This design comes from an exercise in tuning for small area and a short achievable clock period on the open sky130 flow, not from production work.
Where RTL was checked, it was by simulation tests only, not by an equivalence proof against the original.
The series may have gaps, and a smaller design here may also do less where the tests do not look.
Only the layout flow was run in runs 2 and 3; the RTL was not checked for function there.

**design.v**
```verilog
`timescale 1ns / 1ps
module Processor #(
    parameter depth = 32,
    parameter width = 32
    )(
    input clk,
    input rst,
    input [31:0] Instruction,    
    input [31:0] DataIn,         
    output [31:0] AddrOut,       
    output [31:0] DataOut,       
    output [31:0] InstrAddr,     
    output MemWrite              
    );
    wire [4:0] waddr;
    wire [4:0] raddr0;
    wire [4:0] raddr1;
    wire MB;
    wire [3:0] FS;
    wire MD;
    wire [2:0] wstrobe;
    wire we;
    wire [4:0] shamnt;    
    wire [31:0] ConsIn;
    wire V;
    wire C;
    wire N;
    wire Z;
    assign MemWrite = (Instruction[6:0] == 7'b0000101);
    CU CU (
        .clk(clk),
        .rst(rst),
        .N(N),
        .Z(Z),
        .instr(Instruction),
        .waddr(waddr),
        .raddr0(raddr0),
        .raddr1(raddr1),
        .MB(MB),
        .FS(FS),
        .MD(MD),
        .wstrobe(wstrobe),
        .we(we),
        .shamnt(shamnt),
        .ConsOut(ConsIn),
        .InstrAddr(InstrAddr)
        );
    Datapath #(
        .depth(depth),
        .width(width)
        ) Datapath (    
        .clk(clk),
        .rst(rst),
        .waddr(waddr),
        .raddr0(raddr0),
        .raddr1(raddr1),
        .MB(MB),
        .FS(FS),
        .MD(MD),
        .wstrobe(wstrobe),
        .we(we),
        .shamnt(shamnt),
        .DataIn(DataIn),
        .ConsIn(ConsIn),
        .DataOut(DataOut),
        .AddrOut(AddrOut),
        .V(V),
        .C(C),
        .N(N),
        .Z(Z)
        );        
endmodule
`timescale 1ns / 1ps
module CU (
    input clk,
    input rst,
    input N,
    input Z,
    input [31:0] instr,
    output [4:0] waddr,
    output [4:0] raddr0,
    output [4:0] raddr1,
    output MB,
    output [3:0] FS,
    output MD,
    output [2:0] wstrobe,
    output we,
    output [4:0] shamnt,
    output [31:0] ConsOut,
    output [31:0] InstrAddr    
    );
    parameter width = 32;
    wire PL;
    wire JB;
    wire BC;
    wire [31:0] Offset;    
    ID ID (
        instr,
        waddr,
        raddr0,
        raddr1,
        MB,
        FS,
        MD,
        wstrobe,
        we,
        shamnt,
        PL,
        JB,
        BC,
        Offset,
        ConsOut
        );
    PC #(
        width
        ) PC (
        clk,
        rst,
        PL,
        JB,
        BC,
        N,
        Z,
        Offset,
        InstrAddr
        );
endmodule
`timescale 1ns / 1ps
module ID(
    input [31:0] instr,
    output [4:0] waddr,
    output [4:0] raddr0,
    output [4:0] raddr1,
    output MB,
    output [3:0] FS,
    output MD,
    output [2:0] wstrobe,
    output we,
    output [4:0] shamnt,
    output PL,
    output JB,
    output BC,
    output reg [31:0] PCOffset,
    output reg [31:0] ConsOut
    );
    wire [6:0] opcode;
    reg [32:0] control;
    assign opcode = instr[6:0];
    assign waddr = control[32:28];
    assign raddr0 = control[27:23];
    assign raddr1 = control[22:18];
    assign MB = control[17];
    assign FS = control[16:13];
    assign MD = control[12];
    assign wstrobe = control[11:9];
    assign we = control[8];
    assign shamnt = control[7:3];
    assign PL = control[2];
    assign JB = control[1];
    assign BC = control[0];   
    always @(*) begin
        case (opcode)
            7'b0: begin      
                case (instr[14:12])
                    3'b000: begin        
                        control <= {instr[11:7], instr[19:15], 5'b0, 1'b1, 4'b0010, 1'b0, 3'b100, 1'b1, 5'b0, 1'b0, 1'b0, 1'b0};
                        ConsOut <= $signed(instr[31:20]);
                        PCOffset <= 32'b0;
                    end
                    3'b001: begin        
                        control <= {instr[11:7], instr[19:15], 5'b0, 1'b1, 4'b1000, 1'b0, 3'b100, 1'b1, 5'b0, 1'b0, 1'b0, 1'b0};
                        ConsOut <= instr[31:20];
                        PCOffset <= 32'b0;
                    end
                    3'b010: begin        
                        control <= {instr[11:7], instr[19:15], 5'b0, 1'b1, 4'b1001, 1'b0, 3'b100, 1'b1, 5'b0, 1'b0, 1'b0, 1'b0};
                        ConsOut <= instr[31:20];
                        PCOffset <= 32'b0;
                    end
                    3'b011: begin        
                        control <= {instr[11:7], instr[19:15], 5'b0, 1'b1, 4'b1010, 1'b0, 3'b100, 1'b1, 5'b0, 1'b0, 1'b0, 1'b0};
                        ConsOut <= instr[31:20];
                        PCOffset <= 32'b0;
                    end
                    3'b100: begin        
                        control <= {instr[11:7], 5'b0, instr[19:15], 1'b0, 4'b1101, 1'b0, 3'b100, 1'b1, instr[24:20], 1'b0, 1'b0, 1'b0};
                        ConsOut <= 32'b0;
                        PCOffset <= 32'b0;
                    end
                    3'b101: begin        
                        control <= {instr[11:7], 5'b0, instr[19:15], 1'b0, instr[30] ? 4'b1110 : 4'b1100, 1'b0, 3'b100, 1'b1, instr[24:20], 1'b0, 1'b0, 1'b0};
                        ConsOut <= 32'b0;
                        PCOffset <= 32'b0;
                    end
                    default: begin
                        control <= 33'b0;
                        ConsOut <= 32'b0;
                        PCOffset <= 32'b0;
                    end
                endcase
            end
            7'b1: begin          
                case (instr[14:12])
                    3'b000: begin        
                        control <= {instr[11:7], instr[19:15], instr[24:20], 1'b0, 4'b0010, 1'b0, 3'b100, 1'b1, 5'b0, 1'b0, 1'b0, 1'b0};
                        ConsOut <= 32'b0;
                        PCOffset <= 32'b0;
                    end
                    3'b001: begin        
                        control <= {instr[11:7], instr[19:15], instr[24:20], 1'b0, 4'b1000, 1'b0, 3'b100, 1'b1, 5'b0, 1'b0, 1'b0, 1'b0};
                        ConsOut <= 32'b0;
                        PCOffset <= 32'b0;
                    end
                    3'b010: begin        
                        control <= {instr[11:7], instr[19:15], instr[24:20], 1'b0, 4'b1001, 1'b0, 3'b100, 1'b1, 5'b0, 1'b0, 1'b0, 1'b0};
                        ConsOut <= 32'b0;
                        PCOffset <= 32'b0;
                    end
                    3'b011: begin       
                        control <= {instr[11:7], instr[19:15], instr[24:20], 1'b0, 4'b1010, 1'b0, 3'b100, 1'b1, 5'b0, 1'b0, 1'b0, 1'b0};
                        ConsOut <= 32'b0;
                        PCOffset <= 32'b0;
                    end
                    3'b110: begin       
                        control <= instr[30] 
                                 ? {instr[11:7], instr[19:15], instr[24:20], 1'b0, 4'b0101, 1'b0, 3'b100, 1'b1, 5'b0, 1'b0, 1'b0, 1'b0}
                                 : {instr[11:7], 5'b0, instr[19:15], 1'b0, 4'b1101, 1'b0, 3'b100, 1'b1, instr[24:20], 1'b0, 1'b0, 1'b0};
                        ConsOut <= 32'b0;
                        PCOffset <= 32'b0;
                    end
                    3'b111: begin        
                        control <= {instr[11:7], 5'b0, instr[19:15], 1'b0, instr[30] ? 4'b1110 : 4'b1100, 1'b0, 3'b100, 1'b1, instr[24:20], 1'b0, 1'b0, 1'b0};
                        ConsOut <= 32'b0;
                        PCOffset <= 32'b0;                                    
                    end
                    default: begin
                        control <= 33'b0;
                        ConsOut <= 32'b0;
                        PCOffset <= 32'b0;
                    end
                endcase                
            end
            7'b10: begin         
                control <= {5'b0, 5'b0, 5'b0, 1'b0, 4'b0000, 1'b0, 3'b100, 1'b0, 5'b0, 1'b1, 1'b1, 1'b0};
                ConsOut <= 32'b0;
                PCOffset <= $signed({instr[31], instr[19:12], instr[20], instr[30:21]});
            end
            7'b11: begin         
                case (instr[14:12])
                    3'b000: begin        
                        control <= {5'b0, instr[19:15], instr[24:20], 1'b0, 4'b0101, 1'b0, 3'b100, 1'b0, 5'b0, 1'b1, 1'b0, 1'b0};
                        ConsOut <= 32'b0;
                        PCOffset <= $signed({instr[31], instr[7], instr[30:25], instr[11:8]});
                    end
                    3'b001: begin        
                        control <= {5'b0, instr[19:15], instr[24:20], 1'b0, 4'b0101, 1'b0, 3'b100, 1'b0, 5'b0, 1'b1, 1'b0, 1'b1};
                        ConsOut <= 32'b0;
                        PCOffset <= $signed({instr[31], instr[7], instr[30:25], instr[11:8]});                  
                    end
                    default: begin
                        control <= 33'b0;
                        ConsOut <= 32'b0;
                        PCOffset <= 32'b0;
                    end
                endcase
            end
            7'b100: begin       
                control <= {instr[11:7], instr[19:15], 5'b0, 1'b0, 4'b0000, 1'b1, instr[14:12], 1'b1, 5'b0, 1'b0, 1'b0, 1'b0};
                ConsOut <= 32'b0;
                PCOffset <= 32'b0;
            end
            7'b101: begin       
                control <= {5'b0, instr[19:15], instr[24:20], 1'b0, 4'b0000, 1'b0, 3'b100, 1'b0, 5'b0, 1'b0, 1'b0, 1'b0};
                ConsOut <= 32'b0;
                PCOffset <= 32'b0;                        
            end
            default: begin
                control <= 33'b0;
                ConsOut <= 32'b0;
                PCOffset <= 32'b0;
            end
        endcase
    end
endmodule
`timescale 1ns / 1ps
module PC #(
    parameter width = 32
    )(
    input clk,
    input rst,
    input PL,
    input JB,
    input BC,
    input N,
    input Z,
    input signed [31:0] Offset,
    output reg [31:0] InstrAddr
    );
    reg [31:0] nextInstr;
    always @(*) begin
        if (!PL)
            nextInstr = InstrAddr + 1;
        else if (JB)
            nextInstr = InstrAddr + Offset;
        else begin
            if (BC)
                nextInstr = InstrAddr + (N ? Offset : 1);
            else
                nextInstr = InstrAddr + (Z ? Offset : 1);
        end
    end
    always @(posedge clk, negedge rst) begin
        if (!rst)
            InstrAddr <= 0;
        else
            InstrAddr <= nextInstr;
    end
endmodule
`timescale 1ns / 1ps
module Datapath #(
    parameter depth = 32,
    parameter width = 32
    )(    
    input clk,
    input rst,
    input [$clog2(depth) - 1: 0] waddr,
    input [$clog2(depth) - 1: 0] raddr0,
    input [$clog2(depth) - 1: 0] raddr1,
    input MB,
    input [3:0] FS,
    input MD,
    input [2:0] wstrobe,
    input we,
    input [4:0] shamnt,
    input [width - 1: 0] DataIn,
    input [width - 1: 0] ConsIn,
    output [width - 1: 0] DataOut,
    output [width - 1: 0] AddrOut,
    output V,
    output C,
    output N,
    output Z
    );
    wire [width - 1: 0] Adata;
    wire [width - 1: 0] Bdata;
    wire [width - 1: 0] B;
    wire [width - 1: 0] Ddata;
    wire [3:0] GSelect;
    wire [1:0] HSelect;
    wire MFSelect;
    wire [width - 1: 0] F;
    assign GSelect = FS;
    assign HSelect = FS[1:0];
    assign MFSelect = FS[3] & FS[2];    
    assign B = MB ? ConsIn : Bdata;
    assign Ddata = MD ? DataIn : F;
    assign AddrOut = Adata;
    assign DataOut = B;
    RF #(
        .width(width),
        .depth(depth)
        ) RF (
        .clk(clk),
        .rst(rst),
        .we(we),
        .waddr(waddr),
        .wdata(Ddata),
        .wstrobe(wstrobe),
        .raddr0(raddr0),
        .rdata0(Adata),
        .raddr1(raddr1),
        .rdata1(Bdata)
        );
    FU #(
        .size(width)
        ) FU (
        .A(Adata),
        .B(B),
        .G_select(GSelect),
        .H_select(HSelect),
        .shamnt(shamnt),
        .MF_select(MFSelect),
        .F(F),
        .V(V),
        .C(C),
        .N(N),
        .Z(Z)
        );
endmodule
`timescale 1ns / 1ps
module RF #(
    parameter depth = 32,
    parameter width = 32
    )(
    input clk,
    input rst,
    input we,
    input [$clog2(depth) - 1: 0] waddr,
    input [width - 1: 0] wdata,
    input [2:0] wstrobe,     
    input [$clog2(depth) - 1: 0] raddr0,
    output [width - 1: 0] rdata0,
    input [$clog2(depth) - 1: 0] raddr1,
    output [width - 1: 0] rdata1
    );
    genvar i, j;
    integer k;
    wire [depth - 1: 0] waddro;
    reg [depth - 1: 0] w_en [0:3];
    wire [width - 1: 0] dout [0: depth - 1];
    wire strobe_byte;
    wire strobe_half;
    wire strobe_word;  
    assign strobe_word = we & (wstrobe == 3'b100);
    assign strobe_half = we & (wstrobe == 3'b010);
    assign strobe_byte = we & (wstrobe == 3'b001);
    Decoder #(
        .depth(depth)
        ) decoder (
        .waddri(waddr),
        .waddro(waddro)
        );
    always @(strobe_word, strobe_half, strobe_byte, waddro) begin
        for (k = 0; k < depth; k = k + 1) begin
            w_en[0][k] = waddro[k] & (strobe_word | strobe_half | strobe_byte) ? 1'b1 : 1'b0;
            w_en[1][k] = waddro[k] & (strobe_word | strobe_half) ? 1'b1 : 1'b0;
            w_en[2][k] = waddro[k] & strobe_word ? 1'b1 : 1'b0;
            w_en[3][k] = waddro[k] & strobe_word ? 1'b1 : 1'b0;
        end
    end    
    generate
        for (i = 0; i < depth; i = i + 1) begin                  
            for (j = 0; j < 4; j = j + 1) begin                
                Register #(
                .width(width / 4)
                ) register (
                .clk(clk),
                .rst(i == 0 ? 1'b0 : rst),
                .en(w_en[j][i]),
                .din(wdata[((j + 1) * (width / 4)) - 1: j * (width / 4)]),
                .dout(dout[i][((j + 1) * (width / 4)) - 1: j * (width / 4)])           
                );
            end                       
        end
    endgenerate
    assign rdata0 = dout[raddr0];
    assign rdata1 = dout[raddr1]; 
endmodule
`timescale 1ns / 1ps
module Register #(
    parameter width = 32
    )(
    input clk,
    input rst,
    input en,
    input [width - 1 : 0] din,
    output reg [width - 1 : 0] dout
    );
    always @(posedge clk, negedge rst) begin
        if (!rst)
            dout <= 0;
        else if (en)
            dout <= din;
    end
endmodule
`timescale 1ns / 1ps
module Decoder #(
    parameter depth = 128
    )(
    input [$clog2(depth) - 1 : 0] waddri,
    output [depth - 1 : 0] waddro
    );
    assign waddro = {{(depth - 1){1'b0}}, {1'b1}} << waddri;
endmodule
`timescale 1ns / 1ps
module FU#(parameter size = 32)(
    input [size-1:0] A,B,
    input [3:0]G_select,  
    input [1:0]H_select,
    input [$clog2(size)-1 : 0] shamnt,
    input MF_select,
    input I_R, I_L,
    output [size-1:0] F,
    output V,C,N,Z
    );
    wire alu_v,alu_c,alu_z,alu_n,sh_v,sh_c,sh_n,sh_z;
    wire [size-1:0] g,h;
    defparam alu.size = size;
    ALU alu(A,B,G_select[3],G_select[2],G_select[1],G_select[0],g,alu_v,alu_c,alu_n,alu_z);
    defparam shifter.size = size;
    Shifter shifter(B,shamnt,H_select,I_R,I_L,h);
    defparam MUX_F.size = size;                
    MUX MUX_F(g,h,MF_select,F);
    assign Z = alu_z;
    assign C = alu_c;
    assign N = alu_n;
    assign V = alu_v;
endmodule
`timescale 1ns / 1ps
module ALU#(parameter size = 32)(
    input [size -1:0] A,B, 
    input S2,S1,S0,  
    input C_in,  
    output [size-1:0]Y,
    output V,C,N,Z  
    );
    wire [size-1:0] au_out, lu_out, alu_out;
    wire v,c,n,au_z,lu_z,alu_z;
    defparam AU.size = size;
    arithmetic_unit AU(A,B,S1,S0,C_in,au_out,v,c,n,au_z);
    defparam LU.size = size;
    logic_unit LU(A,B,S0,C_in,lu_out,lu_z);
    defparam MUX_S.size = size;
    MUX MUX_S(au_out,lu_out,S2,alu_out);
    defparam MUX_Z.size = 1;
    MUX MUX_Z(au_z,lu_z,S2,alu_z);
    assign Y = alu_out;
    assign Z = alu_z;
    assign V = v;
    assign N = n;
    assign C = c;
endmodule
module arithmetic_unit#(parameter size = 32)(
    input [size -1:0] A,B,
    input S1,S0,C_in,
    output [size-1:0] S,
    output V,C,N,Z );
    defparam add_sub.size = size ;
    ADDER add_sub(A,B,S,S1,S0,C_in,V,C,N,Z);
endmodule
module logic_unit#(parameter size = 32)(
    input [size -1:0] A,B,
    input S0,C_in,
    output [size-1:0] S,
    output Z );
    wire [size-1:0] res_and,res_xor,res_or;
    wire [1:0] selector;
    assign selector = {S0,C_in};
    assign res_and = A & B;
    assign res_or = A | B;
    assign res_xor = A ^ B;
    assign S = ( selector == 2'b00 ? res_and : ( selector == 2'b01 ? res_or : ( selector == 2'b10 ? res_xor : 32'h0000))); 
    assign Z = ( S == 32'h0000 ? 1'b1 : 1'b0);
endmodule
module MUX #(parameter size = 32)(
    input [size -1:0] A,B,
    input S2,
    output [size -1:0] S );
    assign S = ( S2 == 1'b1 ? B : ( S2 == 1'b0 ? A : 32'hAAAA));  
endmodule
`timescale 1ns / 1ps
module ADDER#(parameter size = 32)(
    input  [size-1:0] X,Y,
    output [size-1:0] S,
    input S1,S0,
    input C_in,
    output V,C,N,Z);
    wire [size-1:0] res_add,res_sub,neg_y,res_subf;
    wire [1:0]selector;
    wire c_out_add, c_out_sub,c_out_subf,c_in_sub;
    wire less_than,equal_to,greater_than;
    assign neg_y = ~Y;
    assign selector = {S1,S0};
    defparam adder.size = size;
    RCA adder(X,Y,C_in,c_out_add,res_add);
    defparam subtractor.size = size;
    RCA subtractor(X,neg_y,1'b0 ,c_out_sub,res_sub);
    assign c_in_sub = (less_than | equal_to) ? 1'b1 : 1'b0;
    defparam f_subtractor.size = size;
    RCA f_subtractor(X, neg_y, 1'b1, c_out_subf, res_subf);    
    defparam comparator.size = size;
    Comparator comparator(X,Y,less_than,equal_to,greater_than);
    assign S = (selector == 2'b10) ? res_subf :
                (selector == 2'b01) ? res_add : 
                  (selector == 2'b00 )? Y : 
                    (selector == 2'b11) ? Y : 32'h2222; 
    assign V = (S[size-1]^X[size-1]) & ~(X[size-1]^Y[size-1]);
    assign N = ( selector == 2'b10 ? ( less_than == 1'b1 ? 1'b1 : 1'b0) : 1'b0);
    assign Z = ( selector == 2'b00 ? ( Y == 32'h0000 ? 1'b1 : 1'b0) : ( selector == 2'b01 ? ( res_add == 32'h0000 ? 1'b1 : 1'b0) : ( selector == 2'b10 ? ( res_subf == 32'h0000 ? 1'b1 : 1'b0 ) : ( selector == 2'b11 ? ( Y == 32'h0000 ? 1'b1 : 1'b0): 1'b0))));
    assign C = ( selector == 2'b00 ?  1'b0 : ( selector == 2'b01 ? c_out_add : ( selector == 2'b10 ? c_out_subf : ( selector == 2'b11 ? 1'b0 : 1'b0)))); 
endmodule
module Comparator#(parameter size = 32) (
    input [size-1:0] a,
    input [size-1:0] b,
    output reg less_than,
    output reg equal_to,
    output reg greater_than
);
always @(*) begin
    if ($signed(a) < $signed(b)) begin
        less_than = 1'b1;
        equal_to = 1'b0;
        greater_than = 1'b0;
    end else if ($unsigned(a) == $unsigned(b)) begin
        less_than = 1'b0;
        equal_to = 1'b1;
        greater_than = 1'b0;
    end else begin  
        less_than = 1'b0;
        equal_to = 1'b0;
        greater_than = 1'b1;
    end
end
endmodule
module RCA#(parameter size = 32)(
    input [31:0] a,
    input [31:0] b,
    input carry_in,
    output carry_out,
    output [31:0] c
);
    wire [31:0] carry;
    genvar i;
    generate
        for (i=0; i<32; i=i+1) begin : adder_chain
            FA FA_gen (
                .a(a[i]),
                .b(b[i]),
                .carry_in(i==0 ? carry_in : carry[i-1]),
                .sum(c[i]),
                .carry_out(carry[i])
            );
        end
    endgenerate
    assign carry_out = carry[31];
endmodule
module FA (
    input a,
    input b,
    input carry_in,
    output sum,
    output carry_out
);
    assign sum = a ^ b ^ carry_in;
    assign carry_out = (a & b) | (carry_in & (a ^ b));
endmodule
`timescale 1ns / 1ps
module Shifter#(parameter size = 32)(
    input [size-1:0] B,
    input [$clog2(size)-1 : 0] shamnt,
    input [1:0] S,
    input I_R,I_L,
    output [size-1:0] H
    );
    wire [size-1:0] as_out,ls_out;
    defparam ArShift.size = size;
    arithmetic_shifter ArShift(B,S[0],shamnt,as_out);
    defparam LoShift.size = size;
    logical_shifter LoShift(B,S[0],shamnt,ls_out);
    assign H = S[1]==1'b1 ? as_out : (S[1] == 1'b0 ? ls_out : 32'habcd);
endmodule
module logical_shifter#(parameter size = 32)(
    input [size-1:0] B,
    input selection,
    input [$clog2(size)-1 : 0] shift_amount,
    output reg [size-1:0] C
);
    always @* begin
        if (selection == 0) begin
            C = B >> shift_amount;
        end
        else
            C = B << shift_amount;
    end
endmodule
module arithmetic_shifter#(parameter size = 32)(
    input [size-1:0] B,
    input selection,
    input [$clog2(size)-1 : 0] shift_amount,
    output reg [size-1:0] C
);
    always @* begin
        if (selection == 0) 
            C = $signed(B) >>> shift_amount;
        else
            C = $signed(B) <<< shift_amount;
    end
endmodule
```
**run.sh**
```bash
#!/bin/bash
# synth_recipe.tcl (not shown) runs the flow's synth.tcl, then flattens the netlist and writes it again
# the make line also repeats each setting of config.mk as NAME=value (left out here)
make -C /OpenROAD-flow-scripts/flow DESIGN_CONFIG=/design/flow/config.mk WORK_HOME=/design/flow/orfs CLKGATE_MAP_FILE= SYNTH_SCRIPT=/design/flow/synth_recipe.tcl finish
```
**config.mk**
```make
export PLATFORM = sky130hd
export DESIGN_NAME = Processor
export DESIGN_NICKNAME = Processor
export VERILOG_FILES = /design/flow/design.v
export SDC_FILE = /design/flow/constraint.sdc
export NUM_CORES = 8
export LEC_CHECK = 0
export CAP_MARGIN = 20
export CORE_MARGIN = 2
export CORE_UTILIZATION = 40
export SLEW_MARGIN = 20
```
**constraint.sdc**
```tcl
create_clock -name core_clock -period 27.0 [get_ports {clk}]
set_input_delay 5.4000 -clock core_clock [delete_from_list [all_inputs] [get_ports {clk}]]
set_output_delay 5.4000 -clock core_clock [all_outputs]
set_load 0.01 [all_outputs]
```
Figure 1. Sequential cells grouped by signal name (run 1).
Scale bar: 100 µm. Other cells in grey.
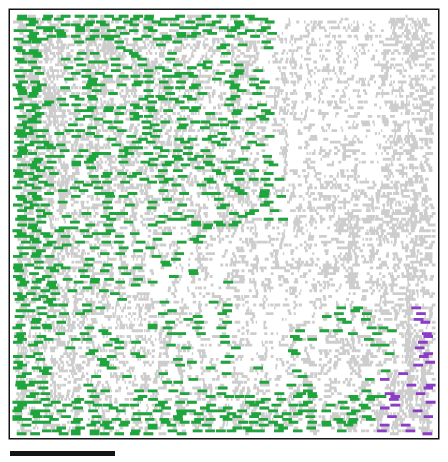
| colour | signal | sequential cells |
|---|---|---|
| purple | `CU.PC.InstrAddr` | 32 |
| green | `Datapath.RF.genblk1.genblk1.register.dout` | 992 |
fraction of area in registers: 32.8%
Layout Utilization: 48.6%
register area: 25600 µm²

Figure 2. Clock wiring as the flow saved it (run 1).
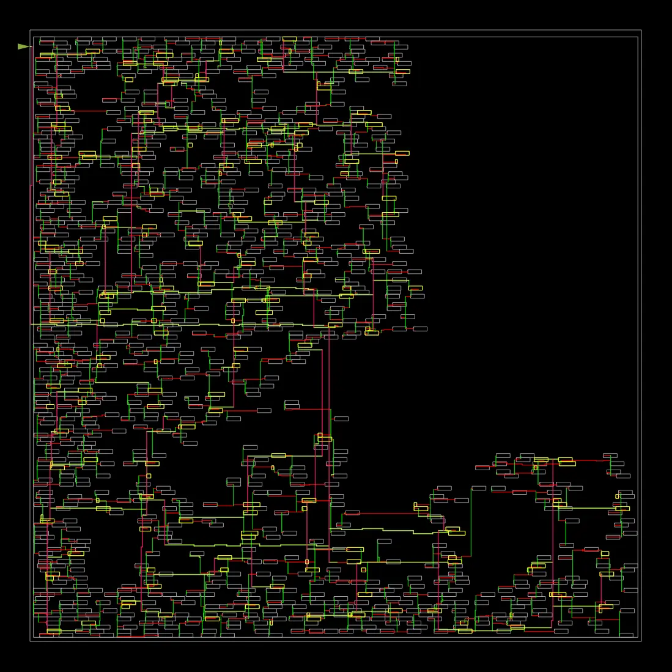
Skew-Pair Late Insertion Delay: 0.83 ns
Num CTS Buffers: 112
CTS sink cnt: 1024

Figure 3. Clock wires, drivers and flops (run 1).
Scale bar: 100 µm.
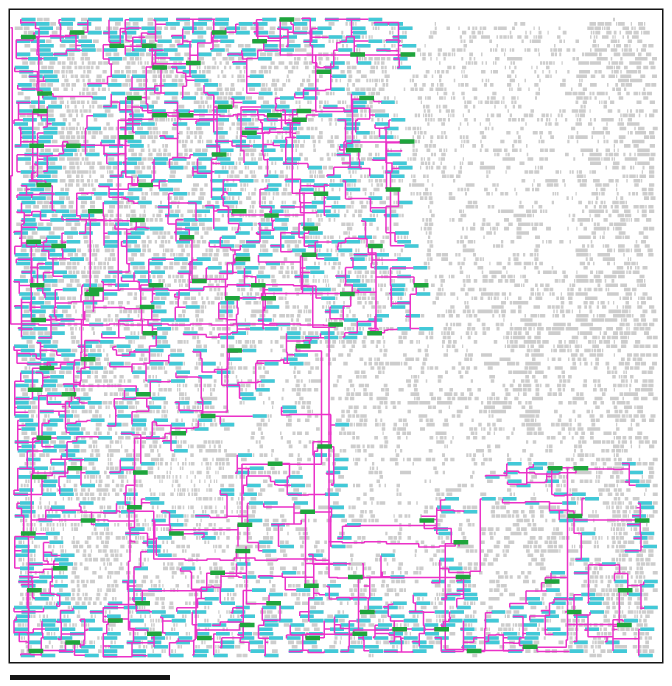
[green] cells driving clock nets | count: 112
[cyan] flip-flops | count: 1024
[magenta] clock wires | length: 14800 µm
routed clock nets: 113
final setup skew: 0.0939 ns

==> results.toml, run 1 <==
[placed_design]
gp_congestion = 1.09
place_area_um2 = 73700
port_buffers = 162
place_hpwl_um = 316000

[critical_path]
end_kind = "register"
critPathKind = "in -> reg"
cp_data_required_time_ns = 27.67
max_stage_delay_ns = 0.51
crit_arrival_ns = 27.01
setup.worst_path.start_class = "primary input"
slowest_stage = "clkdlybuf4s50_1"
crit_fanout = 7
critical_path.most_common_cell = "fa_2"

[synthesis]
synth_seq_cells = 1024
synth-seq-area-share_pct = 39.4
synth_area_per_cell_um2 = 9.47
async_reset_ff_share_pct = 100
yosysWarnings = 9
synth-main-ff-cell = "dfrtp_1"
synth_area_leader_cell = "dfrtp_1"
synth_top_area_share_pct = 39.4
syn_area_um2 = 65000
synth_cell_types = 110
synth_edf_count = 0
synthTopCellsByArea = "dfrtp_1, mux2_2, a22oi_1, nand2_1, nor2_1"
netlist_instances = 6867

[drt]
met3WireLength_um = 71100
wirelength_um = 448000
dr.pass1.iters = 12
dr_wl_met2_um = 172000
vias = 71900
vias_per_cell = 7.50
drtIter0Drc = 13200
ant_nets = 0
wl_met1_um = 160000
wire_per_inst_um = 46.8
drcViolationCount = 0
top_layer_used = "met5"

[grt]
met2_usage_pct = 69.5
grt.overflow.total = 0
grt_busiest_layer = "met2"
grt_pass1_vias = 66500
grt_max_degree = 151
antenna_found_initial = 54
globalRouteMet3Util_pct = 27.0
groute.usage.overall_pct = 52.2
grt_first_pass_wirelength_um = 597000
use_met1_pct = 62.9

[clocking]
cts_tree = "built"
clk_path_buf_depth = 3
cts-hold-fix-buffers = 0
postCtsSetupBuffers = 3
ctsResizeCount = 25
path_clk_slew_ns = 0.06
htreeDepth = 3
root_buffer = "clkbuf_16"

[timing]
setup_viol = 0
fmax_mhz = 38.0
maxSlewHeadroom_pct = 5.14
rsz0062_at_grt = "false"
tightest_slew_ns = 1.42
slew_viol_final = 0
period_share_pct = 97.6
min_period_ns = 26.34
hold_violations = 0

[final_layout]
final_cell_mix = "dfrtp_1, buf_4, nand2_1"
fin_area_um2 = 78200
syn_to_final_growth_pct = 20.3
num-fill-cells = 15200
finalNetCount = 7549
final_common_cell = "dfrtp_1"
multi_input_area_um2 = 37600
drive_gt1_share_pct = 26.1

[floorplan]
die_w_um = 407
die_y_um = 407
io_pins = 163
initial_utilization_pct = 40.4
rows = 147
coreArea_um2 = 161000
dieArea_um2 = 166000

[run_status]
status = "complete, no violations"

[min_path]
min_path_type = "reg -> reg"

[flow_run]
max_cap_violations = 0
-- run 1: area by class of cell --
class                           instances  area share, %
Antenna cell                           38          0.122
Clock buffer                          151           4.10
Clock inverter                         51          0.890
Inverter                               99          0.475
Multi-Input combinational cell       5103           48.1
Sequential cell                      1024           32.8
Tap cell                             2160           3.46
Timing Repair Buffer                  949           10.1
-- run 1: critical path: cells and delay by family --
kind / cells / cell delay, ns
adders and majority gates: 33 / 13.24
AOI/OAI and AO/OA: 19 / 4.04
and+or+nand+nor: 17 / 2.58
buffers and inverters: 7 / 1.43
xor gates and xnor gates: 1 / 0.25
-- run 1: Yosys cell counts (49+ instances only) --
library cell and instances:
o21ai_0 314, a22o_1 125, nand4_1 113, dfrtp_1 1024
a22oi_1 422, a221oi_1 111, o22ai_1 74, clkbuf_1 401
buf_4 90, nand3_1 278, buf_2 113, o21ai_1 69
a21oi_1 278, nor3_1 120, and3_1 49, ha_1 132
nor2_1 555, mux2i_1 128, nor4_1 56, nand2_1 665
a211oi_1 55, o31ai_1 58, mux2_2 624, fa_1 62
inv_1 96, a31oi_1 100
-- run 1: state kept, by name, summed over array words and instances, names as in the netlist --
| signal | flops |
|---|---|
| Datapath.RF.genblk1.genblk1.register.dout | 992 |
| CU.PC.InstrAddr | 32 |
-- run 1: final timing paths --
path / slack [ns] / to / from / depth (start not counted)
max: 0.66 / CU.PC.InstrAddr[31] / Instruction[13] / 77
min: 0.51 / register / register / 2
max reg2reg: 6.67 / CU.PC.InstrAddr[31] / register / 66
min reg2reg: 0.51 / register / register / 2
max in group asynchronous: 18.99 / CU.PC.InstrAddr[4] / rst / 4
min in group asynchronous: 4.57 / asynchronous set/reset pin / rst / 1
-- run 1: logic make-up after synthesis --
family	share of synthesized area, %
XOR/XNOR	0.452
flip-flops	39.4
adder cells (fa/ha/maj)	4.45
buffers and inverters	5.06
AND/OR/NAND/NOR	13.9
multiplexers	13.3
AO/OA/AOI/OAI	23.4
-- run 1: per-stage QoR --
step	hold slack [ns]	utilization (%)	std cells	TNS [ns]	setup slack, ns
floorplan	0.462	-	6867	0	0.0203
global placement	0.488	45.7	9316	-28.45	-2.00
detailed placement	0.498	45.8	9319	-28.01	-1.91
CTS	0.511	48.3	9524	-1.76	-0.395
global route	0.521	48.5	9544	0	0.00834
finish	0.511	48.6	9575	0	0.658
--- run 2 (changed files replaced; the others as in run 1) ---
==> design.v <==
`timescale 1ns / 1ps
module Processor (
    input         clk,
    input         rst,
    input  [31:0] Instruction,
    input  [31:0] DataIn,
    output [31:0] AddrOut,
    output [31:0] DataOut,
    output [31:0] InstrAddr,
    output        MemWrite
    );
    reg  [31:0]      pc;
    reg  [31:1]      valid;
    reg  [32*31-1:0] rfq;       
    wire [31:0] a, b;
    rf_read rda (.rs(Instruction[19:15]), .valid(valid), .d(rfq), .q(a));
    rf_read rdb (.rs(Instruction[24:20]), .valid(valid), .d(rfq), .q(b));
    assign AddrOut   = a;
    assign DataOut   = b;
    assign InstrAddr = pc;
    wire       op0, op0n, sub, s_hi, fill, left, leftn;
    wire [4:0] s, sn;
    wire       s_add, s_g, s_p, s_sr, s_sl;
    wire [2:0] s_ld;
    wire       is_j, is_beq, is_blt;
    ctl c (.instr(Instruction), .a31(a[31]), .memwrite(MemWrite),
           .op0(op0), .op0n(op0n), .sub(sub), .s_hi(s_hi),
           .fill(fill), .left(left), .leftn(leftn), .s(s), .sn(sn),
           .s_add(s_add), .s_g(s_g), .s_p(s_p), .s_sr(s_sr), .s_sl(s_sl),
           .s_ld(s_ld), .is_j(is_j), .is_beq(is_beq), .is_blt(is_blt));
    wire [31:0] bx;
    bsel bs (.b(b), .imm(Instruction[31:20]), .op0(op0), .op0n(op0n),
             .s_hi(s_hi), .sub(sub), .bx(bx));
    wire [31:0] p, g, sum;
    wire        eq;
    genvar i;
    generate
        for (i = 0; i < 32; i = i + 1) begin : pg
            g_ha h (.a(a[i]), .b(bx[i]), .s(p[i]), .c(g[i]));
        end
    endgenerate
    adder32 add (.p(p), .g(g), .cin(sub), .sum(sum), .pall(eq));
    wire lt;
    g_mux2 ltm (.a(a[31]), .b(sum[31]), .s(p[31]), .y(lt));
    wire [31:0] sr;
    shifter sh (.a(a), .fill(fill), .left(left), .leftn(leftn), .s(s), .sn(sn),
                .y(sr));
    wire [31:0] wdata;
    generate
        for (i = 0; i < 32; i = i + 1) begin : wb
            wire t0, t1;
            g_aoi222 u0 (.a0(sum[i]), .a1(s_add), .b0(g[i]), .b1(s_g),
                         .c0(p[i]), .c1(s_p), .y(t0));
            g_aoi222 u1 (.a0(sr[i]), .a1(s_sr), .b0(sr[31 - i]), .b1(s_sl),
                         .c0(DataIn[i]), .c1(s_ld[i < 8 ? 0 : i < 16 ? 1 : 2]),
                         .y(t1));
            g_nand2 u2 (.a(t0), .b(t1), .y(wdata[i]));
        end
    endgenerate
    wire [31:1] en0, en1, en2;
    wen we (.instr(Instruction), .valid(valid), .en0(en0), .en1(en1), .en2(en2));
    wire [31:0] pcn;
    pc_next pn (.pc(pc), .instr(Instruction), .is_j(is_j), .is_beq(is_beq),
                .is_blt(is_blt), .eq(eq), .lt(lt), .pcn(pcn));
    always @(posedge clk, negedge rst) begin
        if (!rst)
            pc <= 32'd0;
        else
            pc <= pcn;
    end
    always @(posedge clk, negedge rst) begin
        if (!rst)
            valid <= 31'd0;
        else
            valid <= valid | en0;
    end
    integer r;
    always @(posedge clk) begin
        for (r = 1; r < 32; r = r + 1) begin
            if (en0[r]) rfq[(r-1)*32 +: 8]       <= wdata[7:0];
            if (en1[r]) rfq[(r-1)*32 + 8 +: 8]   <= wdata[15:8];
            if (en2[r]) rfq[(r-1)*32 + 16 +: 16] <= wdata[31:16];
        end
    end
endmodule
module ctl (
    input  [31:0] instr,
    input         a31,
    output        memwrite,
    output        op0,         
    output        op0n,
    output        sub,         
    output        s_hi,        
    output        fill,        
    output        left,        
    output        leftn,
    output [4:0]  s,           
    output [4:0]  sn,
    output        s_add,       
    output        s_g,
    output        s_p,
    output        s_sr,
    output        s_sl,
    output [2:0]  s_ld,        
    output        is_j,
    output        is_beq,
    output        is_blt
    );
    wire [6:0] op  = instr[6:0];
    wire [2:0] f3  = instr[14:12];
    wire       i30 = instr[30];
    assign memwrite = (op == 7'd5);
    assign op0  = op[0];
    assign op0n = ~op[0];
    assign sub  = (op[1] & op[0]) | ((f3 == 3'd6) & i30);
    assign s_hi = instr[31] & (f3 == 3'd0) & ~op[0];
    assign left  = f3[2] & ~f3[0];
    assign leftn = ~left;
    assign fill  = i30 & f3[0] & a31;
    assign s  = instr[24:20];
    assign sn = ~instr[24:20];
    wire alu = ~op[2];
    assign s_add = alu & ((f3 == 3'd0) | ((f3 == 3'd6) & i30));
    assign s_g   = alu & ((f3 == 3'd1) | (f3 == 3'd2));
    assign s_p   = alu & ((f3 == 3'd2) | (f3 == 3'd3));
    assign s_sr  = alu & ((f3 == 3'd5) | (f3 == 3'd7));
    assign s_sl  = alu & ((f3 == 3'd4) | ((f3 == 3'd6) & ~i30));
    assign s_ld[0] = op[2];
    assign s_ld[1] = op[2] & ((f3 == 3'd4) | (f3 == 3'd2));
    assign s_ld[2] = op[2] & (f3 == 3'd4);
    assign is_j   = (op == 7'd2);
    assign is_beq = (op == 7'd3) & (f3 == 3'd0);
    assign is_blt = (op == 7'd3) & (f3 == 3'd1);
endmodule
module wen (
    input  [31:0] instr,
    input  [31:1] valid,
    output [31:1] en0,
    output [31:1] en1,
    output [31:1] en2
    );
    wire [6:0] op = instr[6:0];
    wire [2:0] f3 = instr[14:12];
    wire [4:0] rd = instr[11:7];
    wire ld_word = (f3 == 3'd4);
    wire ld_half = (f3 == 3'd2);
    wire ld_byte = (f3 == 3'd1);
    wire we = ((op == 7'd0) & (f3 <= 3'd5)) |
              ((op == 7'd1) & (f3 != 3'd4) & (f3 != 3'd5)) |
              ((op == 7'd4) & (ld_word | ld_half | ld_byte));
    wire [31:0] va  = {valid, 1'b0};
    wire        vrd = va[rd];
    wire g0 = we;
    wire g1 = we & (~op[2] | ld_word | ld_half | ~vrd);
    wire g2 = we & (~op[2] | ld_word | ~vrd);
    wire [3:0] p0 = 4'b0001 << rd[1:0];
    wire [7:0] p1 = 8'b00000001 << rd[4:2];
    genvar k;
    generate
        for (k = 1; k < 32; k = k + 1) begin : e
            assign en0[k] = p0[k % 4] & g0 & p1[k / 4];
            assign en1[k] = p0[k % 4] & g1 & p1[k / 4];
            assign en2[k] = p0[k % 4] & g2 & p1[k / 4];
        end
    endgenerate
endmodule
module bsel (
    input  [31:0] b,
    input  [11:0] imm,
    input         op0,
    input         op0n,
    input         s_hi,
    input         sub,
    output [31:0] bx
    );
    genvar i;
    generate
        for (i = 0; i < 32; i = i + 1) begin : bit_
            wire t;
            if (i < 12)
                g_aoi22 m (.a0(b[i]), .a1(op0), .b0(imm[i]), .b1(op0n), .y(t));
            else
                g_aoi21 m (.a0(b[i]), .a1(op0), .b(s_hi), .y(t));
            g_xnor2 x (.a(t), .b(sub), .y(bx[i]));
        end
    endgenerate
endmodule
module adder32 (
    input  [31:0] p,
    input  [31:0] g,
    input         cin,
    output [31:0] sum,
    output        pall
    );
    wire [32:0] c;
    wire [8:0]  cb;
    wire [7:0]  pb;
    assign cb[0] = cin;
    genvar j;
    generate
        for (j = 0; j < 8; j = j + 1) begin : blk
            wire [3:0] pp = p[4*j +: 4];
            wire [3:0] gg = g[4*j +: 4];
            assign c[4*j] = cb[j];
            g_a21o r0 (.a0(pp[0]), .a1(cb[j]),     .b(gg[0]), .y(c[4*j+1]));
            g_a21o r1 (.a0(pp[1]), .a1(c[4*j+1]),  .b(gg[1]), .y(c[4*j+2]));
            g_a21o r2 (.a0(pp[2]), .a1(c[4*j+2]),  .b(gg[2]), .y(c[4*j+3]));
            g_and4 pa (.a(pp[0]), .b(pp[1]), .c(pp[2]), .d(pp[3]), .y(pb[j]));
            if (j < 7) begin : la
                wire g10, g32, p32, gb;
                g_a21o x0 (.a0(pp[1]), .a1(gg[0]), .b(gg[1]), .y(g10));
                g_a21o x1 (.a0(pp[3]), .a1(gg[2]), .b(gg[3]), .y(g32));
                g_and2 x2 (.a(pp[3]), .b(pp[2]), .y(p32));
                g_a21o x3 (.a0(p32), .a1(g10), .b(g32), .y(gb));
                g_a21o x4 (.a0(pb[j]), .a1(cb[j]), .b(gb), .y(cb[j+1]));
            end
        end
        for (j = 0; j < 32; j = j + 1) begin : s_
            g_xor2 x (.a(p[j]), .b(c[j]), .y(sum[j]));
        end
    endgenerate
    wire n0, n1;
    g_nand4 a0 (.a(pb[0]), .b(pb[1]), .c(pb[2]), .d(pb[3]), .y(n0));
    g_nand4 a1 (.a(pb[4]), .b(pb[5]), .c(pb[6]), .d(pb[7]), .y(n1));
    g_nor2  a2 (.a(n0), .b(n1), .y(pall));
endmodule
module shifter (
    input  [31:0] a,
    input         fill,
    input         left,
    input         leftn,
    input  [4:0]  s,
    input  [4:0]  sn,
    output [31:0] y
    );
    wire fill_n = ~fill;
    wire [31:0] x0n, x1, x2n, x3, x4n;
    genvar i;
    generate
        for (i = 0; i < 32; i = i + 1) begin : st
            g_aoi22 r  (.a0(a[31 - i]), .a1(left), .b0(a[i]), .b1(leftn), .y(x0n[i]));
            g_aoi22 s0 (.a0(i + 1  < 32 ? x0n[(i + 1) % 32]  : fill_n), .a1(s[0]),
                        .b0(x0n[i]), .b1(sn[0]), .y(x1[i]));
            g_aoi22 s1 (.a0(i + 2  < 32 ? x1[(i + 2) % 32]   : fill),   .a1(s[1]),
                        .b0(x1[i]),  .b1(sn[1]), .y(x2n[i]));
            g_aoi22 s2 (.a0(i + 4  < 32 ? x2n[(i + 4) % 32]  : fill_n), .a1(s[2]),
                        .b0(x2n[i]), .b1(sn[2]), .y(x3[i]));
            g_aoi22 s3 (.a0(i + 8  < 32 ? x3[(i + 8) % 32]   : fill),   .a1(s[3]),
                        .b0(x3[i]),  .b1(sn[3]), .y(x4n[i]));
            g_aoi22 s4 (.a0(i + 16 < 32 ? x4n[(i + 16) % 32] : fill_n), .a1(s[4]),
                        .b0(x4n[i]), .b1(sn[4]), .y(y[i]));
        end
    endgenerate
endmodule
module pc_next (
    input  [31:0] pc,
    input  [31:0] instr,
    input         is_j,
    input         is_beq,
    input         is_blt,
    input         eq,
    input         lt,
    output [31:0] pcn
    );
    wire [31:0] off;
    assign off[3:0]   = is_j ? instr[24:21] : instr[11:8];
    assign off[9:4]   = instr[30:25];
    assign off[10]    = is_j ? instr[20] : instr[7];
    assign off[18:11] = is_j ? instr[19:12] : {8{instr[31]}};
    assign off[31:19] = {13{instr[31]}};
    wire [31:0] pc1;
    wire [31:1] ci;
    g_inv i0 (.a(pc[0]), .y(pc1[0]));
    assign ci[1] = pc[0];
    genvar i;
    generate
        for (i = 1; i < 32; i = i + 1) begin : inc
            wire co;
            g_ha h (.a(pc[i]), .b(ci[i]), .s(pc1[i]), .c(co));
            if (i < 31) begin : n
                assign ci[i + 1] = co;
            end
        end
    endgenerate
    wire [31:0] pp, gg, pco;
    wire        pall;
    generate
        for (i = 0; i < 32; i = i + 1) begin : pg
            g_ha h (.a(pc[i]), .b(off[i]), .s(pp[i]), .c(gg[i]));
        end
    endgenerate
    adder32 ao (.p(pp), .g(gg), .cin(1'b0), .sum(pco), .pall(pall));
    wire taken = is_j | (is_beq & eq) | (is_blt & lt);
    assign pcn = taken ? pco : pc1;
endmodule
module rf_read (
    input  [4:0]       rs,
    input  [31:1]      valid,
    input  [32*31-1:0] d,
    output [31:0]      q
    );
    wire [31:1] sel;
    rf_sel s (.rs(rs), .valid(valid), .sel(sel));
    genvar j, k;
    generate
        for (j = 0; j < 32; j = j + 1) begin : bt
            wire [30:0] dj;
            for (k = 0; k < 31; k = k + 1) begin : rg
                assign dj[k] = d[k*32 + j];
            end
            rf_bit u (.d(dj), .s(sel), .y(q[j]));
        end
    endgenerate
endmodule
module rf_sel (
    input  [4:0]  rs,
    input  [31:1] valid,
    output [31:1] sel
    );
    wire [3:0] p0 = 4'b0001 << rs[1:0];
    wire [7:0] p1 = 8'b00000001 << rs[4:2];
    genvar k;
    generate
        for (k = 1; k < 32; k = k + 1) begin : s
            assign sel[k] = p0[k % 4] & p1[k / 4] & valid[k];
        end
    endgenerate
endmodule
module rf_bit (
    input  [30:0] d,
    input  [30:0] s,
    output        y
    );
    wire [10:0] t;
    genvar k;
    generate
        for (k = 0; k < 10; k = k + 1) begin : g
            g_aoi222 u (.a0(s[3*k]), .a1(d[3*k]), .b0(s[3*k+1]), .b1(d[3*k+1]),
                        .c0(s[3*k+2]), .c1(d[3*k+2]), .y(t[k]));
        end
    endgenerate
    g_nand2 u10 (.a(s[30]), .b(d[30]), .y(t[10]));
    wire u0, u1, u2;
    g_nand4 n0 (.a(t[0]), .b(t[1]), .c(t[2]),  .d(t[3]), .y(u0));
    g_nand4 n1 (.a(t[4]), .b(t[5]), .c(t[6]),  .d(t[7]), .y(u1));
    g_nand3 n2 (.a(t[8]), .b(t[9]), .c(t[10]), .y(u2));
    g_or3   o  (.a(u0), .b(u1), .c(u2), .y(y));
endmodule
module g_inv (input a, output y);
    assign y = ~a;
endmodule
module g_and2 (input a, b, output y);
    assign y = a & b;
endmodule
module g_and4 (input a, b, c, d, output y);
    assign y = a & b & c & d;
endmodule
module g_nand2 (input a, b, output y);
    assign y = ~(a & b);
endmodule
module g_nand3 (input a, b, c, output y);
    assign y = ~(a & b & c);
endmodule
module g_nand4 (input a, b, c, d, output y);
    assign y = ~(a & b & c & d);
endmodule
module g_nor2 (input a, b, output y);
    assign y = ~(a | b);
endmodule
module g_or3 (input a, b, c, output y);
    assign y = a | b | c;
endmodule
module g_xor2 (input a, b, output y);
    assign y = a ^ b;
endmodule
module g_xnor2 (input a, b, output y);
    assign y = ~(a ^ b);
endmodule
module g_mux2 (input a, b, s, output y);
    assign y = s ? b : a;
endmodule
module g_a21o (input a0, a1, b, output y);
    assign y = (a0 & a1) | b;
endmodule
module g_aoi21 (input a0, a1, b, output y);
    assign y = ~((a0 & a1) | b);
endmodule
module g_aoi22 (input a0, a1, b0, b1, output y);
    assign y = ~((a0 & a1) | (b0 & b1));
endmodule
module g_aoi222 (input a0, a1, b0, b1, c0, c1, output y);
    assign y = ~((a0 & a1) | (b0 & b1) | (c0 & c1));
endmodule
module g_ha (input a, b, output s, c);
    assign s = a ^ b;
    assign c = a & b;
endmodule
==> config.mk <==
export PLATFORM = sky130hd
export DESIGN_NAME = Processor
export DESIGN_NICKNAME = Processor
export VERILOG_FILES = /design/flow/design.v
export SDC_FILE = /design/flow/constraint.sdc
export NUM_CORES = 8
export LEC_CHECK = 0
export CAP_MARGIN = 20
export CORE_MARGIN = 2
export CORE_UTILIZATION = 60
export PLACE_DENSITY = 0.7
export SLEW_MARGIN = 20
export SYNTH_HIERARCHICAL = 1
Figure 4. Wires at chosen ports, followed through buffers (run 2).
Scale bar: 100 µm.
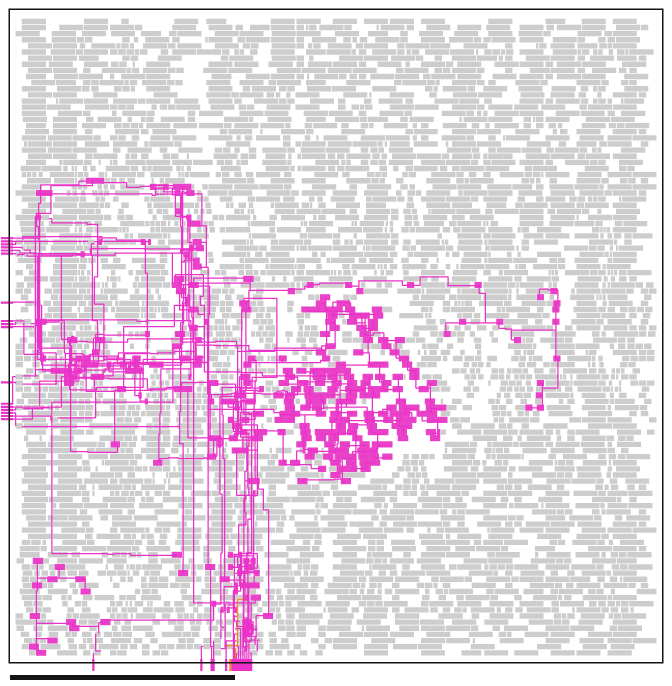
| colour | port | bits | direction | end cells | wire |
|---|---|---|---|---|---|
| magenta | `Instruction` | 32 | input | 345 | 7730 µm |
| orange | `MemWrite` | 1 | output | 1 | 38.8 µm |
I/O pin cnt: 163
number of port buffers: 162

Figure 5. Finished layout with every layer on (run 2).
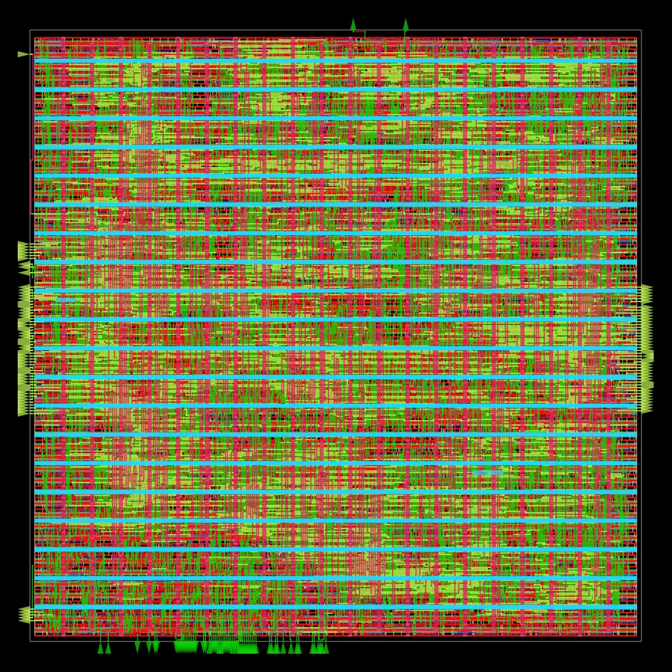
FP Rows: 104
final instance area: 56500 µm²
die height: 289 µm

Figure 6. Clock wiring as the flow saved it (run 2).
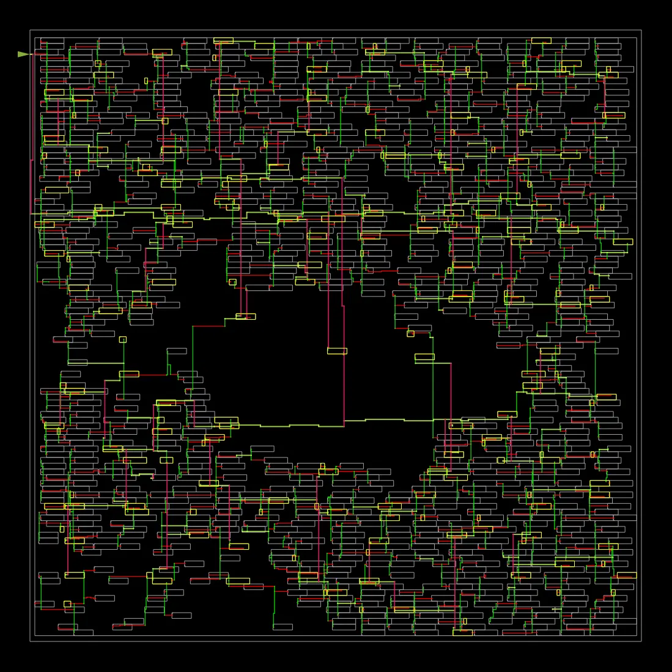
clock buffer count: 126
Seq cells: 1055
Skew-Pair Late Insertion Delay: 0.70 ns

==> results.toml, run 2 <==
[final_layout]
final_common_cell = "edfxtp_1"
syn_to_final_growth_pct = 15.6
finalNetCount = 3607
largest_register_ffs = 992
reg_top3 = "rfq: 992 flops, pc: 32 flops, valid: 31 flops"
top_register = "rfq"
drive_gt1_share_pct = 18.9
final_cell_mix = "edfxtp_1, a222oi_1, a22oi_2"

[grt]
grt.overflow.total = 0
groute.usage.overall_pct = 42.8
globalRouteMet3Util_pct = 12.3
grt_first_pass_wirelength_um = 256000
grt_busiest_layer = "met2"
use_met1_pct = 56.5
met2_usage_pct = 61.9
antenna_found_initial = 3
grt_pass1_vias = 36900
grt_max_degree = 64

[clocking]
cts_sinks = 1055
cts-hold-fix-buffers = 0
cts_made_buffers = 105
root_buffer = "clkbuf_16"
clk_path_buf_depth = 3
cts_tree = "built"
path_clk_slew_ns = 0.07
postCtsSetupBuffers = 0
ctsResizeCount = 0
htreeDepth = 3

[drt]
dr.pass1.iters = 17
wire_per_inst_um = 39.9
drtIter0Drc = 11700
vias = 39100
drcViolationCount = 0
wirelength_um = 184000
vias_per_cell = 8.49
ant_nets = 0

[placed_design]
place_area_um2 = 52900
preCtsSetupSlack_ns = 12.69
gp_congestion = 1.05
place_hpwl_um = 119000

[critical_path]
cp_data_required_time_ns = 21.60
r2r_cells = 14
critPathKind = "in -> out"
crit_fanout = 32
crit_arrival_ns = 9.18
setup.worst_path.start_class = "primary input"
end_kind = "primary output"

[floorplan]
initial_utilization_pct = 60.6
dieArea_um2 = 83700
coreArea_um2 = 80500
die_w_um = 289

[min_path]
min_path_type = "reg -> reg"
whs_path_depth = 1

[timing]
setup_viol = 0
tightest_slew_ns = 1.23
fmax_mhz = 68.6
period_share_pct = 54.0
fin_worst_skew_ns = 0.0548
hold_violations = 0
rsz0062_at_grt = "false"
tns_ns = 0
whs_ns = 0.519
setup_ws_ns = 12.42
min_period_ns = 14.58
maxSlewHeadroom_pct = 18.0
slew_viol_final = 0

[synthesis]
netlist_instances = 3073
yosysWarnings = 7
synth_area_per_cell_um2 = 15.9
syn_area_um2 = 48800

[run_status]
status = "complete, no violations"

[flow_run]
max_cap_violations = 0
==> run 2: critical path, cell delays in order <==
cell and delay [ns]:
clkdlybuf4s50_1 0.81, nor3b_2 0.48, and3_1 0.32, buf_4 0.49
a222oi_1 0.15, nand4_1 0.26, or3_1 0.57, clkdlybuf4s50_1 0.66
==> run 2: path summary, 6_finish.rpt <==
| kind | from | to | slack (ns) |
|---|---|---|---|
| worst max-delay path | Instruction[18] | AddrOut[31] | 12.42 |
| worst min-delay path | valid[27] | valid[27] | 0.52 |
| worst max register to register | valid[12] | rfq[153] | 19.63 |
| max in group asynchronous | rst | valid[22] | 21.39 |
| worst min register to register | valid[27] | valid[27] | 0.52 |
| min in group asynchronous | rst | pc[19] | 4.93 |
==> run 2: per-stage QoR <==
step	cells	utilization (%)
after global routing	4596	70.1
after floorplan	3075	-
after CTS	4594	70.0
final	4601	70.1
after global placement	4395	65.6
after detailed placement	4397	65.6
==> run 2: routing by layer <==
layer | up-vias | part of all wire [%] | wire length (µm)
li1 | 15200 | - | -
met1 | 18900 | 33 | 60000
met2 | 4175 | 42 | 77700
met3 | 789 | 16 | 29900
met4 | 4 | 8.6 | 15800
met5 | - | 0.011 | 20
==> run 2: cell type report <==
type / count / area, µm²
flip-flops and latches: 1055 / 31400
fillers: 5277 / 24100
multi-input cells: 1965 / 17500
clock buffers: 126 / 2730
repair buffers: 308 / 2730
well taps: 1060 / 1330
clock inverters: 71 / 786
inverters: 11 / 41.3
diodes: 5 / 12.5
--- run 3 (diff from run 2) ---
--- a/design.v
+++ b/design.v
@@ -41,6 +41,7 @@
     endgenerate
     adder32 add (.p(p), .g(g), .cin(sub), .sum(sum), .pall(eq));
-    wire lt;
-    g_mux2 ltm (.a(a[31]), .b(sum[31]), .s(p[31]), .y(lt));
+    wire lt_n, p31n;
+    g_inv p31i (.a(p[31]), .y(p31n));
+    g_muxi ltm (.a(a[31]), .b(sum[31]), .s(p[31]), .sn(p31n), .y(lt_n));
     wire [31:0] sr;
     shifter sh (.a(a), .fill(fill), .left(left), .leftn(leftn), .s(s), .sn(sn),
@@ -62,5 +63,5 @@
     wire [31:0] pcn;
     pc_next pn (.pc(pc), .instr(Instruction), .is_j(is_j), .is_beq(is_beq),
-                .is_blt(is_blt), .eq(eq), .lt(lt), .pcn(pcn));
+                .is_blt(is_blt), .eq(eq), .lt_n(lt_n), .pcn(pcn));
     always @(posedge clk, negedge rst) begin
         if (!rst)
@@ -140,4 +141,24 @@
     output [31:1] en2
     );
+    wire [3:0] h0, h1, h2;      
+    wire [7:0] p1n;             
+    wen_dec d (.instr(instr), .valid(valid), .h0(h0), .h1(h1), .h2(h2), .p1n(p1n));
+    genvar k;
+    generate
+        for (k = 1; k < 32; k = k + 1) begin : e
+            g_nor2 n0 (.a(h0[k % 4]), .b(p1n[k / 4]), .y(en0[k]));
+            g_nor2 n1 (.a(h1[k % 4]), .b(p1n[k / 4]), .y(en1[k]));
+            g_nor2 n2 (.a(h2[k % 4]), .b(p1n[k / 4]), .y(en2[k]));
+        end
+    endgenerate
+endmodule
+module wen_dec (
+    input  [31:0] instr,
+    input  [31:1] valid,
+    output [3:0]  h0,
+    output [3:0]  h1,
+    output [3:0]  h2,
+    output [7:0]  p1n
+    );
     wire [6:0] op = instr[6:0];
     wire [2:0] f3 = instr[14:12];
@@ -155,13 +176,8 @@
     wire g2 = we & (~op[2] | ld_word | ~vrd);
     wire [3:0] p0 = 4'b0001 << rd[1:0];
-    wire [7:0] p1 = 8'b00000001 << rd[4:2];
-    genvar k;
-    generate
-        for (k = 1; k < 32; k = k + 1) begin : e
-            assign en0[k] = p0[k % 4] & g0 & p1[k / 4];
-            assign en1[k] = p0[k % 4] & g1 & p1[k / 4];
-            assign en2[k] = p0[k % 4] & g2 & p1[k / 4];
-        end
-    endgenerate
+    assign h0 = ~(p0 & {4{g0}});
+    assign h1 = ~(p0 & {4{g1}});
+    assign h2 = ~(p0 & {4{g2}});
+    assign p1n = ~(8'b00000001 << rd[4:2]);
 endmodule
 module bsel (
@@ -178,13 +194,12 @@
         for (i = 0; i < 32; i = i + 1) begin : bit_
             wire t;
-            if (i < 12)
-                g_aoi22 m (.a0(b[i]), .a1(op0), .b0(imm[i]), .b1(op0n), .y(t));
-            else
-                g_aoi21 m (.a0(b[i]), .a1(op0), .b(s_hi), .y(t));
+            g_muxi m (.a(i < 12 ? imm[i % 12] : s_hi), .b(b[i]), .s(op0), .sn(op0n), .y(t));
             g_xnor2 x (.a(t), .b(sub), .y(bx[i]));
         end
     endgenerate
 endmodule
-module adder32 (
+module adder32 #(
+    parameter INV = 0            
+    )(
     input  [31:0] p,
     input  [31:0] g,
@@ -217,5 +232,8 @@
         end
         for (j = 0; j < 32; j = j + 1) begin : s_
-            g_xor2 x (.a(p[j]), .b(c[j]), .y(sum[j]));
+            if (INV)
+                g_xnor2 x (.a(p[j]), .b(c[j]), .y(sum[j]));
+            else
+                g_xor2 x (.a(p[j]), .b(c[j]), .y(sum[j]));
         end
     endgenerate
@@ -239,15 +257,15 @@
     generate
         for (i = 0; i < 32; i = i + 1) begin : st
-            g_aoi22 r  (.a0(a[31 - i]), .a1(left), .b0(a[i]), .b1(leftn), .y(x0n[i]));
-            g_aoi22 s0 (.a0(i + 1  < 32 ? x0n[(i + 1) % 32]  : fill_n), .a1(s[0]),
-                        .b0(x0n[i]), .b1(sn[0]), .y(x1[i]));
-            g_aoi22 s1 (.a0(i + 2  < 32 ? x1[(i + 2) % 32]   : fill),   .a1(s[1]),
-                        .b0(x1[i]),  .b1(sn[1]), .y(x2n[i]));
-            g_aoi22 s2 (.a0(i + 4  < 32 ? x2n[(i + 4) % 32]  : fill_n), .a1(s[2]),
-                        .b0(x2n[i]), .b1(sn[2]), .y(x3[i]));
-            g_aoi22 s3 (.a0(i + 8  < 32 ? x3[(i + 8) % 32]   : fill),   .a1(s[3]),
-                        .b0(x3[i]),  .b1(sn[3]), .y(x4n[i]));
-            g_aoi22 s4 (.a0(i + 16 < 32 ? x4n[(i + 16) % 32] : fill_n), .a1(s[4]),
-                        .b0(x4n[i]), .b1(sn[4]), .y(y[i]));
+            g_muxi r  (.a(a[i]), .b(a[31 - i]), .s(left), .sn(leftn), .y(x0n[i]));
+            g_muxi s0 (.a(x0n[i]), .b(i + 1  < 32 ? x0n[(i + 1) % 32]  : fill_n),
+                       .s(s[0]), .sn(sn[0]), .y(x1[i]));
+            g_muxi s1 (.a(x1[i]),  .b(i + 2  < 32 ? x1[(i + 2) % 32]   : fill),
+                       .s(s[1]), .sn(sn[1]), .y(x2n[i]));
+            g_muxi s2 (.a(x2n[i]), .b(i + 4  < 32 ? x2n[(i + 4) % 32]  : fill_n),
+                       .s(s[2]), .sn(sn[2]), .y(x3[i]));
+            g_muxi s3 (.a(x3[i]),  .b(i + 8  < 32 ? x3[(i + 8) % 32]   : fill),
+                       .s(s[3]), .sn(sn[3]), .y(x4n[i]));
+            g_muxi s4 (.a(x4n[i]), .b(i + 16 < 32 ? x4n[(i + 16) % 32] : fill_n),
+                       .s(s[4]), .sn(sn[4]), .y(y[i]));
         end
     endgenerate
@@ -260,28 +278,35 @@
     input         is_blt,
     input         eq,
-    input         lt,
+    input         lt_n,
     output [31:0] pcn
     );
+    wire is_jn = ~is_j;
     wire [31:0] off;
-    assign off[3:0]   = is_j ? instr[24:21] : instr[11:8];
+    genvar i;
+    generate
+        for (i = 0; i < 4; i = i + 1) begin : o0
+            g_a22o m (.a0(instr[21 + i]), .a1(is_j), .b0(instr[8 + i]), .b1(is_jn), .y(off[i]));
+        end
+        for (i = 0; i < 8; i = i + 1) begin : o1
+            g_a22o m (.a0(instr[12 + i]), .a1(is_j), .b0(instr[31]), .b1(is_jn), .y(off[11 + i]));
+        end
+    endgenerate
     assign off[9:4]   = instr[30:25];
-    assign off[10]    = is_j ? instr[20] : instr[7];
-    assign off[18:11] = is_j ? instr[19:12] : {8{instr[31]}};
+    g_a22o o10 (.a0(instr[20]), .a1(is_j), .b0(instr[7]), .b1(is_jn), .y(off[10]));
     assign off[31:19] = {13{instr[31]}};
-    wire [31:0] pc1;
-    wire [31:1] ci;
-    g_inv i0 (.a(pc[0]), .y(pc1[0]));
+    wire [31:0] pc1n;
+    wire [31:0] ci;
+    assign ci[0] = 1'b1;
     assign ci[1] = pc[0];
-    genvar i;
+    assign pc1n[0] = pc[0];
     generate
         for (i = 1; i < 32; i = i + 1) begin : inc
-            wire co;
-            g_ha h (.a(pc[i]), .b(ci[i]), .s(pc1[i]), .c(co));
+            g_xnor2 x (.a(pc[i]), .b(ci[i]), .y(pc1n[i]));
             if (i < 31) begin : n
-                assign ci[i + 1] = co;
+                g_and2 c (.a(pc[i]), .b(ci[i]), .y(ci[i + 1]));
             end
         end
     endgenerate
-    wire [31:0] pp, gg, pco;
+    wire [31:0] pp, gg, pcon;
     wire        pall;
     generate
@@ -290,7 +315,12 @@
         end
     endgenerate
-    adder32 ao (.p(pp), .g(gg), .cin(1'b0), .sum(pco), .pall(pall));
-    wire taken = is_j | (is_beq & eq) | (is_blt & lt);
-    assign pcn = taken ? pco : pc1;
+    adder32 #(.INV(1)) ao (.p(pp), .g(gg), .cin(1'b0), .sum(pcon), .pall(pall));
+    wire taken  = is_j | (is_beq & eq) | (is_blt & ~lt_n);
+    wire takenn = ~taken;
+    generate
+        for (i = 0; i < 32; i = i + 1) begin : m
+            g_muxi m (.a(pc1n[i]), .b(pcon[i]), .s(taken), .sn(takenn), .y(pcn[i]));
+        end
+    endgenerate
 endmodule
 module rf_read (
@@ -377,19 +407,16 @@
     assign y = ~(a ^ b);
 endmodule
-module g_mux2 (input a, b, s, output y);
-    assign y = s ? b : a;
-endmodule
 module g_a21o (input a0, a1, b, output y);
     assign y = (a0 & a1) | b;
 endmodule
-module g_aoi21 (input a0, a1, b, output y);
-    assign y = ~((a0 & a1) | b);
-endmodule
-module g_aoi22 (input a0, a1, b0, b1, output y);
-    assign y = ~((a0 & a1) | (b0 & b1));
-endmodule
 module g_aoi222 (input a0, a1, b0, b1, c0, c1, output y);
     assign y = ~((a0 & a1) | (b0 & b1) | (c0 & c1));
 endmodule
+module g_muxi (input a, b, s, sn, output y);
+    assign y = ~((b | sn) & (a | s));
+endmodule
+module g_a22o (input a0, a1, b0, b1, output y);
+    assign y = (a0 & a1) | (b0 & b1);
+endmodule
 module g_ha (input a, b, output s, c);
     assign s = a ^ b;
==> flow/run.sh (new file) <==
#!/bin/bash
set -euo pipefail
here=$(cd "$(dirname "$0")" && pwd)
work=$(dirname "$here")
cd "$work"
source "$here/params.sh"
bash standard.sh synth > flow_synth.log 2>&1
bash standard.sh "BUFFER_PORTS_ARGS=-buffer_cell $PORT_BUF" \
    "SETUP_SLACK_MARGIN=$REPAIR_MARGIN" $EXTRA finish > flow_layout.log 2>&1
==> flow/params.sh (new file) <==
PORT_BUF=sky130_fd_sc_hd__buf_2
REPAIR_MARGIN=14
EXTRA="CTS_BUF_LIST=sky130_fd_sc_hd__clkbuf_8"
==> standard.sh (new file) <==
#!/bin/bash
# synth_recipe.tcl (not shown) runs the flow's synth.tcl, then flattens the netlist and writes it again
# the make line also repeats each setting of config.mk as NAME=value (left out here)
make -C /OpenROAD-flow-scripts/flow DESIGN_CONFIG=/design/flow/config.mk WORK_HOME=/design/flow/orfs CLKGATE_MAP_FILE= SYNTH_SCRIPT=/design/flow/synth_recipe.tcl "${@:-finish}"
removed: run.sh
Figure 7. Finished layout with every layer on (run 3).
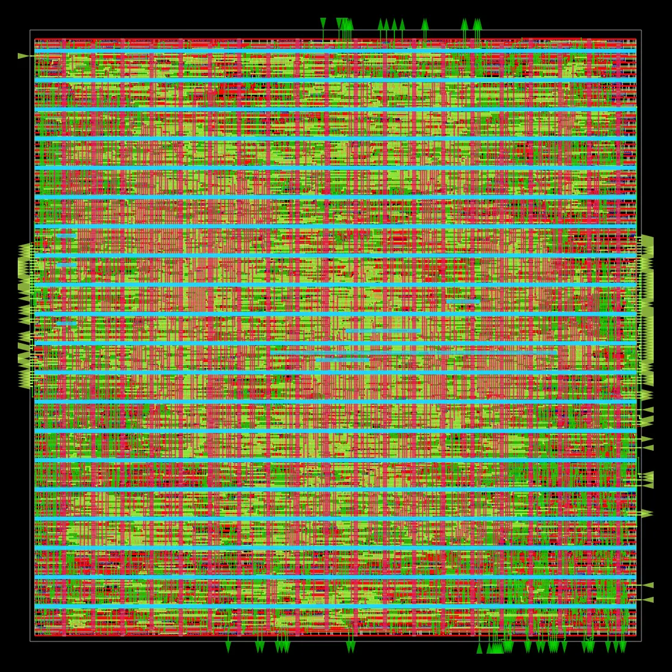
Finished Layout Cells: 4777
total routed wirelength: 209000 µm
final instance area: 55800 µm²
FP Rows: 102
die area: 80900 µm²

Figure 8. Wires at chosen ports, followed through buffers (run 3).
Scale bar: 100 µm.
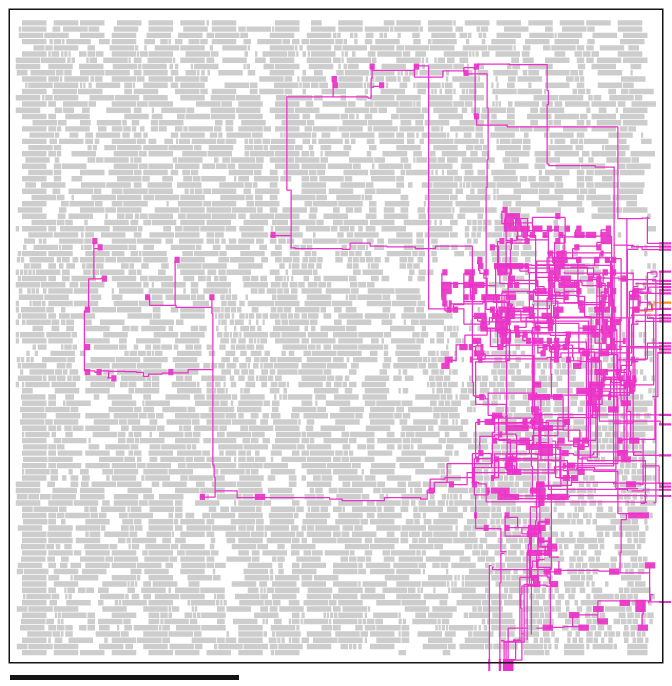
| colour | port | bits | direction | end cells | wire |
|---|---|---|---|---|---|
| orange | `MemWrite` | 1 | output | 1 | 12.5 µm |
| magenta | `Instruction` | 32 | input | 349 | 8720 µm |

Figure 9. Sequential cells grouped by signal name (run 3).
Scale bar: 100 µm. Other cells in grey.
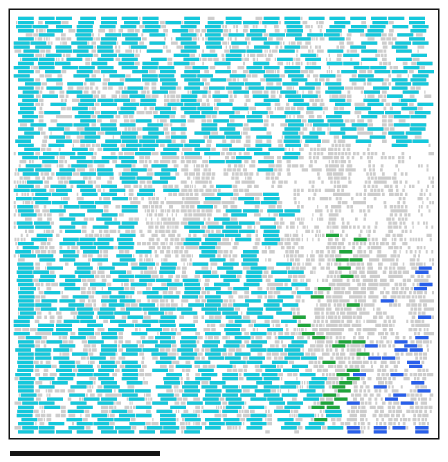
| colour | signal | sequential cells | where |
|---|---|---|---|
| blue | `pc` | 32 | lower right |
| green | `valid` | 31 | lower right |
| cyan | `rfq` | 992 | spread over the die |
Layout Utilization: 72.0%
fraction of area in registers: 56.2%
register area: 31400 µm²

==> results.toml, run 3 <==
[floorplan]
die_w_um = 284
coreArea_um2 = 77600
initial_utilization_pct = 60.8
io_pins = 163
die_y_um = 284

[critical_path]
end_kind = "primary output"
crit_fanout = 32
r2r_cells = 25
critPathKind = "in -> out"
setup.worst_path.start_class = "primary input"
cp_data_required_time_ns = 21.60
crit_arrival_ns = 7.80

[final_layout]
num-fill-cells = 5128
final_cell_mix = "edfxtp_1, a222oi_1, o22ai_1"
syn_to_final_growth_pct = 18.3
top_register = "rfq"
reg_top3 = "rfq: 992 flops, pc: 32 flops, valid: 31 flops"
drive_gt1_share_pct = 19.0
finalNetCount = 3709
largest_register_ffs = 992
final_common_cell = "edfxtp_1"

[grt]
groute.usage.overall_pct = 48.4
globalRouteMet3Util_pct = 22.9
grt_busiest_layer = "met2"
met2_usage_pct = 66.2
grt.overflow.total = 0
antenna_found_initial = 13
use_met1_pct = 59.9
grt_pass1_vias = 38700
grt_max_degree = 44
grt_first_pass_wirelength_um = 276000

[run_status]
status = "complete, no violations"

[timing]
tightest_slew_ns = 1.36
fin_worst_skew_ns = 0.0702
hold_violations = 0
min_period_ns = 13.20
period_share_pct = 48.9
maxSlewHeadroom_pct = 9.33
fmax_mhz = 75.8
whs_ns = 0.536
slew_viol_final = 0
setup_viol = 0
tns_ns = 0
rsz0062_at_grt = "true"

[synthesis]
synth_area_per_cell_um2 = 15.3
netlist_instances = 3080
yosysWarnings = 7
syn_area_um2 = 47200

[clocking]
path_clk_slew_ns = 0.07
root_buffer = "clkbuf_8"
clk-insertion-delay-late_ns = 0.88
cts_tree = "built"
cts_sinks = 1055
clk_path_buf_depth = 3
cts-hold-fix-buffers = 0
htreeDepth = 4
cts_made_buffers = 166

[placed_design]
place_hpwl_um = 122000
gp_congestion = 1.09
port_buffers = 162
dp.cells = 4378

[drt]
drcViolationCount = 0
vias_per_cell = 8.79
wire_per_inst_um = 43.8
vias = 42000
ant_nets = 0
drtIter0Drc = 13300
dr.pass1.iters = 22

[min_path]
min_path_type = "reg -> reg"
whs_path_depth = 1

[flow_run]
max_cap_violations = 0
==> run 3: cell count changes in the layout (fill, tap and decap cells not counted), moves of 56 or more <==
cell             delta
a22oi_2           -204
clkdlybuf4s50_1   -155
xnor2_1            +63
clkbuf_16          -90
o22ai_1           +257
clkbuf_8          +169
inv_1              +56
or3_1              -59
buf_2             +138
or3_4              +59
==> run 3: final cells by class <==
| type | instances | area, µm² | share of cell area, % |
|---|---|---|---|
| Tap cell | 1040 | 1300 | 2.33 |
| Multi-Input combinational cell | 1995 | 16300 | 29.2 |
| Clock buffer | 169 | 2330 | 4.17 |
| Inverter | 16 | 60.1 | 0.108 |
| Sequential cell | 1055 | 31400 | 56.2 |
| Timing Repair Buffer | 345 | 3490 | 6.25 |
| Clock inverter | 139 | 932 | 1.67 |
| Antenna cell | 18 | 45.0 | 0.0807 |
==> run 3: routing by layer <==
metal | up-vias | share of wire (%)
met5 | - | 0.11
met4 | 14 | 10
met3 | 1220 | 20
met2 | 5261 | 39
met1 | 19900 | 31
li1 | 15600 | -
==> run 3: timing repair <==
| item | 4_1_cts | 5_1_grt |
|---|---|---|
| setup endpoints to repair | 64 | 61 |
| pin swaps | 106 | 103 |
| setup buffers | 15 | 28 |
| gates resized for setup | 187 | 116 |
| gates cloned | 8 | 16 |
==> run 3: through the flow <==
stage                     utilization, %  area [µm²]  setup slack (ns)
after global placement              64.7       50200             13.17
after floorplan                        -       47200             14.04
after CTS                           70.3       54600             13.96
after detailed placement            64.7       50200             13.13
after global routing                71.9       55800             13.88
final                               72.0       55800             13.80
==> run 3: worst paths after layout <==
kind | startpoint | to | slack [ns]
setup / recovery | Instruction[24] | DataOut[5] | 13.80
hold / removal | valid[12] | valid[12] | 0.54
setup reg to reg | valid[19] | pc[16] | 19.67
hold reg to reg | valid[12] | valid[12] | 0.54
max in group asynchronous | rst | valid[26] | 21.40
min in group asynchronous | rst | pc[28] | 4.55
==> run 3: critical path, cell delays in order <==
cell and delay [ns]:
buf_12 0.11, buf_12 0.14, nor3b_2 0.19, and3_4 0.20, buf_12 0.16, a222oi_1 0.43, nand4_1 0.36, or3_4 0.55
buf_6 0.14
--- run 4 (diff from run 3) ---
--- a/design.v
+++ b/design.v
@@ -59,6 +59,7 @@
         end
     endgenerate
-    wire [31:1] en0, en1, en2;
-    wen we (.instr(Instruction), .valid(valid), .en0(en0), .en1(en1), .en2(en2));
+    wire [31:1] en0, en1, en2, en0n, en1n, en2n;
+    wen we (.instr(Instruction), .valid(valid), .en0(en0), .en1(en1), .en2(en2),
+            .en0n(en0n), .en1n(en1n), .en2n(en2n));
     wire [31:0] pcn;
     pc_next pn (.pc(pc), .instr(Instruction), .is_j(is_j), .is_beq(is_beq),
@@ -76,12 +77,18 @@
             valid <= valid | en0;
     end
-    integer r;
-    always @(posedge clk) begin
-        for (r = 1; r < 32; r = r + 1) begin
-            if (en0[r]) rfq[(r-1)*32 +: 8]       <= wdata[7:0];
-            if (en1[r]) rfq[(r-1)*32 + 8 +: 8]   <= wdata[15:8];
-            if (en2[r]) rfq[(r-1)*32 + 16 +: 16] <= wdata[31:16];
+    wire [32*31-1:0] rfd;
+    genvar r, j;
+    generate
+        for (r = 1; r < 32; r = r + 1) begin : rr
+            for (j = 0; j < 32; j = j + 1) begin : rb
+                wire e  = j < 8 ? en0[r]  : j < 16 ? en1[r]  : en2[r];
+                wire en = j < 8 ? en0n[r] : j < 16 ? en1n[r] : en2n[r];
+                g_a22o m (.a0(wdata[j]), .a1(e), .b0(rfq[(r-1)*32 + j]), .b1(en),
+                          .y(rfd[(r-1)*32 + j]));
+            end
         end
-    end
+    endgenerate
+    always @(posedge clk)
+        rfq <= rfd;
 endmodule
 module ctl (
@@ -139,5 +146,8 @@
     output [31:1] en0,
     output [31:1] en1,
-    output [31:1] en2
+    output [31:1] en2,
+    output [31:1] en0n,
+    output [31:1] en1n,
+    output [31:1] en2n
     );
     wire [3:0] h0, h1, h2;      
@@ -150,4 +160,7 @@
             g_nor2 n1 (.a(h1[k % 4]), .b(p1n[k / 4]), .y(en1[k]));
             g_nor2 n2 (.a(h2[k % 4]), .b(p1n[k / 4]), .y(en2[k]));
+            g_inv  i0 (.a(en0[k]), .y(en0n[k]));
+            g_inv  i1 (.a(en1[k]), .y(en1n[k]));
+            g_inv  i2 (.a(en2[k]), .y(en2n[k]));
         end
     endgenerate
==> flow/params.sh (replaced) <==
PORT_BUF=sky130_fd_sc_hd__buf_2
REPAIR_MARGIN=13.5
EXTRA=""
--- a/config.mk
+++ b/config.mk
@@ -8,6 +8,9 @@
 export CAP_MARGIN = 20
 export CORE_MARGIN = 2
-export CORE_UTILIZATION = 60
-export PLACE_DENSITY = 0.7
+export CORE_UTILIZATION = 50
+export CTS_BUF_LIST = sky130_fd_sc_hd__clkbuf_8
+export CTS_CLUSTER_DIAMETER = 60
+export CTS_CLUSTER_SIZE = 14
+export PLACE_DENSITY = 0.65
 export SLEW_MARGIN = 20
 export SYNTH_HIERARCHICAL = 1
Figure 10. Clock wiring as the flow saved it (run 4).
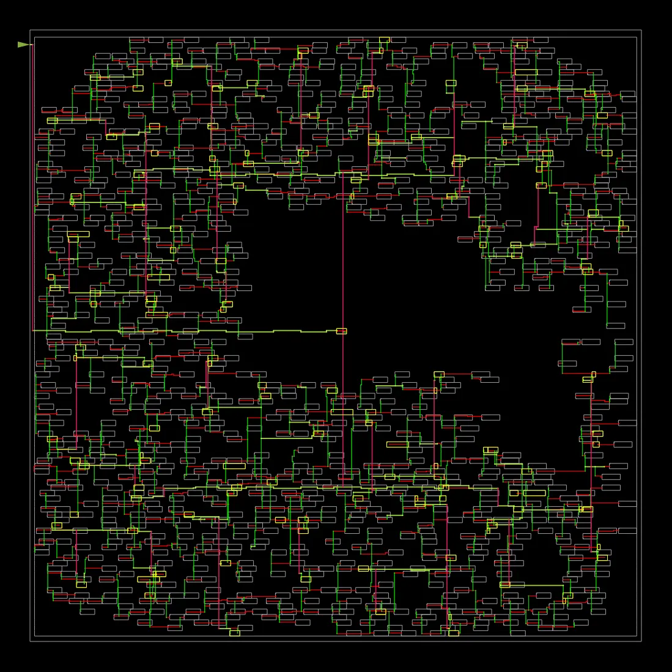
final setup skew: 0.0506 ns
Num CTS Buffers: 96
Skew-Pair Late Insertion Delay: 0.81 ns
clock buffer count: 103

Figure 11. Wires at chosen ports, followed through buffers (run 4).
Scale bar: 100 µm.
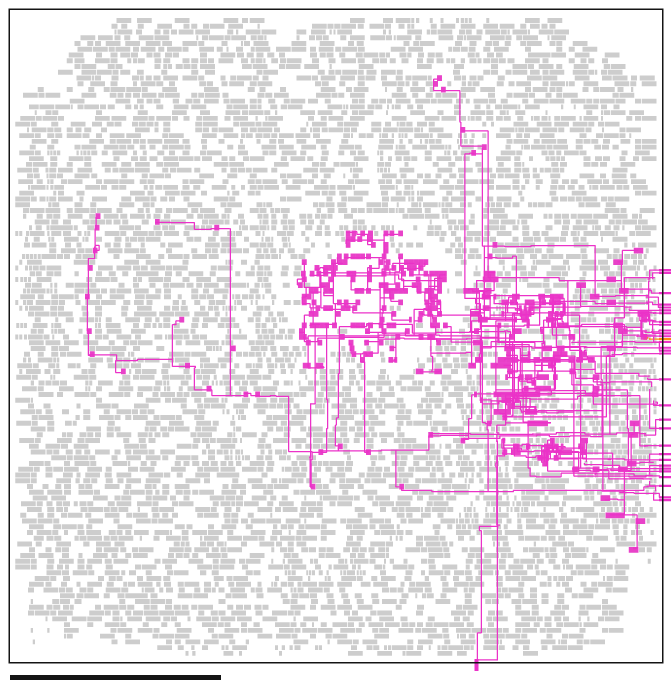
| colour | port | bits | direction | end cells | wire |
|---|---|---|---|---|---|
| orange | `MemWrite` | 1 | output | 1 | 8.00 µm |
| magenta | `Instruction` | 32 | input | 349 | 7220 µm |

Figure 12. Cells by drive strength (run 4).
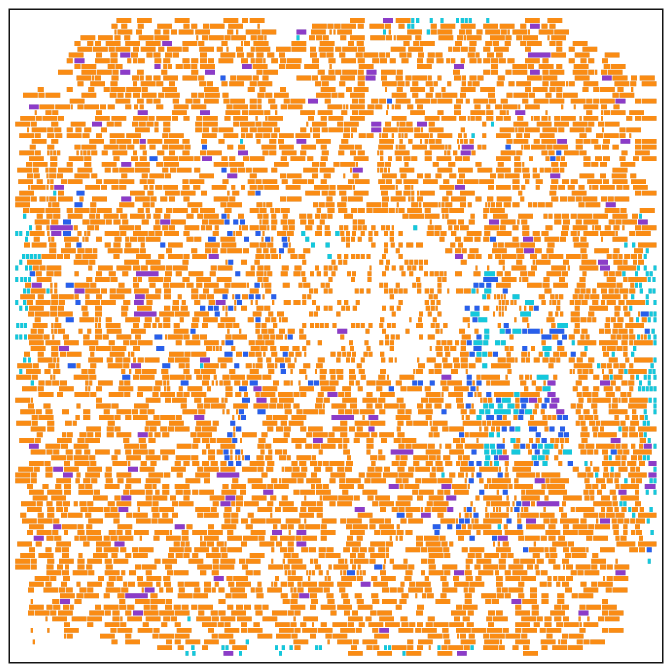
| colour | size | cells | share |
|---|---|---|---|
| blue | drive 3 to 4 | 174 | 3.8% |
| cyan | drive 2 | 229 | 5.0% |
| orange | drive 1 or less | 4067 | 88% |
| purple | drive 6 and up | 132 | 2.9% |
count of plain and timing-repair buffers: 300
final instance area: 51800 µm²
Final WS setup: 13.41 ns
P&R area growth vs syn: 11.9%

==> results.toml, run 4 <==
[run_status]
status = "complete, no violations"

[floorplan]
rows = 111
initial_utilization_pct = 50.5
dieArea_um2 = 95000
die_w_um = 308
coreArea_um2 = 91700
die_y_um = 308
io_pins = 163

[final_layout]
final_cell_mix = "a22o_1, dfxtp_1, a222oi_1"
reg_top3 = "rfq: 992 flops, pc: 32 flops, valid: 31 flops"
final_cells = 5796
finalNetCount = 4679
largest_register_ffs = 992
multi_input_area_um2 = 24600
top_register = "rfq"
fin_util_pct = 56.5
num-fill-cells = 8009
final_common_cell = "a22o_1"
drive_gt1_share_pct = 11.6

[drt]
vias_per_cell = 8.21
dr.pass1.iters = 15
drtIter0Drc = 13100
vias = 47600
drcViolationCount = 0
wire_per_inst_um = 37.6
ant_nets = 0
wirelength_um = 218000

[timing]
slew_viol_final = 0
hold_violations = 0
min_period_ns = 13.59
setup_viol = 0
period_share_pct = 50.3
fmax_mhz = 73.6
whs_ns = 0.506
maxSlewHeadroom_pct = 15.8
rsz0062_at_grt = "true"
tightest_slew_ns = 1.26

[clocking]
path_clk_slew_ns = 0.08
cts-hold-fix-buffers = 0
htreeDepth = 3
clk_path_buf_depth = 3
cts_tree = "built"
cts_sinks = 1055

[critical_path]
rr_endpoint = "pc[18]"
r2r_cells = 26
crit_fanout = 24
crit_arrival_ns = 8.19
ff2ff_setup_slack_ns = 19.61
critPathKind = "in -> out"
crit-reg2reg-launch = "valid[19]"
cp_data_required_time_ns = 21.60
end_kind = "primary output"
setup.worst_path.start_class = "primary input"

[grt]
antenna_found_initial = 15
use_met1_pct = 57.1
met2_usage_pct = 60.9
grt_first_pass_wirelength_um = 305000
globalRouteMet3Util_pct = 13.6
grt_pass1_vias = 43200

[placed_design]
place_area_um2 = 49600
dp.cells = 5636
preCtsSetupSlack_ns = 12.98
gp_congestion = 0.991
place_hpwl_um = 140000

[synthesis]
syn_area_um2 = 46300
synth_area_per_cell_um2 = 11.1
yosysWarnings = 7
netlist_instances = 4165

[min_path]
whs_path_depth = 1
hold_start = "rfq[146]"
min_path_type = "reg -> reg"

[flow_run]
max_cap_violations = 0
run 4: worst max path at each step:
| stage | startpoint | to | slack (ns) | cells past startpoint |
|---|---|---|---|---|
| 2_1_floorplan | Instruction[12] | pc[0] | 14.04 | 22 |
| 4_1_cts | Instruction[23] | DataOut[26] | 13.44 | 9 |
| 3_3_place_gp | Instruction[24] | DataOut[26] | 13.02 | 8 |
| 6_report | Instruction[19] | AddrOut[27] | 13.41 | 8 |
| 3_5_place_dp | Instruction[24] | DataOut[26] | 12.98 | 8 |
| 5_1_grt | Instruction[16] | AddrOut[29] | 13.41 | 8 |
run 4: layer usage:
metal,vias up,wire length (µm)
met5,-,55
met2,4485,87100
li1,19400,-
met4,10,16800
met1,22800,81200
met3,904,32500
run 4: what timing repair did:
action	4_1_cts	5_1_grt
pin swaps	2	10
resized for setup	26	21
buffers inserted	0	1
endpoints found under the setup margin	45	42
run 4: area by class of cell:
| cell class | count | area share [%] |
|---|---|---|
| Clock buffer | 103 | 2.74 |
| Multi-Input combinational cell | 2987 | 47.5 |
| Clock inverter | 48 | 1.00 |
| Tap cell | 1186 | 2.86 |
| Timing Repair Buffer | 300 | 3.68 |
| Sequential cell | 1055 | 41.4 |
| Inverter | 109 | 0.790 |
| Antenna cell | 8 | 0.0386 |
run 4: worst max-delay path, cell delays in order:
cell      delay, ns
buf_2          0.17
nor3b_2        0.19
and3_1         0.37
buf_4          0.35
a222oi_1       0.49
nand4_1        0.39
or3_4          0.59
buf_2          0.18
--- run 5 (diff from run 4) ---
==> flow/run.sh (replaced) <==
#!/bin/bash
set -euo pipefail
here=$(cd "$(dirname "$0")" && pwd)
work=$(dirname "$here")
cd "$work"
source "$here/params.sh"
bash standard.sh synth > flow_synth.log 2>&1
bash standard.sh "BUFFER_PORTS_ARGS=-buffer_cell $PORT_BUF" \
    "SETUP_SLACK_MARGIN=$REPAIR_MARGIN" "CTS_ARGS=$CTS" finish > flow_layout.log 2>&1
==> flow/params.sh (replaced) <==
PORT_BUF=sky130_fd_sc_hd__buf_2
REPAIR_MARGIN=13.5
CTS="-sink_clustering_enable -repair_clock_nets -buf_list sky130_fd_sc_hd__clkbuf_8 -sink_clustering_size 14 -sink_clustering_max_diameter 60 -dont_use_dummy_load"
Figure 13. Finished layout with every layer on (run 5).
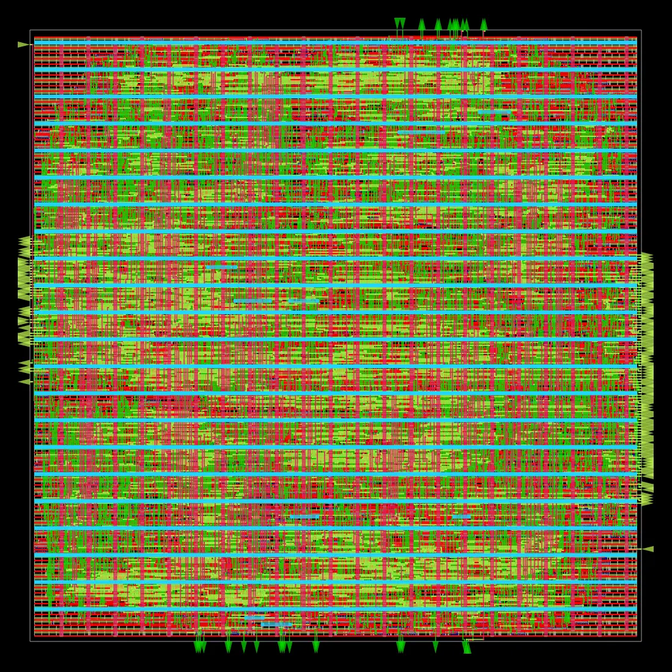
total routed wirelength: 218000 µm
Layout Utilization: 55.9%
Finished Layout Cells: 5742
die area: 95000 µm²
final instance area: 51200 µm²

Figure 14. Wires at chosen ports, followed through buffers (run 5).
Scale bar: 100 µm.
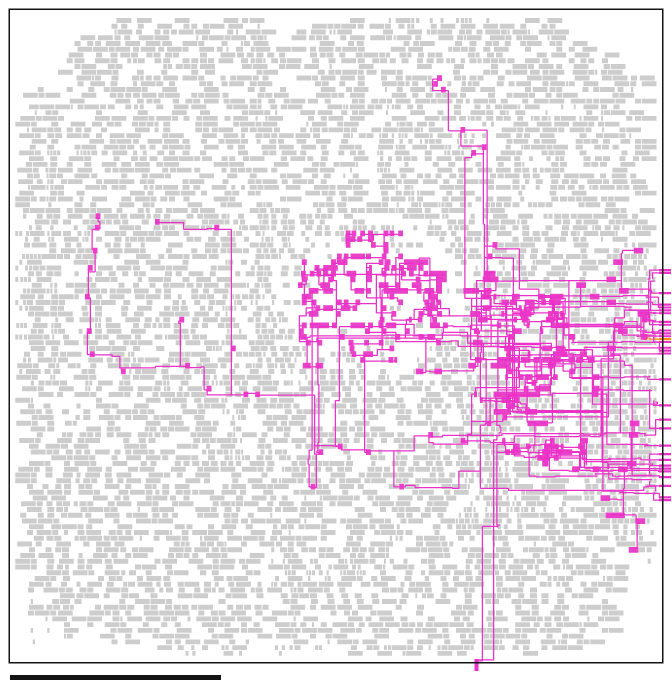
| colour | port | bits | direction | end cells | wire |
|---|---|---|---|---|---|
| magenta | `Instruction` | 32 | input | 349 | 7250 µm |
| orange | `MemWrite` | 1 | output | 1 | 8.00 µm |

Figure 15. Cells by drive strength (run 5).
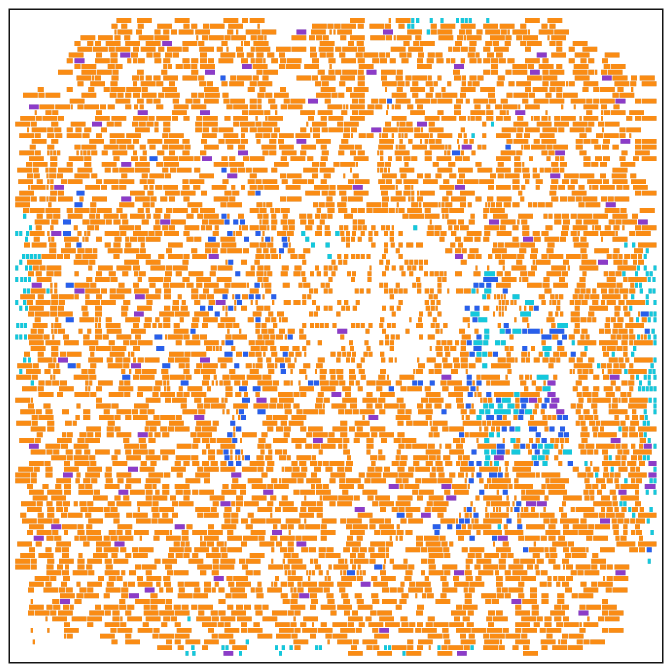
| colour | size | cells | share |
|---|---|---|---|
| cyan | drive 2 | 219 | 4.8% |
| blue | drive 3 to 4 | 167 | 3.7% |
| orange | drive 1 or less | 4053 | 89% |
| purple | drive 6 and up | 108 | 2.4% |
Final WS setup: 13.39 ns
P&R area growth vs syn: 10.6%

==> results.toml, run 5 <==
[run_status]
status = "complete, no violations"

[synthesis]
yosysWarnings = 7
netlist_instances = 4165
syn_area_um2 = 46300
synth_area_per_cell_um2 = 11.1

[floorplan]
rows = 111
die_w_um = 308
die_y_um = 308
io_pins = 163
initial_utilization_pct = 50.5
coreArea_um2 = 91700

[timing]
fin_worst_skew_ns = 0.0989
setup_viol = 0
slew_viol_final = 0
period_share_pct = 50.4
min_period_ns = 13.61
maxSlewHeadroom_pct = 15.0
fmax_mhz = 73.5
rsz0062_at_grt = "true"
tightest_slew_ns = 1.27
tns_ns = 0
hold_violations = 0

[placed_design]
dp.cells = 5636
preCtsSetupSlack_ns = 12.98
place_hpwl_um = 140000
gp_congestion = 0.991
port_buffers = 162

[final_layout]
reg_top3 = "rfq: 992 flops, pc: 32 flops, valid: 31 flops"
final_common_cell = "a22o_1"
num-fill-cells = 8092
finalNetCount = 4679
largest_register_ffs = 992
drive_gt1_share_pct = 10.9
top_register = "rfq"
final_cell_mix = "a22o_1, dfxtp_1, a222oi_1"

[clocking]
clk-insertion-delay-late_ns = 0.80
cts_tree = "built"
cts_made_buffers = 96
htreeDepth = 3
cts_sinks = 1055
clk_path_buf_depth = 3
path_clk_slew_ns = 0.10
root_buffer = "clkbuf_8"

[grt]
grt_max_degree = 64
groute.usage.overall_pct = 43.4
grt_pass1_vias = 43000
antenna_found_initial = 19
grt_first_pass_wirelength_um = 304000
grt.overflow.total = 0

[drt]
dr.pass1.iters = 17
vias = 47600
ant_nets = 0
vias_per_cell = 8.29
wire_per_inst_um = 37.9
drtIter0Drc = 13000
drcViolationCount = 0

[critical_path]
slowest_stage = "a222oi_1"
ff2ff_setup_slack_ns = 19.60
cp_data_required_time_ns = 21.60
crit_arrival_ns = 8.21
crit_fanout = 43
setup.worst_path.start_class = "primary input"
critPathKind = "in -> out"
end_kind = "primary output"
path_buf_inv = 2
timing.critical_path.cells = "buf_6 > and3b_2 > and3_2 > a222oi_1 > nand3_1 > or3_1 > buf_2"
path_delay_family = "simple AND/OR/NAND/NOR gates"
max_stage_delay_ns = 0.68

[flow_run]
max_cap_violations = 0

[min_path]
min_path_type = "reg -> reg"
## run 5: area by class of cell
cell class | count | area, µm² | area share (%)
multi-input cells | 2987 | 24600 | 48.1
flip-flops and latches | 1055 | 21400 | 41.9
repair buffers | 300 | 1910 | 3.72
well taps | 1186 | 1480 | 2.90
clock buffers | 96 | 1320 | 2.58
inverters | 109 | 409 | 0.799
diodes | 9 | 22.5 | 0.0440
## run 5: final timing paths
path,startpoint,endpoint,depth (start not counted)
worst max register to register,valid[19],pc[18],26
worst min register to register,rfq[625],rfq[625],1
worst max-delay path,Instruction[20],DataOut[9],7
worst min-delay path,rfq[625],rfq[625],1
min in group asynchronous,rst,valid[7],2
max in group asynchronous,rst,valid[21],2
## run 5: timing repair
item | 4_1_cts | 5_1_grt
resized for setup | 26 | 24
buffers inserted | 0 | 1
endpoints found under the hold margin | 0 | 0
setup endpoints to repair | 45 | 44
hold buffers | 0 | 0
pin swaps | 2 | 12
cloned | 0 | 0
## run 5: layer usage
layer,routed length (µm),GRT usage (%)
met1,81900,57.4
met2,86900,60.8
met3,32000,13.5
met4,16700,28.1
met5,124,0.310
## run 5: metrics by stage
step	hold WS, ns	utilization (%)	area, µm²
floorplan	0.451	-	46300
global placement	0.476	54.2	49600
detailed placement	0.477	54.2	49600
CTS	0.498	55.7	51100
global route	0.512	55.9	51200
finish	0.506	55.9	51200
--- run 6 (diff from run 5) ---
==> flow/params.sh (replaced) <==
PORT_BUF=sky130_fd_sc_hd__buf_2
REPAIR_MARGIN=13.75
CTS="-sink_clustering_enable -repair_clock_nets -buf_list sky130_fd_sc_hd__clkbuf_8 -sink_clustering_size 14 -sink_clustering_max_diameter 60 -dont_use_dummy_load"
Figure 16. Sequential cells grouped by signal name (run 6).
Scale bar: 100 µm. Other cells in grey.
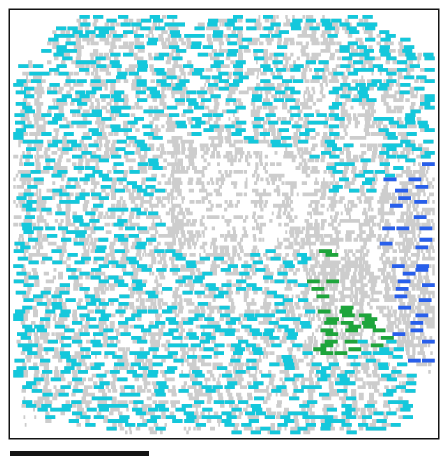
| colour | signal | sequential cells |
|---|---|---|
| blue | `pc` | 32 |
| cyan | `rfq` | 992 |
| green | `valid` | 31 |
fraction of area in registers: 41.5%
register area: 21400 µm²
Layout Utilization: 56.4%

Figure 17. Cells by drive strength (run 6).
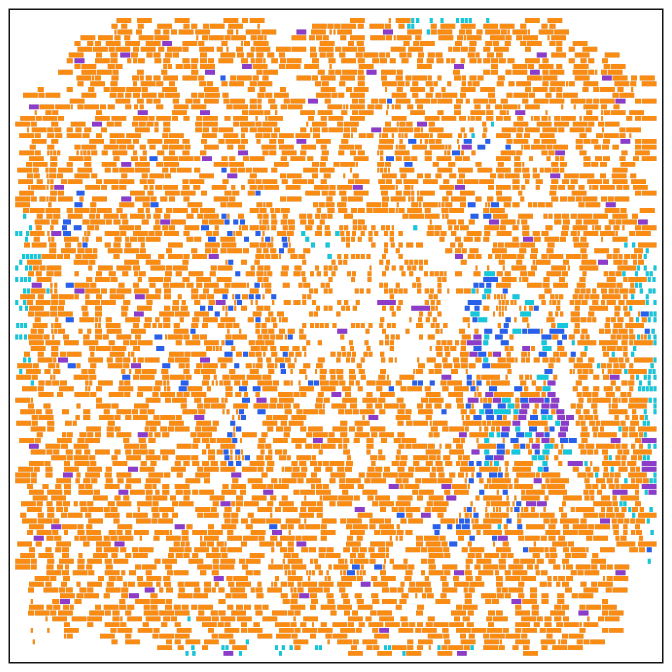
| colour | size | cells | share |
|---|---|---|---|
| cyan | drive 2 | 205 | 4.5% |
| blue | drive 3 to 4 | 185 | 4.1% |
| orange | drive 1 or less | 4026 | 88% |
| purple | drive 6 and up | 137 | 3.0% |
Final WS setup: 13.63 ns
final instance area: 51700 µm²

Figure 18. Clock wires, drivers and flops (run 6).
Scale bar: 100 µm.
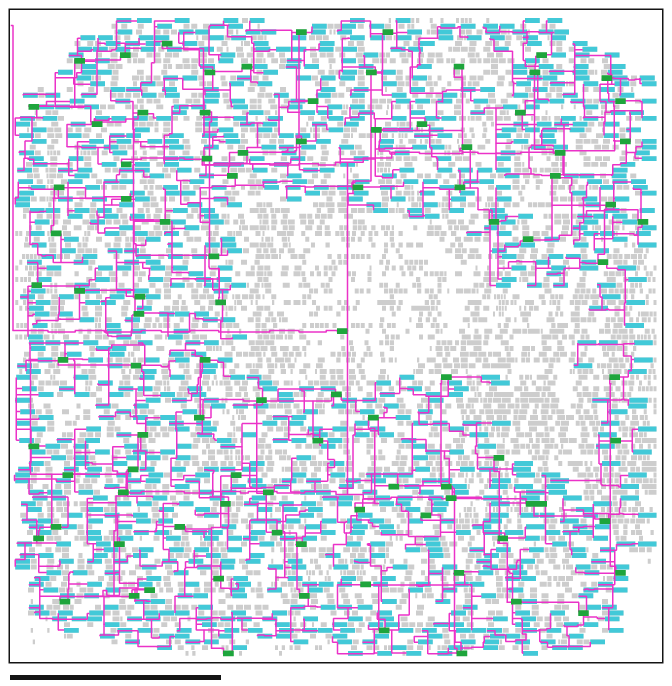
[cyan] flip-flops | count: 1055
[magenta] clock wires | length: 12200 µm
[green] cells driving clock nets | count: 96
routed clock nets: 97
flops lie: spread over the die

==> results.toml, run 6 <==
[grt]
grt.overflow.total = 0
grt_pass1_vias = 43100
groute.usage.overall_pct = 43.4
antenna_found_initial = 14

[timing]
maxSlewHeadroom_pct = 17.1
tightest_slew_ns = 1.24
rsz0062_at_grt = "true"
period_share_pct = 49.5
hold_violations = 0
setup_viol = 0
tns_ns = 0
whs_ns = 0.504
slew_viol_final = 0
fmax_mhz = 74.8

[clocking]
path_clk_slew_ns = 0.07
cts_sinks = 1055
clk-insertion-delay-late_ns = 0.80
htreeDepth = 3
cts_made_buffers = 96
cts_tree = "built"
root_buffer = "clkbuf_8"

[run_status]
status = "complete, no violations"

[final_layout]
largest_register_ffs = 992
drive_gt1_share_pct = 11.6
num-fill-cells = 8040
final_cell_mix = "a22o_1, dfxtp_1, a222oi_1"
syn_to_final_growth_pct = 11.6
final_common_cell = "a22o_1"
top_register = "rfq"
reg_top3 = "rfq: 992 flops, pc: 32 flops, valid: 31 flops"
finalNetCount = 4685

[synthesis]
netlist_instances = 4165
synth_area_per_cell_um2 = 11.1
yosysWarnings = 7
syn_area_um2 = 46300

[floorplan]
die_y_um = 308
io_pins = 163
coreArea_um2 = 91700
die_w_um = 308

[critical_path]
cp_data_required_time_ns = 21.60
crit_arrival_ns = 7.97
critPathKind = "in -> out"
crit_fanout = 24
end_kind = "primary output"

[drt]
wirelength_um = 218000
drcViolationCount = 0
wire_per_inst_um = 37.9
ant_nets = 0
dr.pass1.iters = 14
drtIter0Drc = 13100
vias = 47500

[flow_run]
max_cap_violations = 0

[placed_design]
place_area_um2 = 49600
place_hpwl_um = 140000
port_buffers = 162
gp_congestion = 0.991

[min_path]
min_path_type = "reg -> reg"
[run 6: timing repair]
action	CTS	global route
pin swaps	36	45
gates cloned	0	2
endpoints found under the setup margin	62	61
buffers inserted	1	4
hold buffers	0	0
resized for setup	90	60
[run 6: stage by stage]
| stage | std cells | setup slack, ns |
|---|---|---|
| floorplan | 4167 | 14.04 |
| global placement | 5636 | 13.02 |
| detailed placement | 5636 | 12.98 |
| CTS | 5733 | 13.73 |
| global route | 5743 | 13.68 |
| finish | 5750 | 13.63 |
[run 6: final timing paths]
path / startpoint / endpoint / slack, ns / cells after the start
worst max-delay path: Instruction[23] / DataOut[29] / 13.63 / 9
worst min-delay path: rfq[792] / rfq[792] / 0.50 / 1
worst max register to register: valid[19] / pc[18] / 19.73 / 26
worst min register to register: rfq[792] / rfq[792] / 0.50 / 1
max in group asynchronous: rst / valid[21] / 21.60 / 2
min in group asynchronous: rst / valid[7] / 4.83 / 2
[run 6: final cells by class]
| type | count | area, µm² | share of cell area (%) |
|---|---|---|---|
| inverters | 109 | 409 | 0.792 |
| diodes | 11 | 27.5 | 0.0533 |
| flip-flops and latches | 1055 | 21400 | 41.5 |
| repair buffers | 306 | 2160 | 4.18 |
| clock buffers | 96 | 1320 | 2.56 |
| well taps | 1186 | 1480 | 2.87 |
| multi-input cells | 2987 | 24800 | 48.0 |
[run 6: layer usage]
metal | up-vias | wire (µm) | global-route usage [%]
li1 | 19400 | - | -
met1 | 22800 | 82800 | 57.4
met2 | 4443 | 87100 | 60.6
met3 | 896 | 31300 | 13.4
met4 | 8 | 17000 | 28.9
met5 | - | 47 | 0
[run 6: worst max-delay path, stage by stage]
cell	delay, ns
buf_6	0.16
buf_12	0.19
nor3b_2	0.08
and3_2	0.33
buf_6	0.23
a222oi_1	0.37
nand4_1	0.39
or3_4	0.59
buf_2	0.17
--- run 7 (diff from run 6) ---
--- a/design.v
+++ b/design.v
@@ -11,9 +11,8 @@
     );
     reg  [31:0]      pc;
-    reg  [31:1]      valid;
     reg  [32*31-1:0] rfq;       
     wire [31:0] a, b;
-    rf_read rda (.rs(Instruction[19:15]), .valid(valid), .d(rfq), .q(a));
-    rf_read rdb (.rs(Instruction[24:20]), .valid(valid), .d(rfq), .q(b));
+    rf_read rda (.rs(Instruction[19:15]), .d(rfq), .q(a));
+    rf_read rdb (.rs(Instruction[24:20]), .d(rfq), .q(b));
     assign AddrOut   = a;
     assign DataOut   = b;
@@ -22,7 +21,7 @@
     wire [4:0] s, sn;
     wire       s_add, s_g, s_p, s_sr, s_sl;
-    wire [2:0] s_ld;
+    wire       s_ld;
     wire       is_j, is_beq, is_blt;
-    ctl c (.instr(Instruction), .a31(a[31]), .memwrite(MemWrite),
+    ctl c (.instr(Instruction), .rst(rst), .a31(a[31]), .memwrite(MemWrite),
            .op0(op0), .op0n(op0n), .sub(sub), .s_hi(s_hi),
            .fill(fill), .left(left), .leftn(leftn), .s(s), .sn(sn),
@@ -54,5 +53,5 @@
                          .c0(p[i]), .c1(s_p), .y(t0));
             g_aoi222 u1 (.a0(sr[i]), .a1(s_sr), .b0(sr[31 - i]), .b1(s_sl),
-                         .c0(DataIn[i]), .c1(s_ld[i < 8 ? 0 : i < 16 ? 1 : 2]),
+                         .c0(DataIn[i]), .c1(s_ld),
                          .y(t1));
             g_nand2 u2 (.a(t0), .b(t1), .y(wdata[i]));
@@ -60,5 +59,5 @@
     endgenerate
     wire [31:1] en0, en1, en2, en0n, en1n, en2n;
-    wen we (.instr(Instruction), .valid(valid), .en0(en0), .en1(en1), .en2(en2),
+    wen we (.instr(Instruction), .rst(rst), .en0(en0), .en1(en1), .en2(en2),
             .en0n(en0n), .en1n(en1n), .en2n(en2n));
     wire [31:0] pcn;
@@ -71,10 +70,4 @@
             pc <= pcn;
     end
-    always @(posedge clk, negedge rst) begin
-        if (!rst)
-            valid <= 31'd0;
-        else
-            valid <= valid | en0;
-    end
     wire [32*31-1:0] rfd;
     genvar r, j;
@@ -94,4 +87,5 @@
 module ctl (
     input  [31:0] instr,
+    input         rst,         
     input         a31,
     output        memwrite,
@@ -110,5 +104,5 @@
     output        s_sr,
     output        s_sl,
-    output [2:0]  s_ld,        
+    output        s_ld,        
     output        is_j,
     output        is_beq,
@@ -128,5 +122,5 @@
     assign s  = instr[24:20];
     assign sn = ~instr[24:20];
-    wire alu = ~op[2];
+    wire alu = ~op[2] & rst;
     assign s_add = alu & ((f3 == 3'd0) | ((f3 == 3'd6) & i30));
     assign s_g   = alu & ((f3 == 3'd1) | (f3 == 3'd2));
@@ -134,7 +128,5 @@
     assign s_sr  = alu & ((f3 == 3'd5) | (f3 == 3'd7));
     assign s_sl  = alu & ((f3 == 3'd4) | ((f3 == 3'd6) & ~i30));
-    assign s_ld[0] = op[2];
-    assign s_ld[1] = op[2] & ((f3 == 3'd4) | (f3 == 3'd2));
-    assign s_ld[2] = op[2] & (f3 == 3'd4);
+    assign s_ld  = op[2] & rst;
     assign is_j   = (op == 7'd2);
     assign is_beq = (op == 7'd3) & (f3 == 3'd0);
@@ -143,5 +135,5 @@
 module wen (
     input  [31:0] instr,
-    input  [31:1] valid,
+    input         rst,
     output [31:1] en0,
     output [31:1] en1,
@@ -153,11 +145,11 @@
     wire [3:0] h0, h1, h2;      
     wire [7:0] p1n;             
-    wen_dec d (.instr(instr), .valid(valid), .h0(h0), .h1(h1), .h2(h2), .p1n(p1n));
+    wen_dec d (.instr(instr), .h0(h0), .h1(h1), .h2(h2), .p1n(p1n));
     genvar k;
     generate
         for (k = 1; k < 32; k = k + 1) begin : e
-            g_nor2 n0 (.a(h0[k % 4]), .b(p1n[k / 4]), .y(en0[k]));
-            g_nor2 n1 (.a(h1[k % 4]), .b(p1n[k / 4]), .y(en1[k]));
-            g_nor2 n2 (.a(h2[k % 4]), .b(p1n[k / 4]), .y(en2[k]));
+            g_oai21 n0 (.a0(h0[k % 4]), .a1(p1n[k / 4]), .b(rst), .y(en0[k]));
+            g_oai21 n1 (.a0(h1[k % 4]), .a1(p1n[k / 4]), .b(rst), .y(en1[k]));
+            g_oai21 n2 (.a0(h2[k % 4]), .a1(p1n[k / 4]), .b(rst), .y(en2[k]));
             g_inv  i0 (.a(en0[k]), .y(en0n[k]));
             g_inv  i1 (.a(en1[k]), .y(en1n[k]));
@@ -168,5 +160,4 @@
 module wen_dec (
     input  [31:0] instr,
-    input  [31:1] valid,
     output [3:0]  h0,
     output [3:0]  h1,
@@ -183,9 +174,7 @@
               ((op == 7'd1) & (f3 != 3'd4) & (f3 != 3'd5)) |
               ((op == 7'd4) & (ld_word | ld_half | ld_byte));
-    wire [31:0] va  = {valid, 1'b0};
-    wire        vrd = va[rd];
     wire g0 = we;
-    wire g1 = we & (~op[2] | ld_word | ld_half | ~vrd);
-    wire g2 = we & (~op[2] | ld_word | ~vrd);
+    wire g1 = we & (~op[2] | ld_word | ld_half);
+    wire g2 = we & (~op[2] | ld_word);
     wire [3:0] p0 = 4'b0001 << rd[1:0];
     assign h0 = ~(p0 & {4{g0}});
@@ -339,10 +328,9 @@
 module rf_read (
     input  [4:0]       rs,
-    input  [31:1]      valid,
     input  [32*31-1:0] d,
     output [31:0]      q
     );
     wire [31:1] sel;
-    rf_sel s (.rs(rs), .valid(valid), .sel(sel));
+    rf_sel s (.rs(rs), .sel(sel));
     genvar j, k;
     generate
@@ -358,16 +346,24 @@
 module rf_sel (
     input  [4:0]  rs,
-    input  [31:1] valid,
     output [31:1] sel
     );
-    wire [3:0] p0 = 4'b0001 << rs[1:0];
-    wire [7:0] p1 = 8'b00000001 << rs[4:2];
+    wire [3:0] p0;
+    wire [7:0] p1;
+    rf_dec d (.rs(rs), .p0(p0), .p1(p1));
     genvar k;
     generate
         for (k = 1; k < 32; k = k + 1) begin : s
-            assign sel[k] = p0[k % 4] & p1[k / 4] & valid[k];
+            g_and2 a (.a(p0[k % 4]), .b(p1[k / 4]), .y(sel[k]));
         end
     endgenerate
 endmodule
+module rf_dec (
+    input  [4:0] rs,
+    output [3:0] p0,
+    output [7:0] p1
+    );
+    assign p0 = 4'b0001 << rs[1:0];
+    assign p1 = 8'b00000001 << rs[4:2];
+endmodule
 module rf_bit (
     input  [30:0] d,
@@ -423,4 +419,7 @@
     assign y = (a0 & a1) | b;
 endmodule
+module g_oai21 (input a0, a1, b, output y);
+    assign y = ~((a0 | a1) & b);
+endmodule
 module g_aoi222 (input a0, a1, b0, b1, c0, c1, output y);
     assign y = ~((a0 & a1) | (b0 & b1) | (c0 & c1));
Figure 19. Wires at chosen ports, followed through buffers (run 7).
Scale bar: 100 µm.
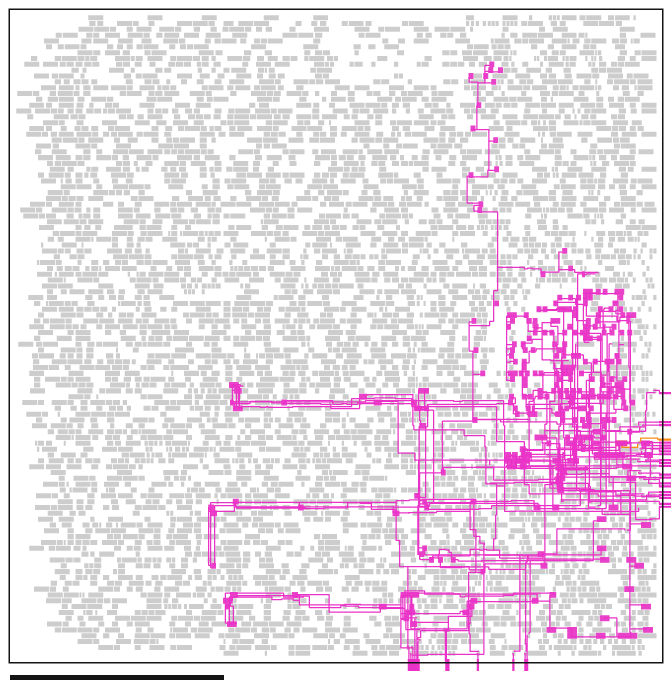
| colour | port | bits | direction | end cells | wire |
|---|---|---|---|---|---|
| orange | `MemWrite` | 1 | output | 1 | 22.3 µm |
| magenta | `Instruction` | 32 | input | 300 | 8100 µm |

Figure 20. Sequential cells grouped by signal name (run 7).
Scale bar: 100 µm. Other cells in grey.
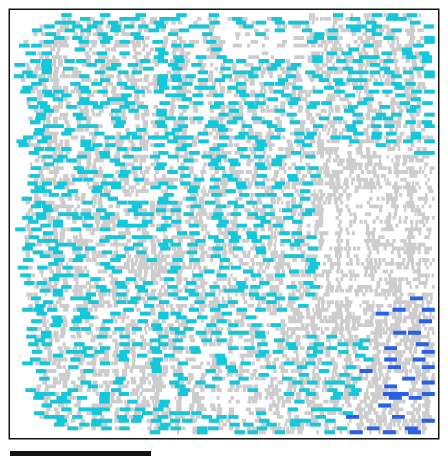
| colour | signal | sequential cells | where |
|---|---|---|---|
| cyan | `rfq` | 992 | spread over the die |
| blue | `pc` | 32 | lower right |
register area: 20700 µm²
Layout Utilization: 56.8%
fraction of area in registers: 40.6%

Figure 21. Cells by drive strength (run 7).
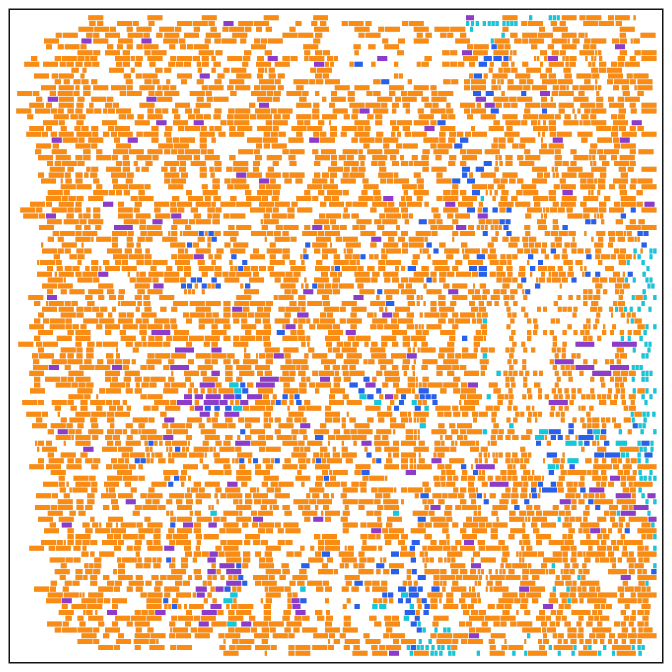
| colour | size | cells | share |
|---|---|---|---|
| blue | drive 3 to 4 | 200 | 4.5% |
| cyan | drive 2 | 188 | 4.2% |
| orange | drive 1 or less | 3949 | 88% |
| purple | drive 6 and up | 145 | 3.2% |
count of plain and timing-repair buffers: 341
Final WS setup: 13.63 ns
final instance area: 50900 µm²
P&R area growth vs syn: 12.9%

==> results.toml, run 7 <==
[timing]
tightest_slew_ns = 1.09
tns_ns = 0
min_period_ns = 13.37
fin_worst_skew_ns = 0.113
period_share_pct = 49.5
fmax_mhz = 74.8
slew_viol_final = 0
setup_viol = 0
rsz0062_at_grt = "true"
hold_violations = 0
maxSlewHeadroom_pct = 27.1

[grt]
antenna_found_initial = 8
grt_first_pass_wirelength_um = 282000
grt.overflow.total = 0
groute.usage.overall_pct = 39.7
grt_pass1_vias = 40900
grt_max_degree = 75

[clocking]
cts_tree = "built"
htreeDepth = 3
clk-insertion-delay-late_ns = 0.83
root_buffer = "clkbuf_8"
path_clk_slew_ns = 0.06
clk_path_buf_depth = 3
cts_made_buffers = 92
cts_sinks = 1024
cts-hold-fix-buffers = 0

[floorplan]
initial_utilization_pct = 50.3
die_w_um = 304
rows = 110
io_pins = 163
die_y_um = 304
coreArea_um2 = 89600
dieArea_um2 = 92500

[min_path]
min_path_type = "reg -> reg"

[run_status]
status = "complete, no violations"

[critical_path]
setup.worst_path.start_class = "primary input"
cp_data_required_time_ns = 21.60
end_kind = "primary output"
critPathKind = "in -> out"
crit_arrival_ns = 7.97
crit_fanout = 32

[final_layout]
reg_top3 = "rfq: 992 flops, pc: 32 flops"
top_register = "rfq"
finalNetCount = 4614
final_common_cell = "a22o_1"
final_cell_mix = "a22o_1, dfxtp_1, a222oi_1"
largest_register_ffs = 992
drive_gt1_share_pct = 11.9

[drt]
wire_per_inst_um = 35.0
dr.pass1.iters = 15
drcViolationCount = 0
drtIter0Drc = 11300
ant_nets = 0
wirelength_um = 198000
vias = 46000
vias_per_cell = 8.11

[synthesis]
yosysWarnings = 7
syn_area_um2 = 45000
netlist_instances = 4055
synth_area_per_cell_um2 = 11.1

[placed_design]
place_hpwl_um = 128000
port_buffers = 162
preCtsSetupSlack_ns = 13.19
gp_congestion = 1.01

[flow_run]
max_cap_violations = 0
-- run 7: critical path: stages --
cell and delay [ns]:
buf_2 0.16, buf_12 0.18, nor3b_2 0.19, and2_1 0.16, buf_12 0.19, a222oi_1 0.48, nand4_1 0.47, or3_4 0.56
buf_2 0.16
-- run 7: final timing paths --
kind                                 startpoint           to  slack (ns)  cells after the start
worst min register to register         rfq[735]     rfq[735]        0.50                      1
max in group asynchronous                   rst        pc[8]       20.97                      2
min in group asynchronous                   rst       pc[11]        4.68                      1
worst min-delay path                   rfq[735]     rfq[735]        0.50                      1
worst max register to register         rfq[194]       pc[13]       20.56                     23
worst max-delay path            Instruction[23]  DataOut[17]       13.63                      9
-- run 7: repair_timing --
item | CTS | global route
resized for setup | 65 | 104
buffers inserted | 4 | 10
pin swaps | 43 | 59
gates cloned | 1 | 14
endpoints found under the hold margin | 0 | 0
setup endpoints to repair | 61 | 63
-- run 7: per-stage QoR --
stage	area [µm²]	instances	util, %	hold slack, ns
3_3_place_gp	48500	5536	54.1	0.476
4_1_cts	50100	5634	55.9	0.502
2_1_floorplan	45100	4057	-	0.462
6_report	50900	5665	56.8	0.503
3_5_place_dp	48500	5537	54.1	0.477
5_1_grt	50800	5660	56.8	0.511
-- run 7: final cells by class --
type | count | area [µm²]
Timing Repair Buffer | 341 | 2740
Multi-Input combinational cell | 2919 | 24300
Antenna cell | 7 | 17.5
Fill cell | 7858 | 38700
Tap cell | 1176 | 1470
Clock buffer | 92 | 1270
Sequential cell | 1024 | 20700
Inverter | 106 | 398
-- run 7: routing by layer --
layer | up-vias | share of wire (%) | global-route usage, %
met5 | - | 0.022 | 0
met4 | 6 | 4.1 | 14.3
met3 | 541 | 16 | 13.4
met2 | 3891 | 41 | 56.0
met1 | 22400 | 40 | 56.0
li1 | 19200 | - | -
--- run 8 (diff from run 7) ---
--- a/config.mk
+++ b/config.mk
@@ -12,4 +12,5 @@
 export CTS_CLUSTER_DIAMETER = 60
 export CTS_CLUSTER_SIZE = 14
+export GPL_ROUTABILITY_DRIVEN = 0
 export PLACE_DENSITY = 0.65
 export SLEW_MARGIN = 20
Figure 22. Wires at chosen ports, followed through buffers (run 8).
Scale bar: 100 µm.
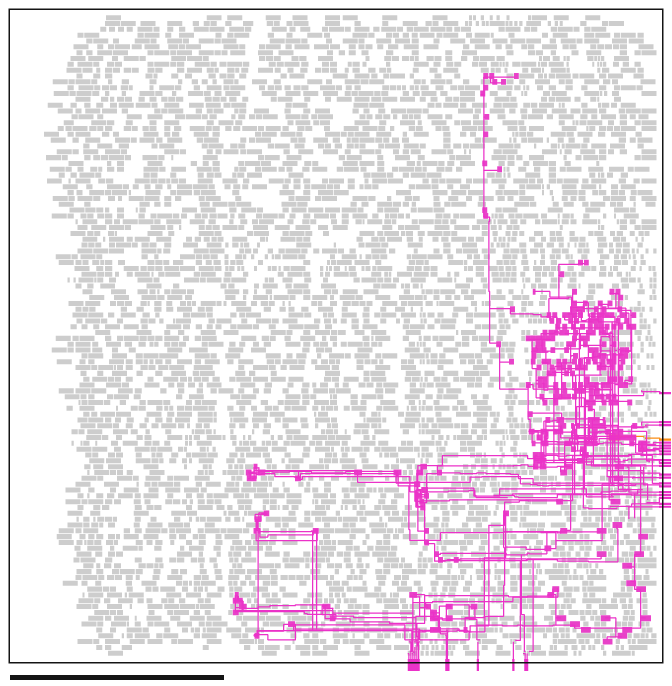
| colour | port | bits | direction | end cells | wire |
|---|---|---|---|---|---|
| orange | `MemWrite` | 1 | output | 1 | 21.2 µm |
| magenta | `Instruction` | 32 | input | 300 | 6830 µm |

Figure 23. Sequential cells grouped by signal name (run 8).
Scale bar: 100 µm. Other cells in grey.
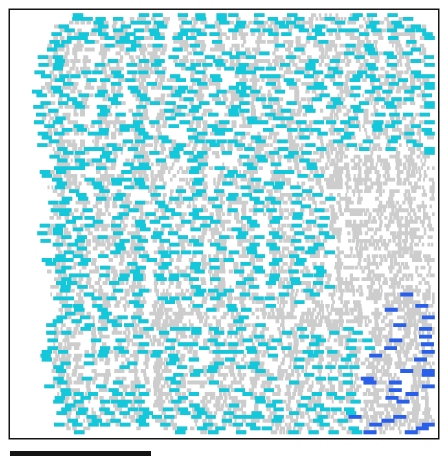
| colour | signal | sequential cells | where |
|---|---|---|---|
| blue | `pc` | 32 | lower right |
| cyan | `rfq` | 992 | spread over the die |
Layout Utilization: 56.5%
fraction of area in registers: 40.8%

Figure 24. Finished layout with every layer on (run 8).
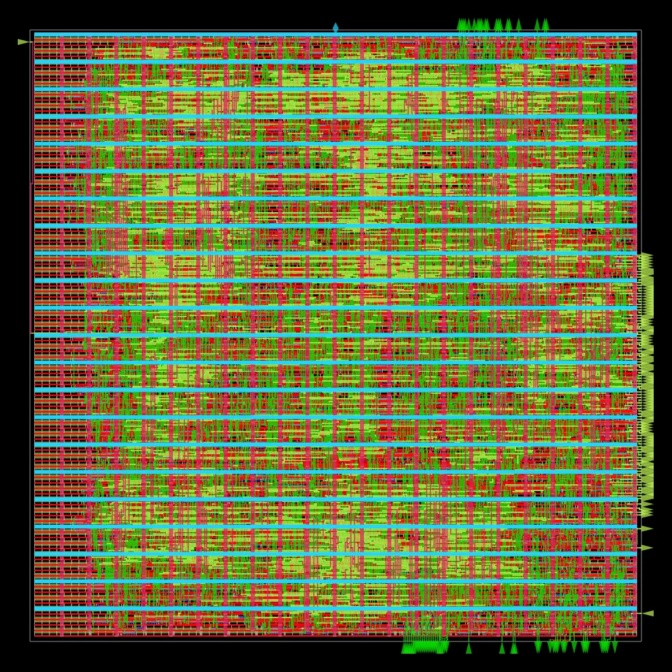
die height: 304 µm
total routed wirelength: 188000 µm
FP Rows: 110
final instance area: 50600 µm²
Die W: 304 µm

==> results.toml, run 8 <==
[drt]
vias_per_cell = 8.06
drtIter0Drc = 11600
wire_per_inst_um = 33.3
drcViolationCount = 0
dr.pass1.iters = 23
ant_nets = 0
vias = 45600

[critical_path]
r2r_cells = 24
crit_arrival_ns = 7.94
cp_data_required_time_ns = 21.60
end_kind = "primary output"
setup.worst_path.start_class = "primary input"
crit_fanout = 32
critPathKind = "in -> out"

[timing]
fmax_mhz = 74.9
tightest_slew_ns = 1.03
tns_ns = 0
setup_viol = 0
period_share_pct = 49.4
fin_worst_skew_ns = 0.138
rsz0062_at_grt = "true"
hold_violations = 0
slew_viol_final = 0
min_period_ns = 13.34
maxSlewHeadroom_pct = 31.5

[min_path]
whs_path_depth = 1
min_path_type = "reg -> reg"

[clocking]
clk_path_buf_depth = 3
clk-insertion-delay-late_ns = 0.80
root_buffer = "clkbuf_8"
cts_sinks = 1024
path_clk_slew_ns = 0.05
cts_tree = "built"
cts_made_buffers = 90

[grt]
grt.overflow.total = 0
grt_pass1_vias = 40800
grt_max_degree = 89
grt_first_pass_wirelength_um = 272000
groute.usage.overall_pct = 37.9
antenna_found_initial = 5

[floorplan]
initial_utilization_pct = 50.3
io_pins = 163
dieArea_um2 = 92500

[run_status]
status = "complete, no violations"

[flow_run]
max_cap_violations = 0

[final_layout]
largest_register_ffs = 992
finalNetCount = 4610
drive_gt1_share_pct = 11.6
top_register = "rfq"
final_cell_mix = "a22o_1, dfxtp_1, a222oi_1"
num-fill-cells = 7962
reg_top3 = "rfq: 992 flops, pc: 32 flops"
seqCellArea_um2 = 20700
syn_to_final_growth_pct = 12.3
final_common_cell = "a22o_1"
multi_input_area_um2 = 24300

[placed_design]
place_hpwl_um = 125000
port_buffers = 162

[synthesis]
syn_area_um2 = 45000
synth_area_per_cell_um2 = 11.1
netlist_instances = 4055
==> run 8: changes by cell type in the layout (fill, tap and decap cells not counted), moves of 5 or more <==
cell	previous run	this run
clkbuf_16	14	8
buf_12	15	6
buf_4	135	141
and2_1	96	103
and2_4	11	6
buf_8	5	12
==> run 8: through the flow <==
stage	util (%)	hold slack [ns]	area [µm²]	cells	setup WS [ns]
floorplan	-	0.462	45100	4057	14.06
global placement	54.1	0.476	48500	5542	13.28
detailed placement	54.2	0.476	48500	5544	13.26
CTS	55.8	0.502	50000	5638	13.70
global route	56.5	0.512	50600	5656	13.73
finish	56.5	0.505	50600	5662	13.66
==> run 8: timing repair <==
action | in CTS | in global routing
setup endpoints to repair | 60 | 63
buffers inserted | 4 | 8
resized for setup | 50 | 94
pin swaps | 35 | 77
cloned | 0 | 8
==> run 8: cell type report <==
type,count,area share [%]
diodes,8,0.0396
clock buffers,90,2.45
inverters,106,0.786
multi-input cells,2919,48.0
flip-flops and latches,1024,40.8
well taps,1176,2.91
repair buffers,339,5.01
==> run 8: path summary, 6_finish.rpt <==
check	start	endpoint	slack, ns
worst max-delay path	Instruction[16]	AddrOut[18]	13.66
worst min-delay path	rfq[353]	rfq[353]	0.51
worst max register to register	rfq[675]	pc[10]	20.47
worst min register to register	rfq[353]	rfq[353]	0.51
max in group asynchronous	rst	pc[9]	20.92
min in group asynchronous	rst	pc[25]	4.60
==> run 8: metal layers <==
| layer | GRT usage [%] | routed length (µm) |
|---|---|---|
| met1 | 52.8 | 74700 |
| met4 | 14.5 | 8070 |
| met3 | 12.3 | 28800 |
| met5 | 0.155 | 0 |
| met2 | 54.0 | 76800 |
==> run 8: critical path: stages <==
cell and delay, ns:
buf_2 0.14, nor2b_2 0.24, and2_1 0.20, buf_8 0.21
a222oi_1 0.47, nand4_1 0.51, or3_4 0.58, buf_2 0.17

==> layout pictures side by side <==
Clock wires, drivers and flops.
Scale bar: 100 µm.
panel A
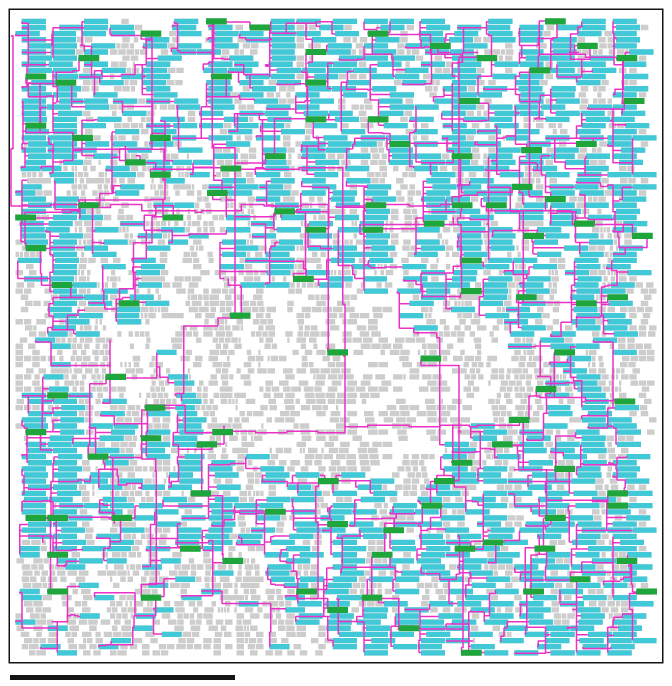
panel B
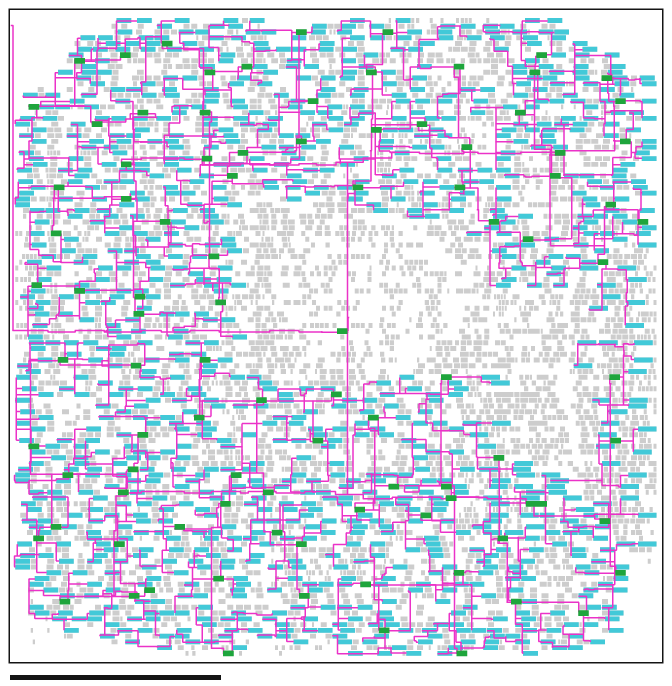
panel C
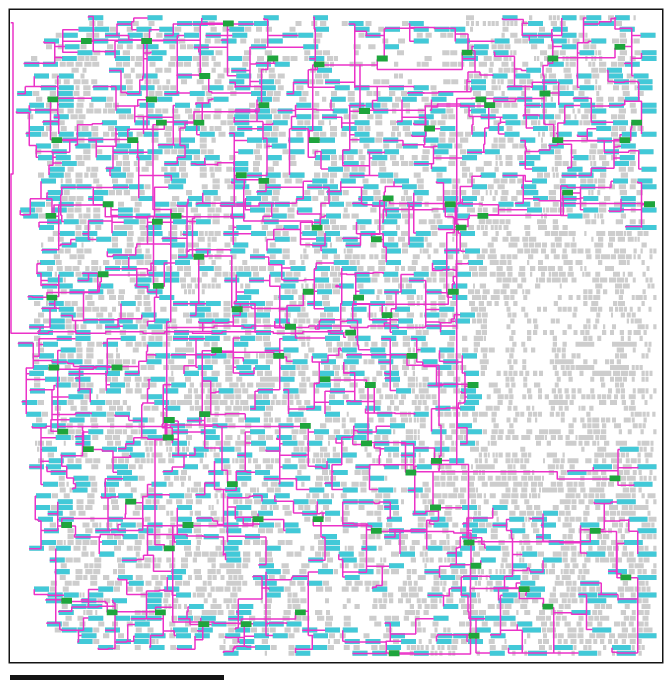
panel D
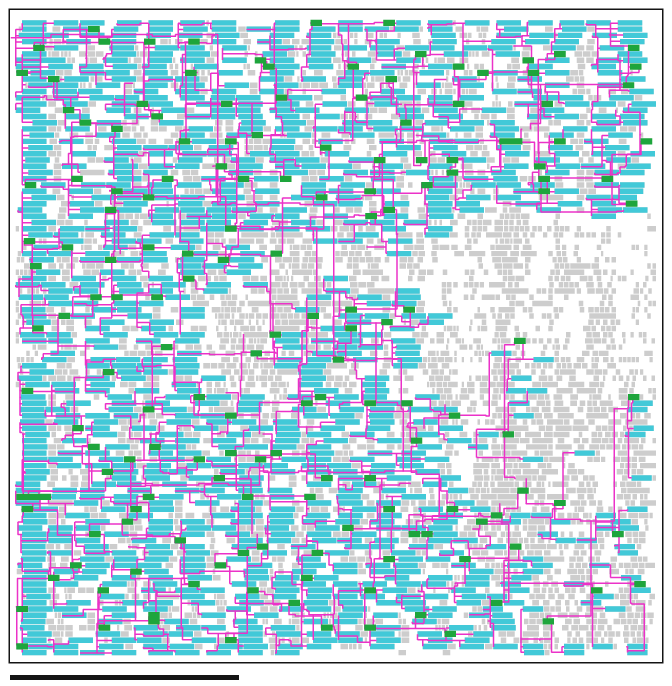
Panel B comes from run 5.
Panel A comes from run 2.
Panel D comes from run 3.
Panel C comes from run 7.

Key to panel A:
[cyan] flip-flops | count: 1055
[green] cells driving clock nets | count: 105
[magenta] clock wires | length: 11400 µm
routed clock nets: 106
flops lie: spread over the die


==> screenshots <==
Sequential cells grouped by signal name.
Scale bar: 100 µm. Other cells in grey.
picture 1
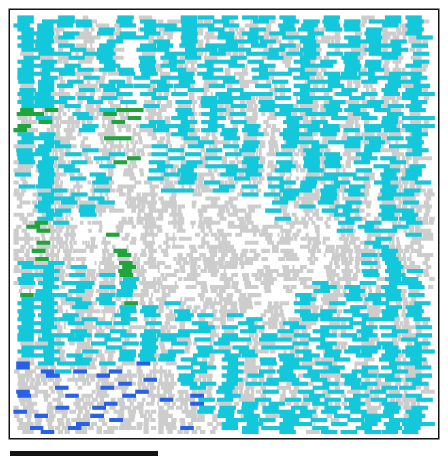
picture 2
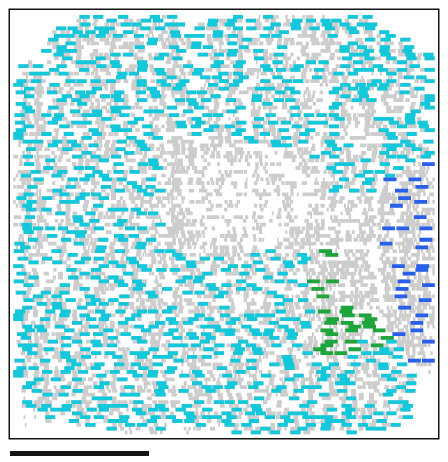
Run 2 is picture 1.
Run 5 is picture 2.
The one with the most cells is picture 2.

Key to picture 2:
| colour | signal | sequential cells |
|---|---|---|
| blue | `pc` | 32 |
| green | `valid` | 31 |
| cyan | `rfq` | 992 |

==> static timing again, ports no longer ideal <==
In the flow no input, the clock included, has a driving cell. The finished layouts below were timed again as built, in two steps.
Step 1 sets driving cells, clkbuf_16 on the clock port and buf_2 on the other inputs (assumed; they add their load-dependent delay and slew).
Step 2 also shifts input and output timing later by t, the mid clock arrival at the registers, as if the neighbouring blocks saw the same clock.
Three values: ideal ports, drivers, drivers and shift; two values: the first two.
run | t, ns | slack for setup (ns) | worst setup path at the end | worst slew at a driven data input, ns | pins driven straight from the clock port
run 1 | 0.866 | 0.658 / 0.706 / -0.160 | input to register | 0.12 | 1
run 2 | 0.749 | 12.421 / 12.380 / 12.380 | input to output | 0.05 | 1
run 3 | 0.916 | 13.803 / 13.673 / 13.673 | input to output | 0.23 | 1
run 4 | 0.855 | 13.408 / 13.365 / 13.365 | input to output | 0.11 | 1
run 5 | 0.827 | 13.389 / 13.347 / 13.347 | input to output | 0.11 | 1
run 6 | 0.826 | 13.627 / 13.587 / 13.587 | input to output | 0.12 | 1
run 7 | 0.842 | 13.629 / 13.597 / 13.597 | input to output | 0.09 | 1
run 8 | 0.797 | 13.656 / 13.628 / 13.628 | input to output | 0.07 | 1
With both steps, setup timing fails in run 1, where it was met with ideal ports. The setup slack of run 1, which loses most, moves by +0.048 ns with the drivers and by -0.818 ns with both steps.
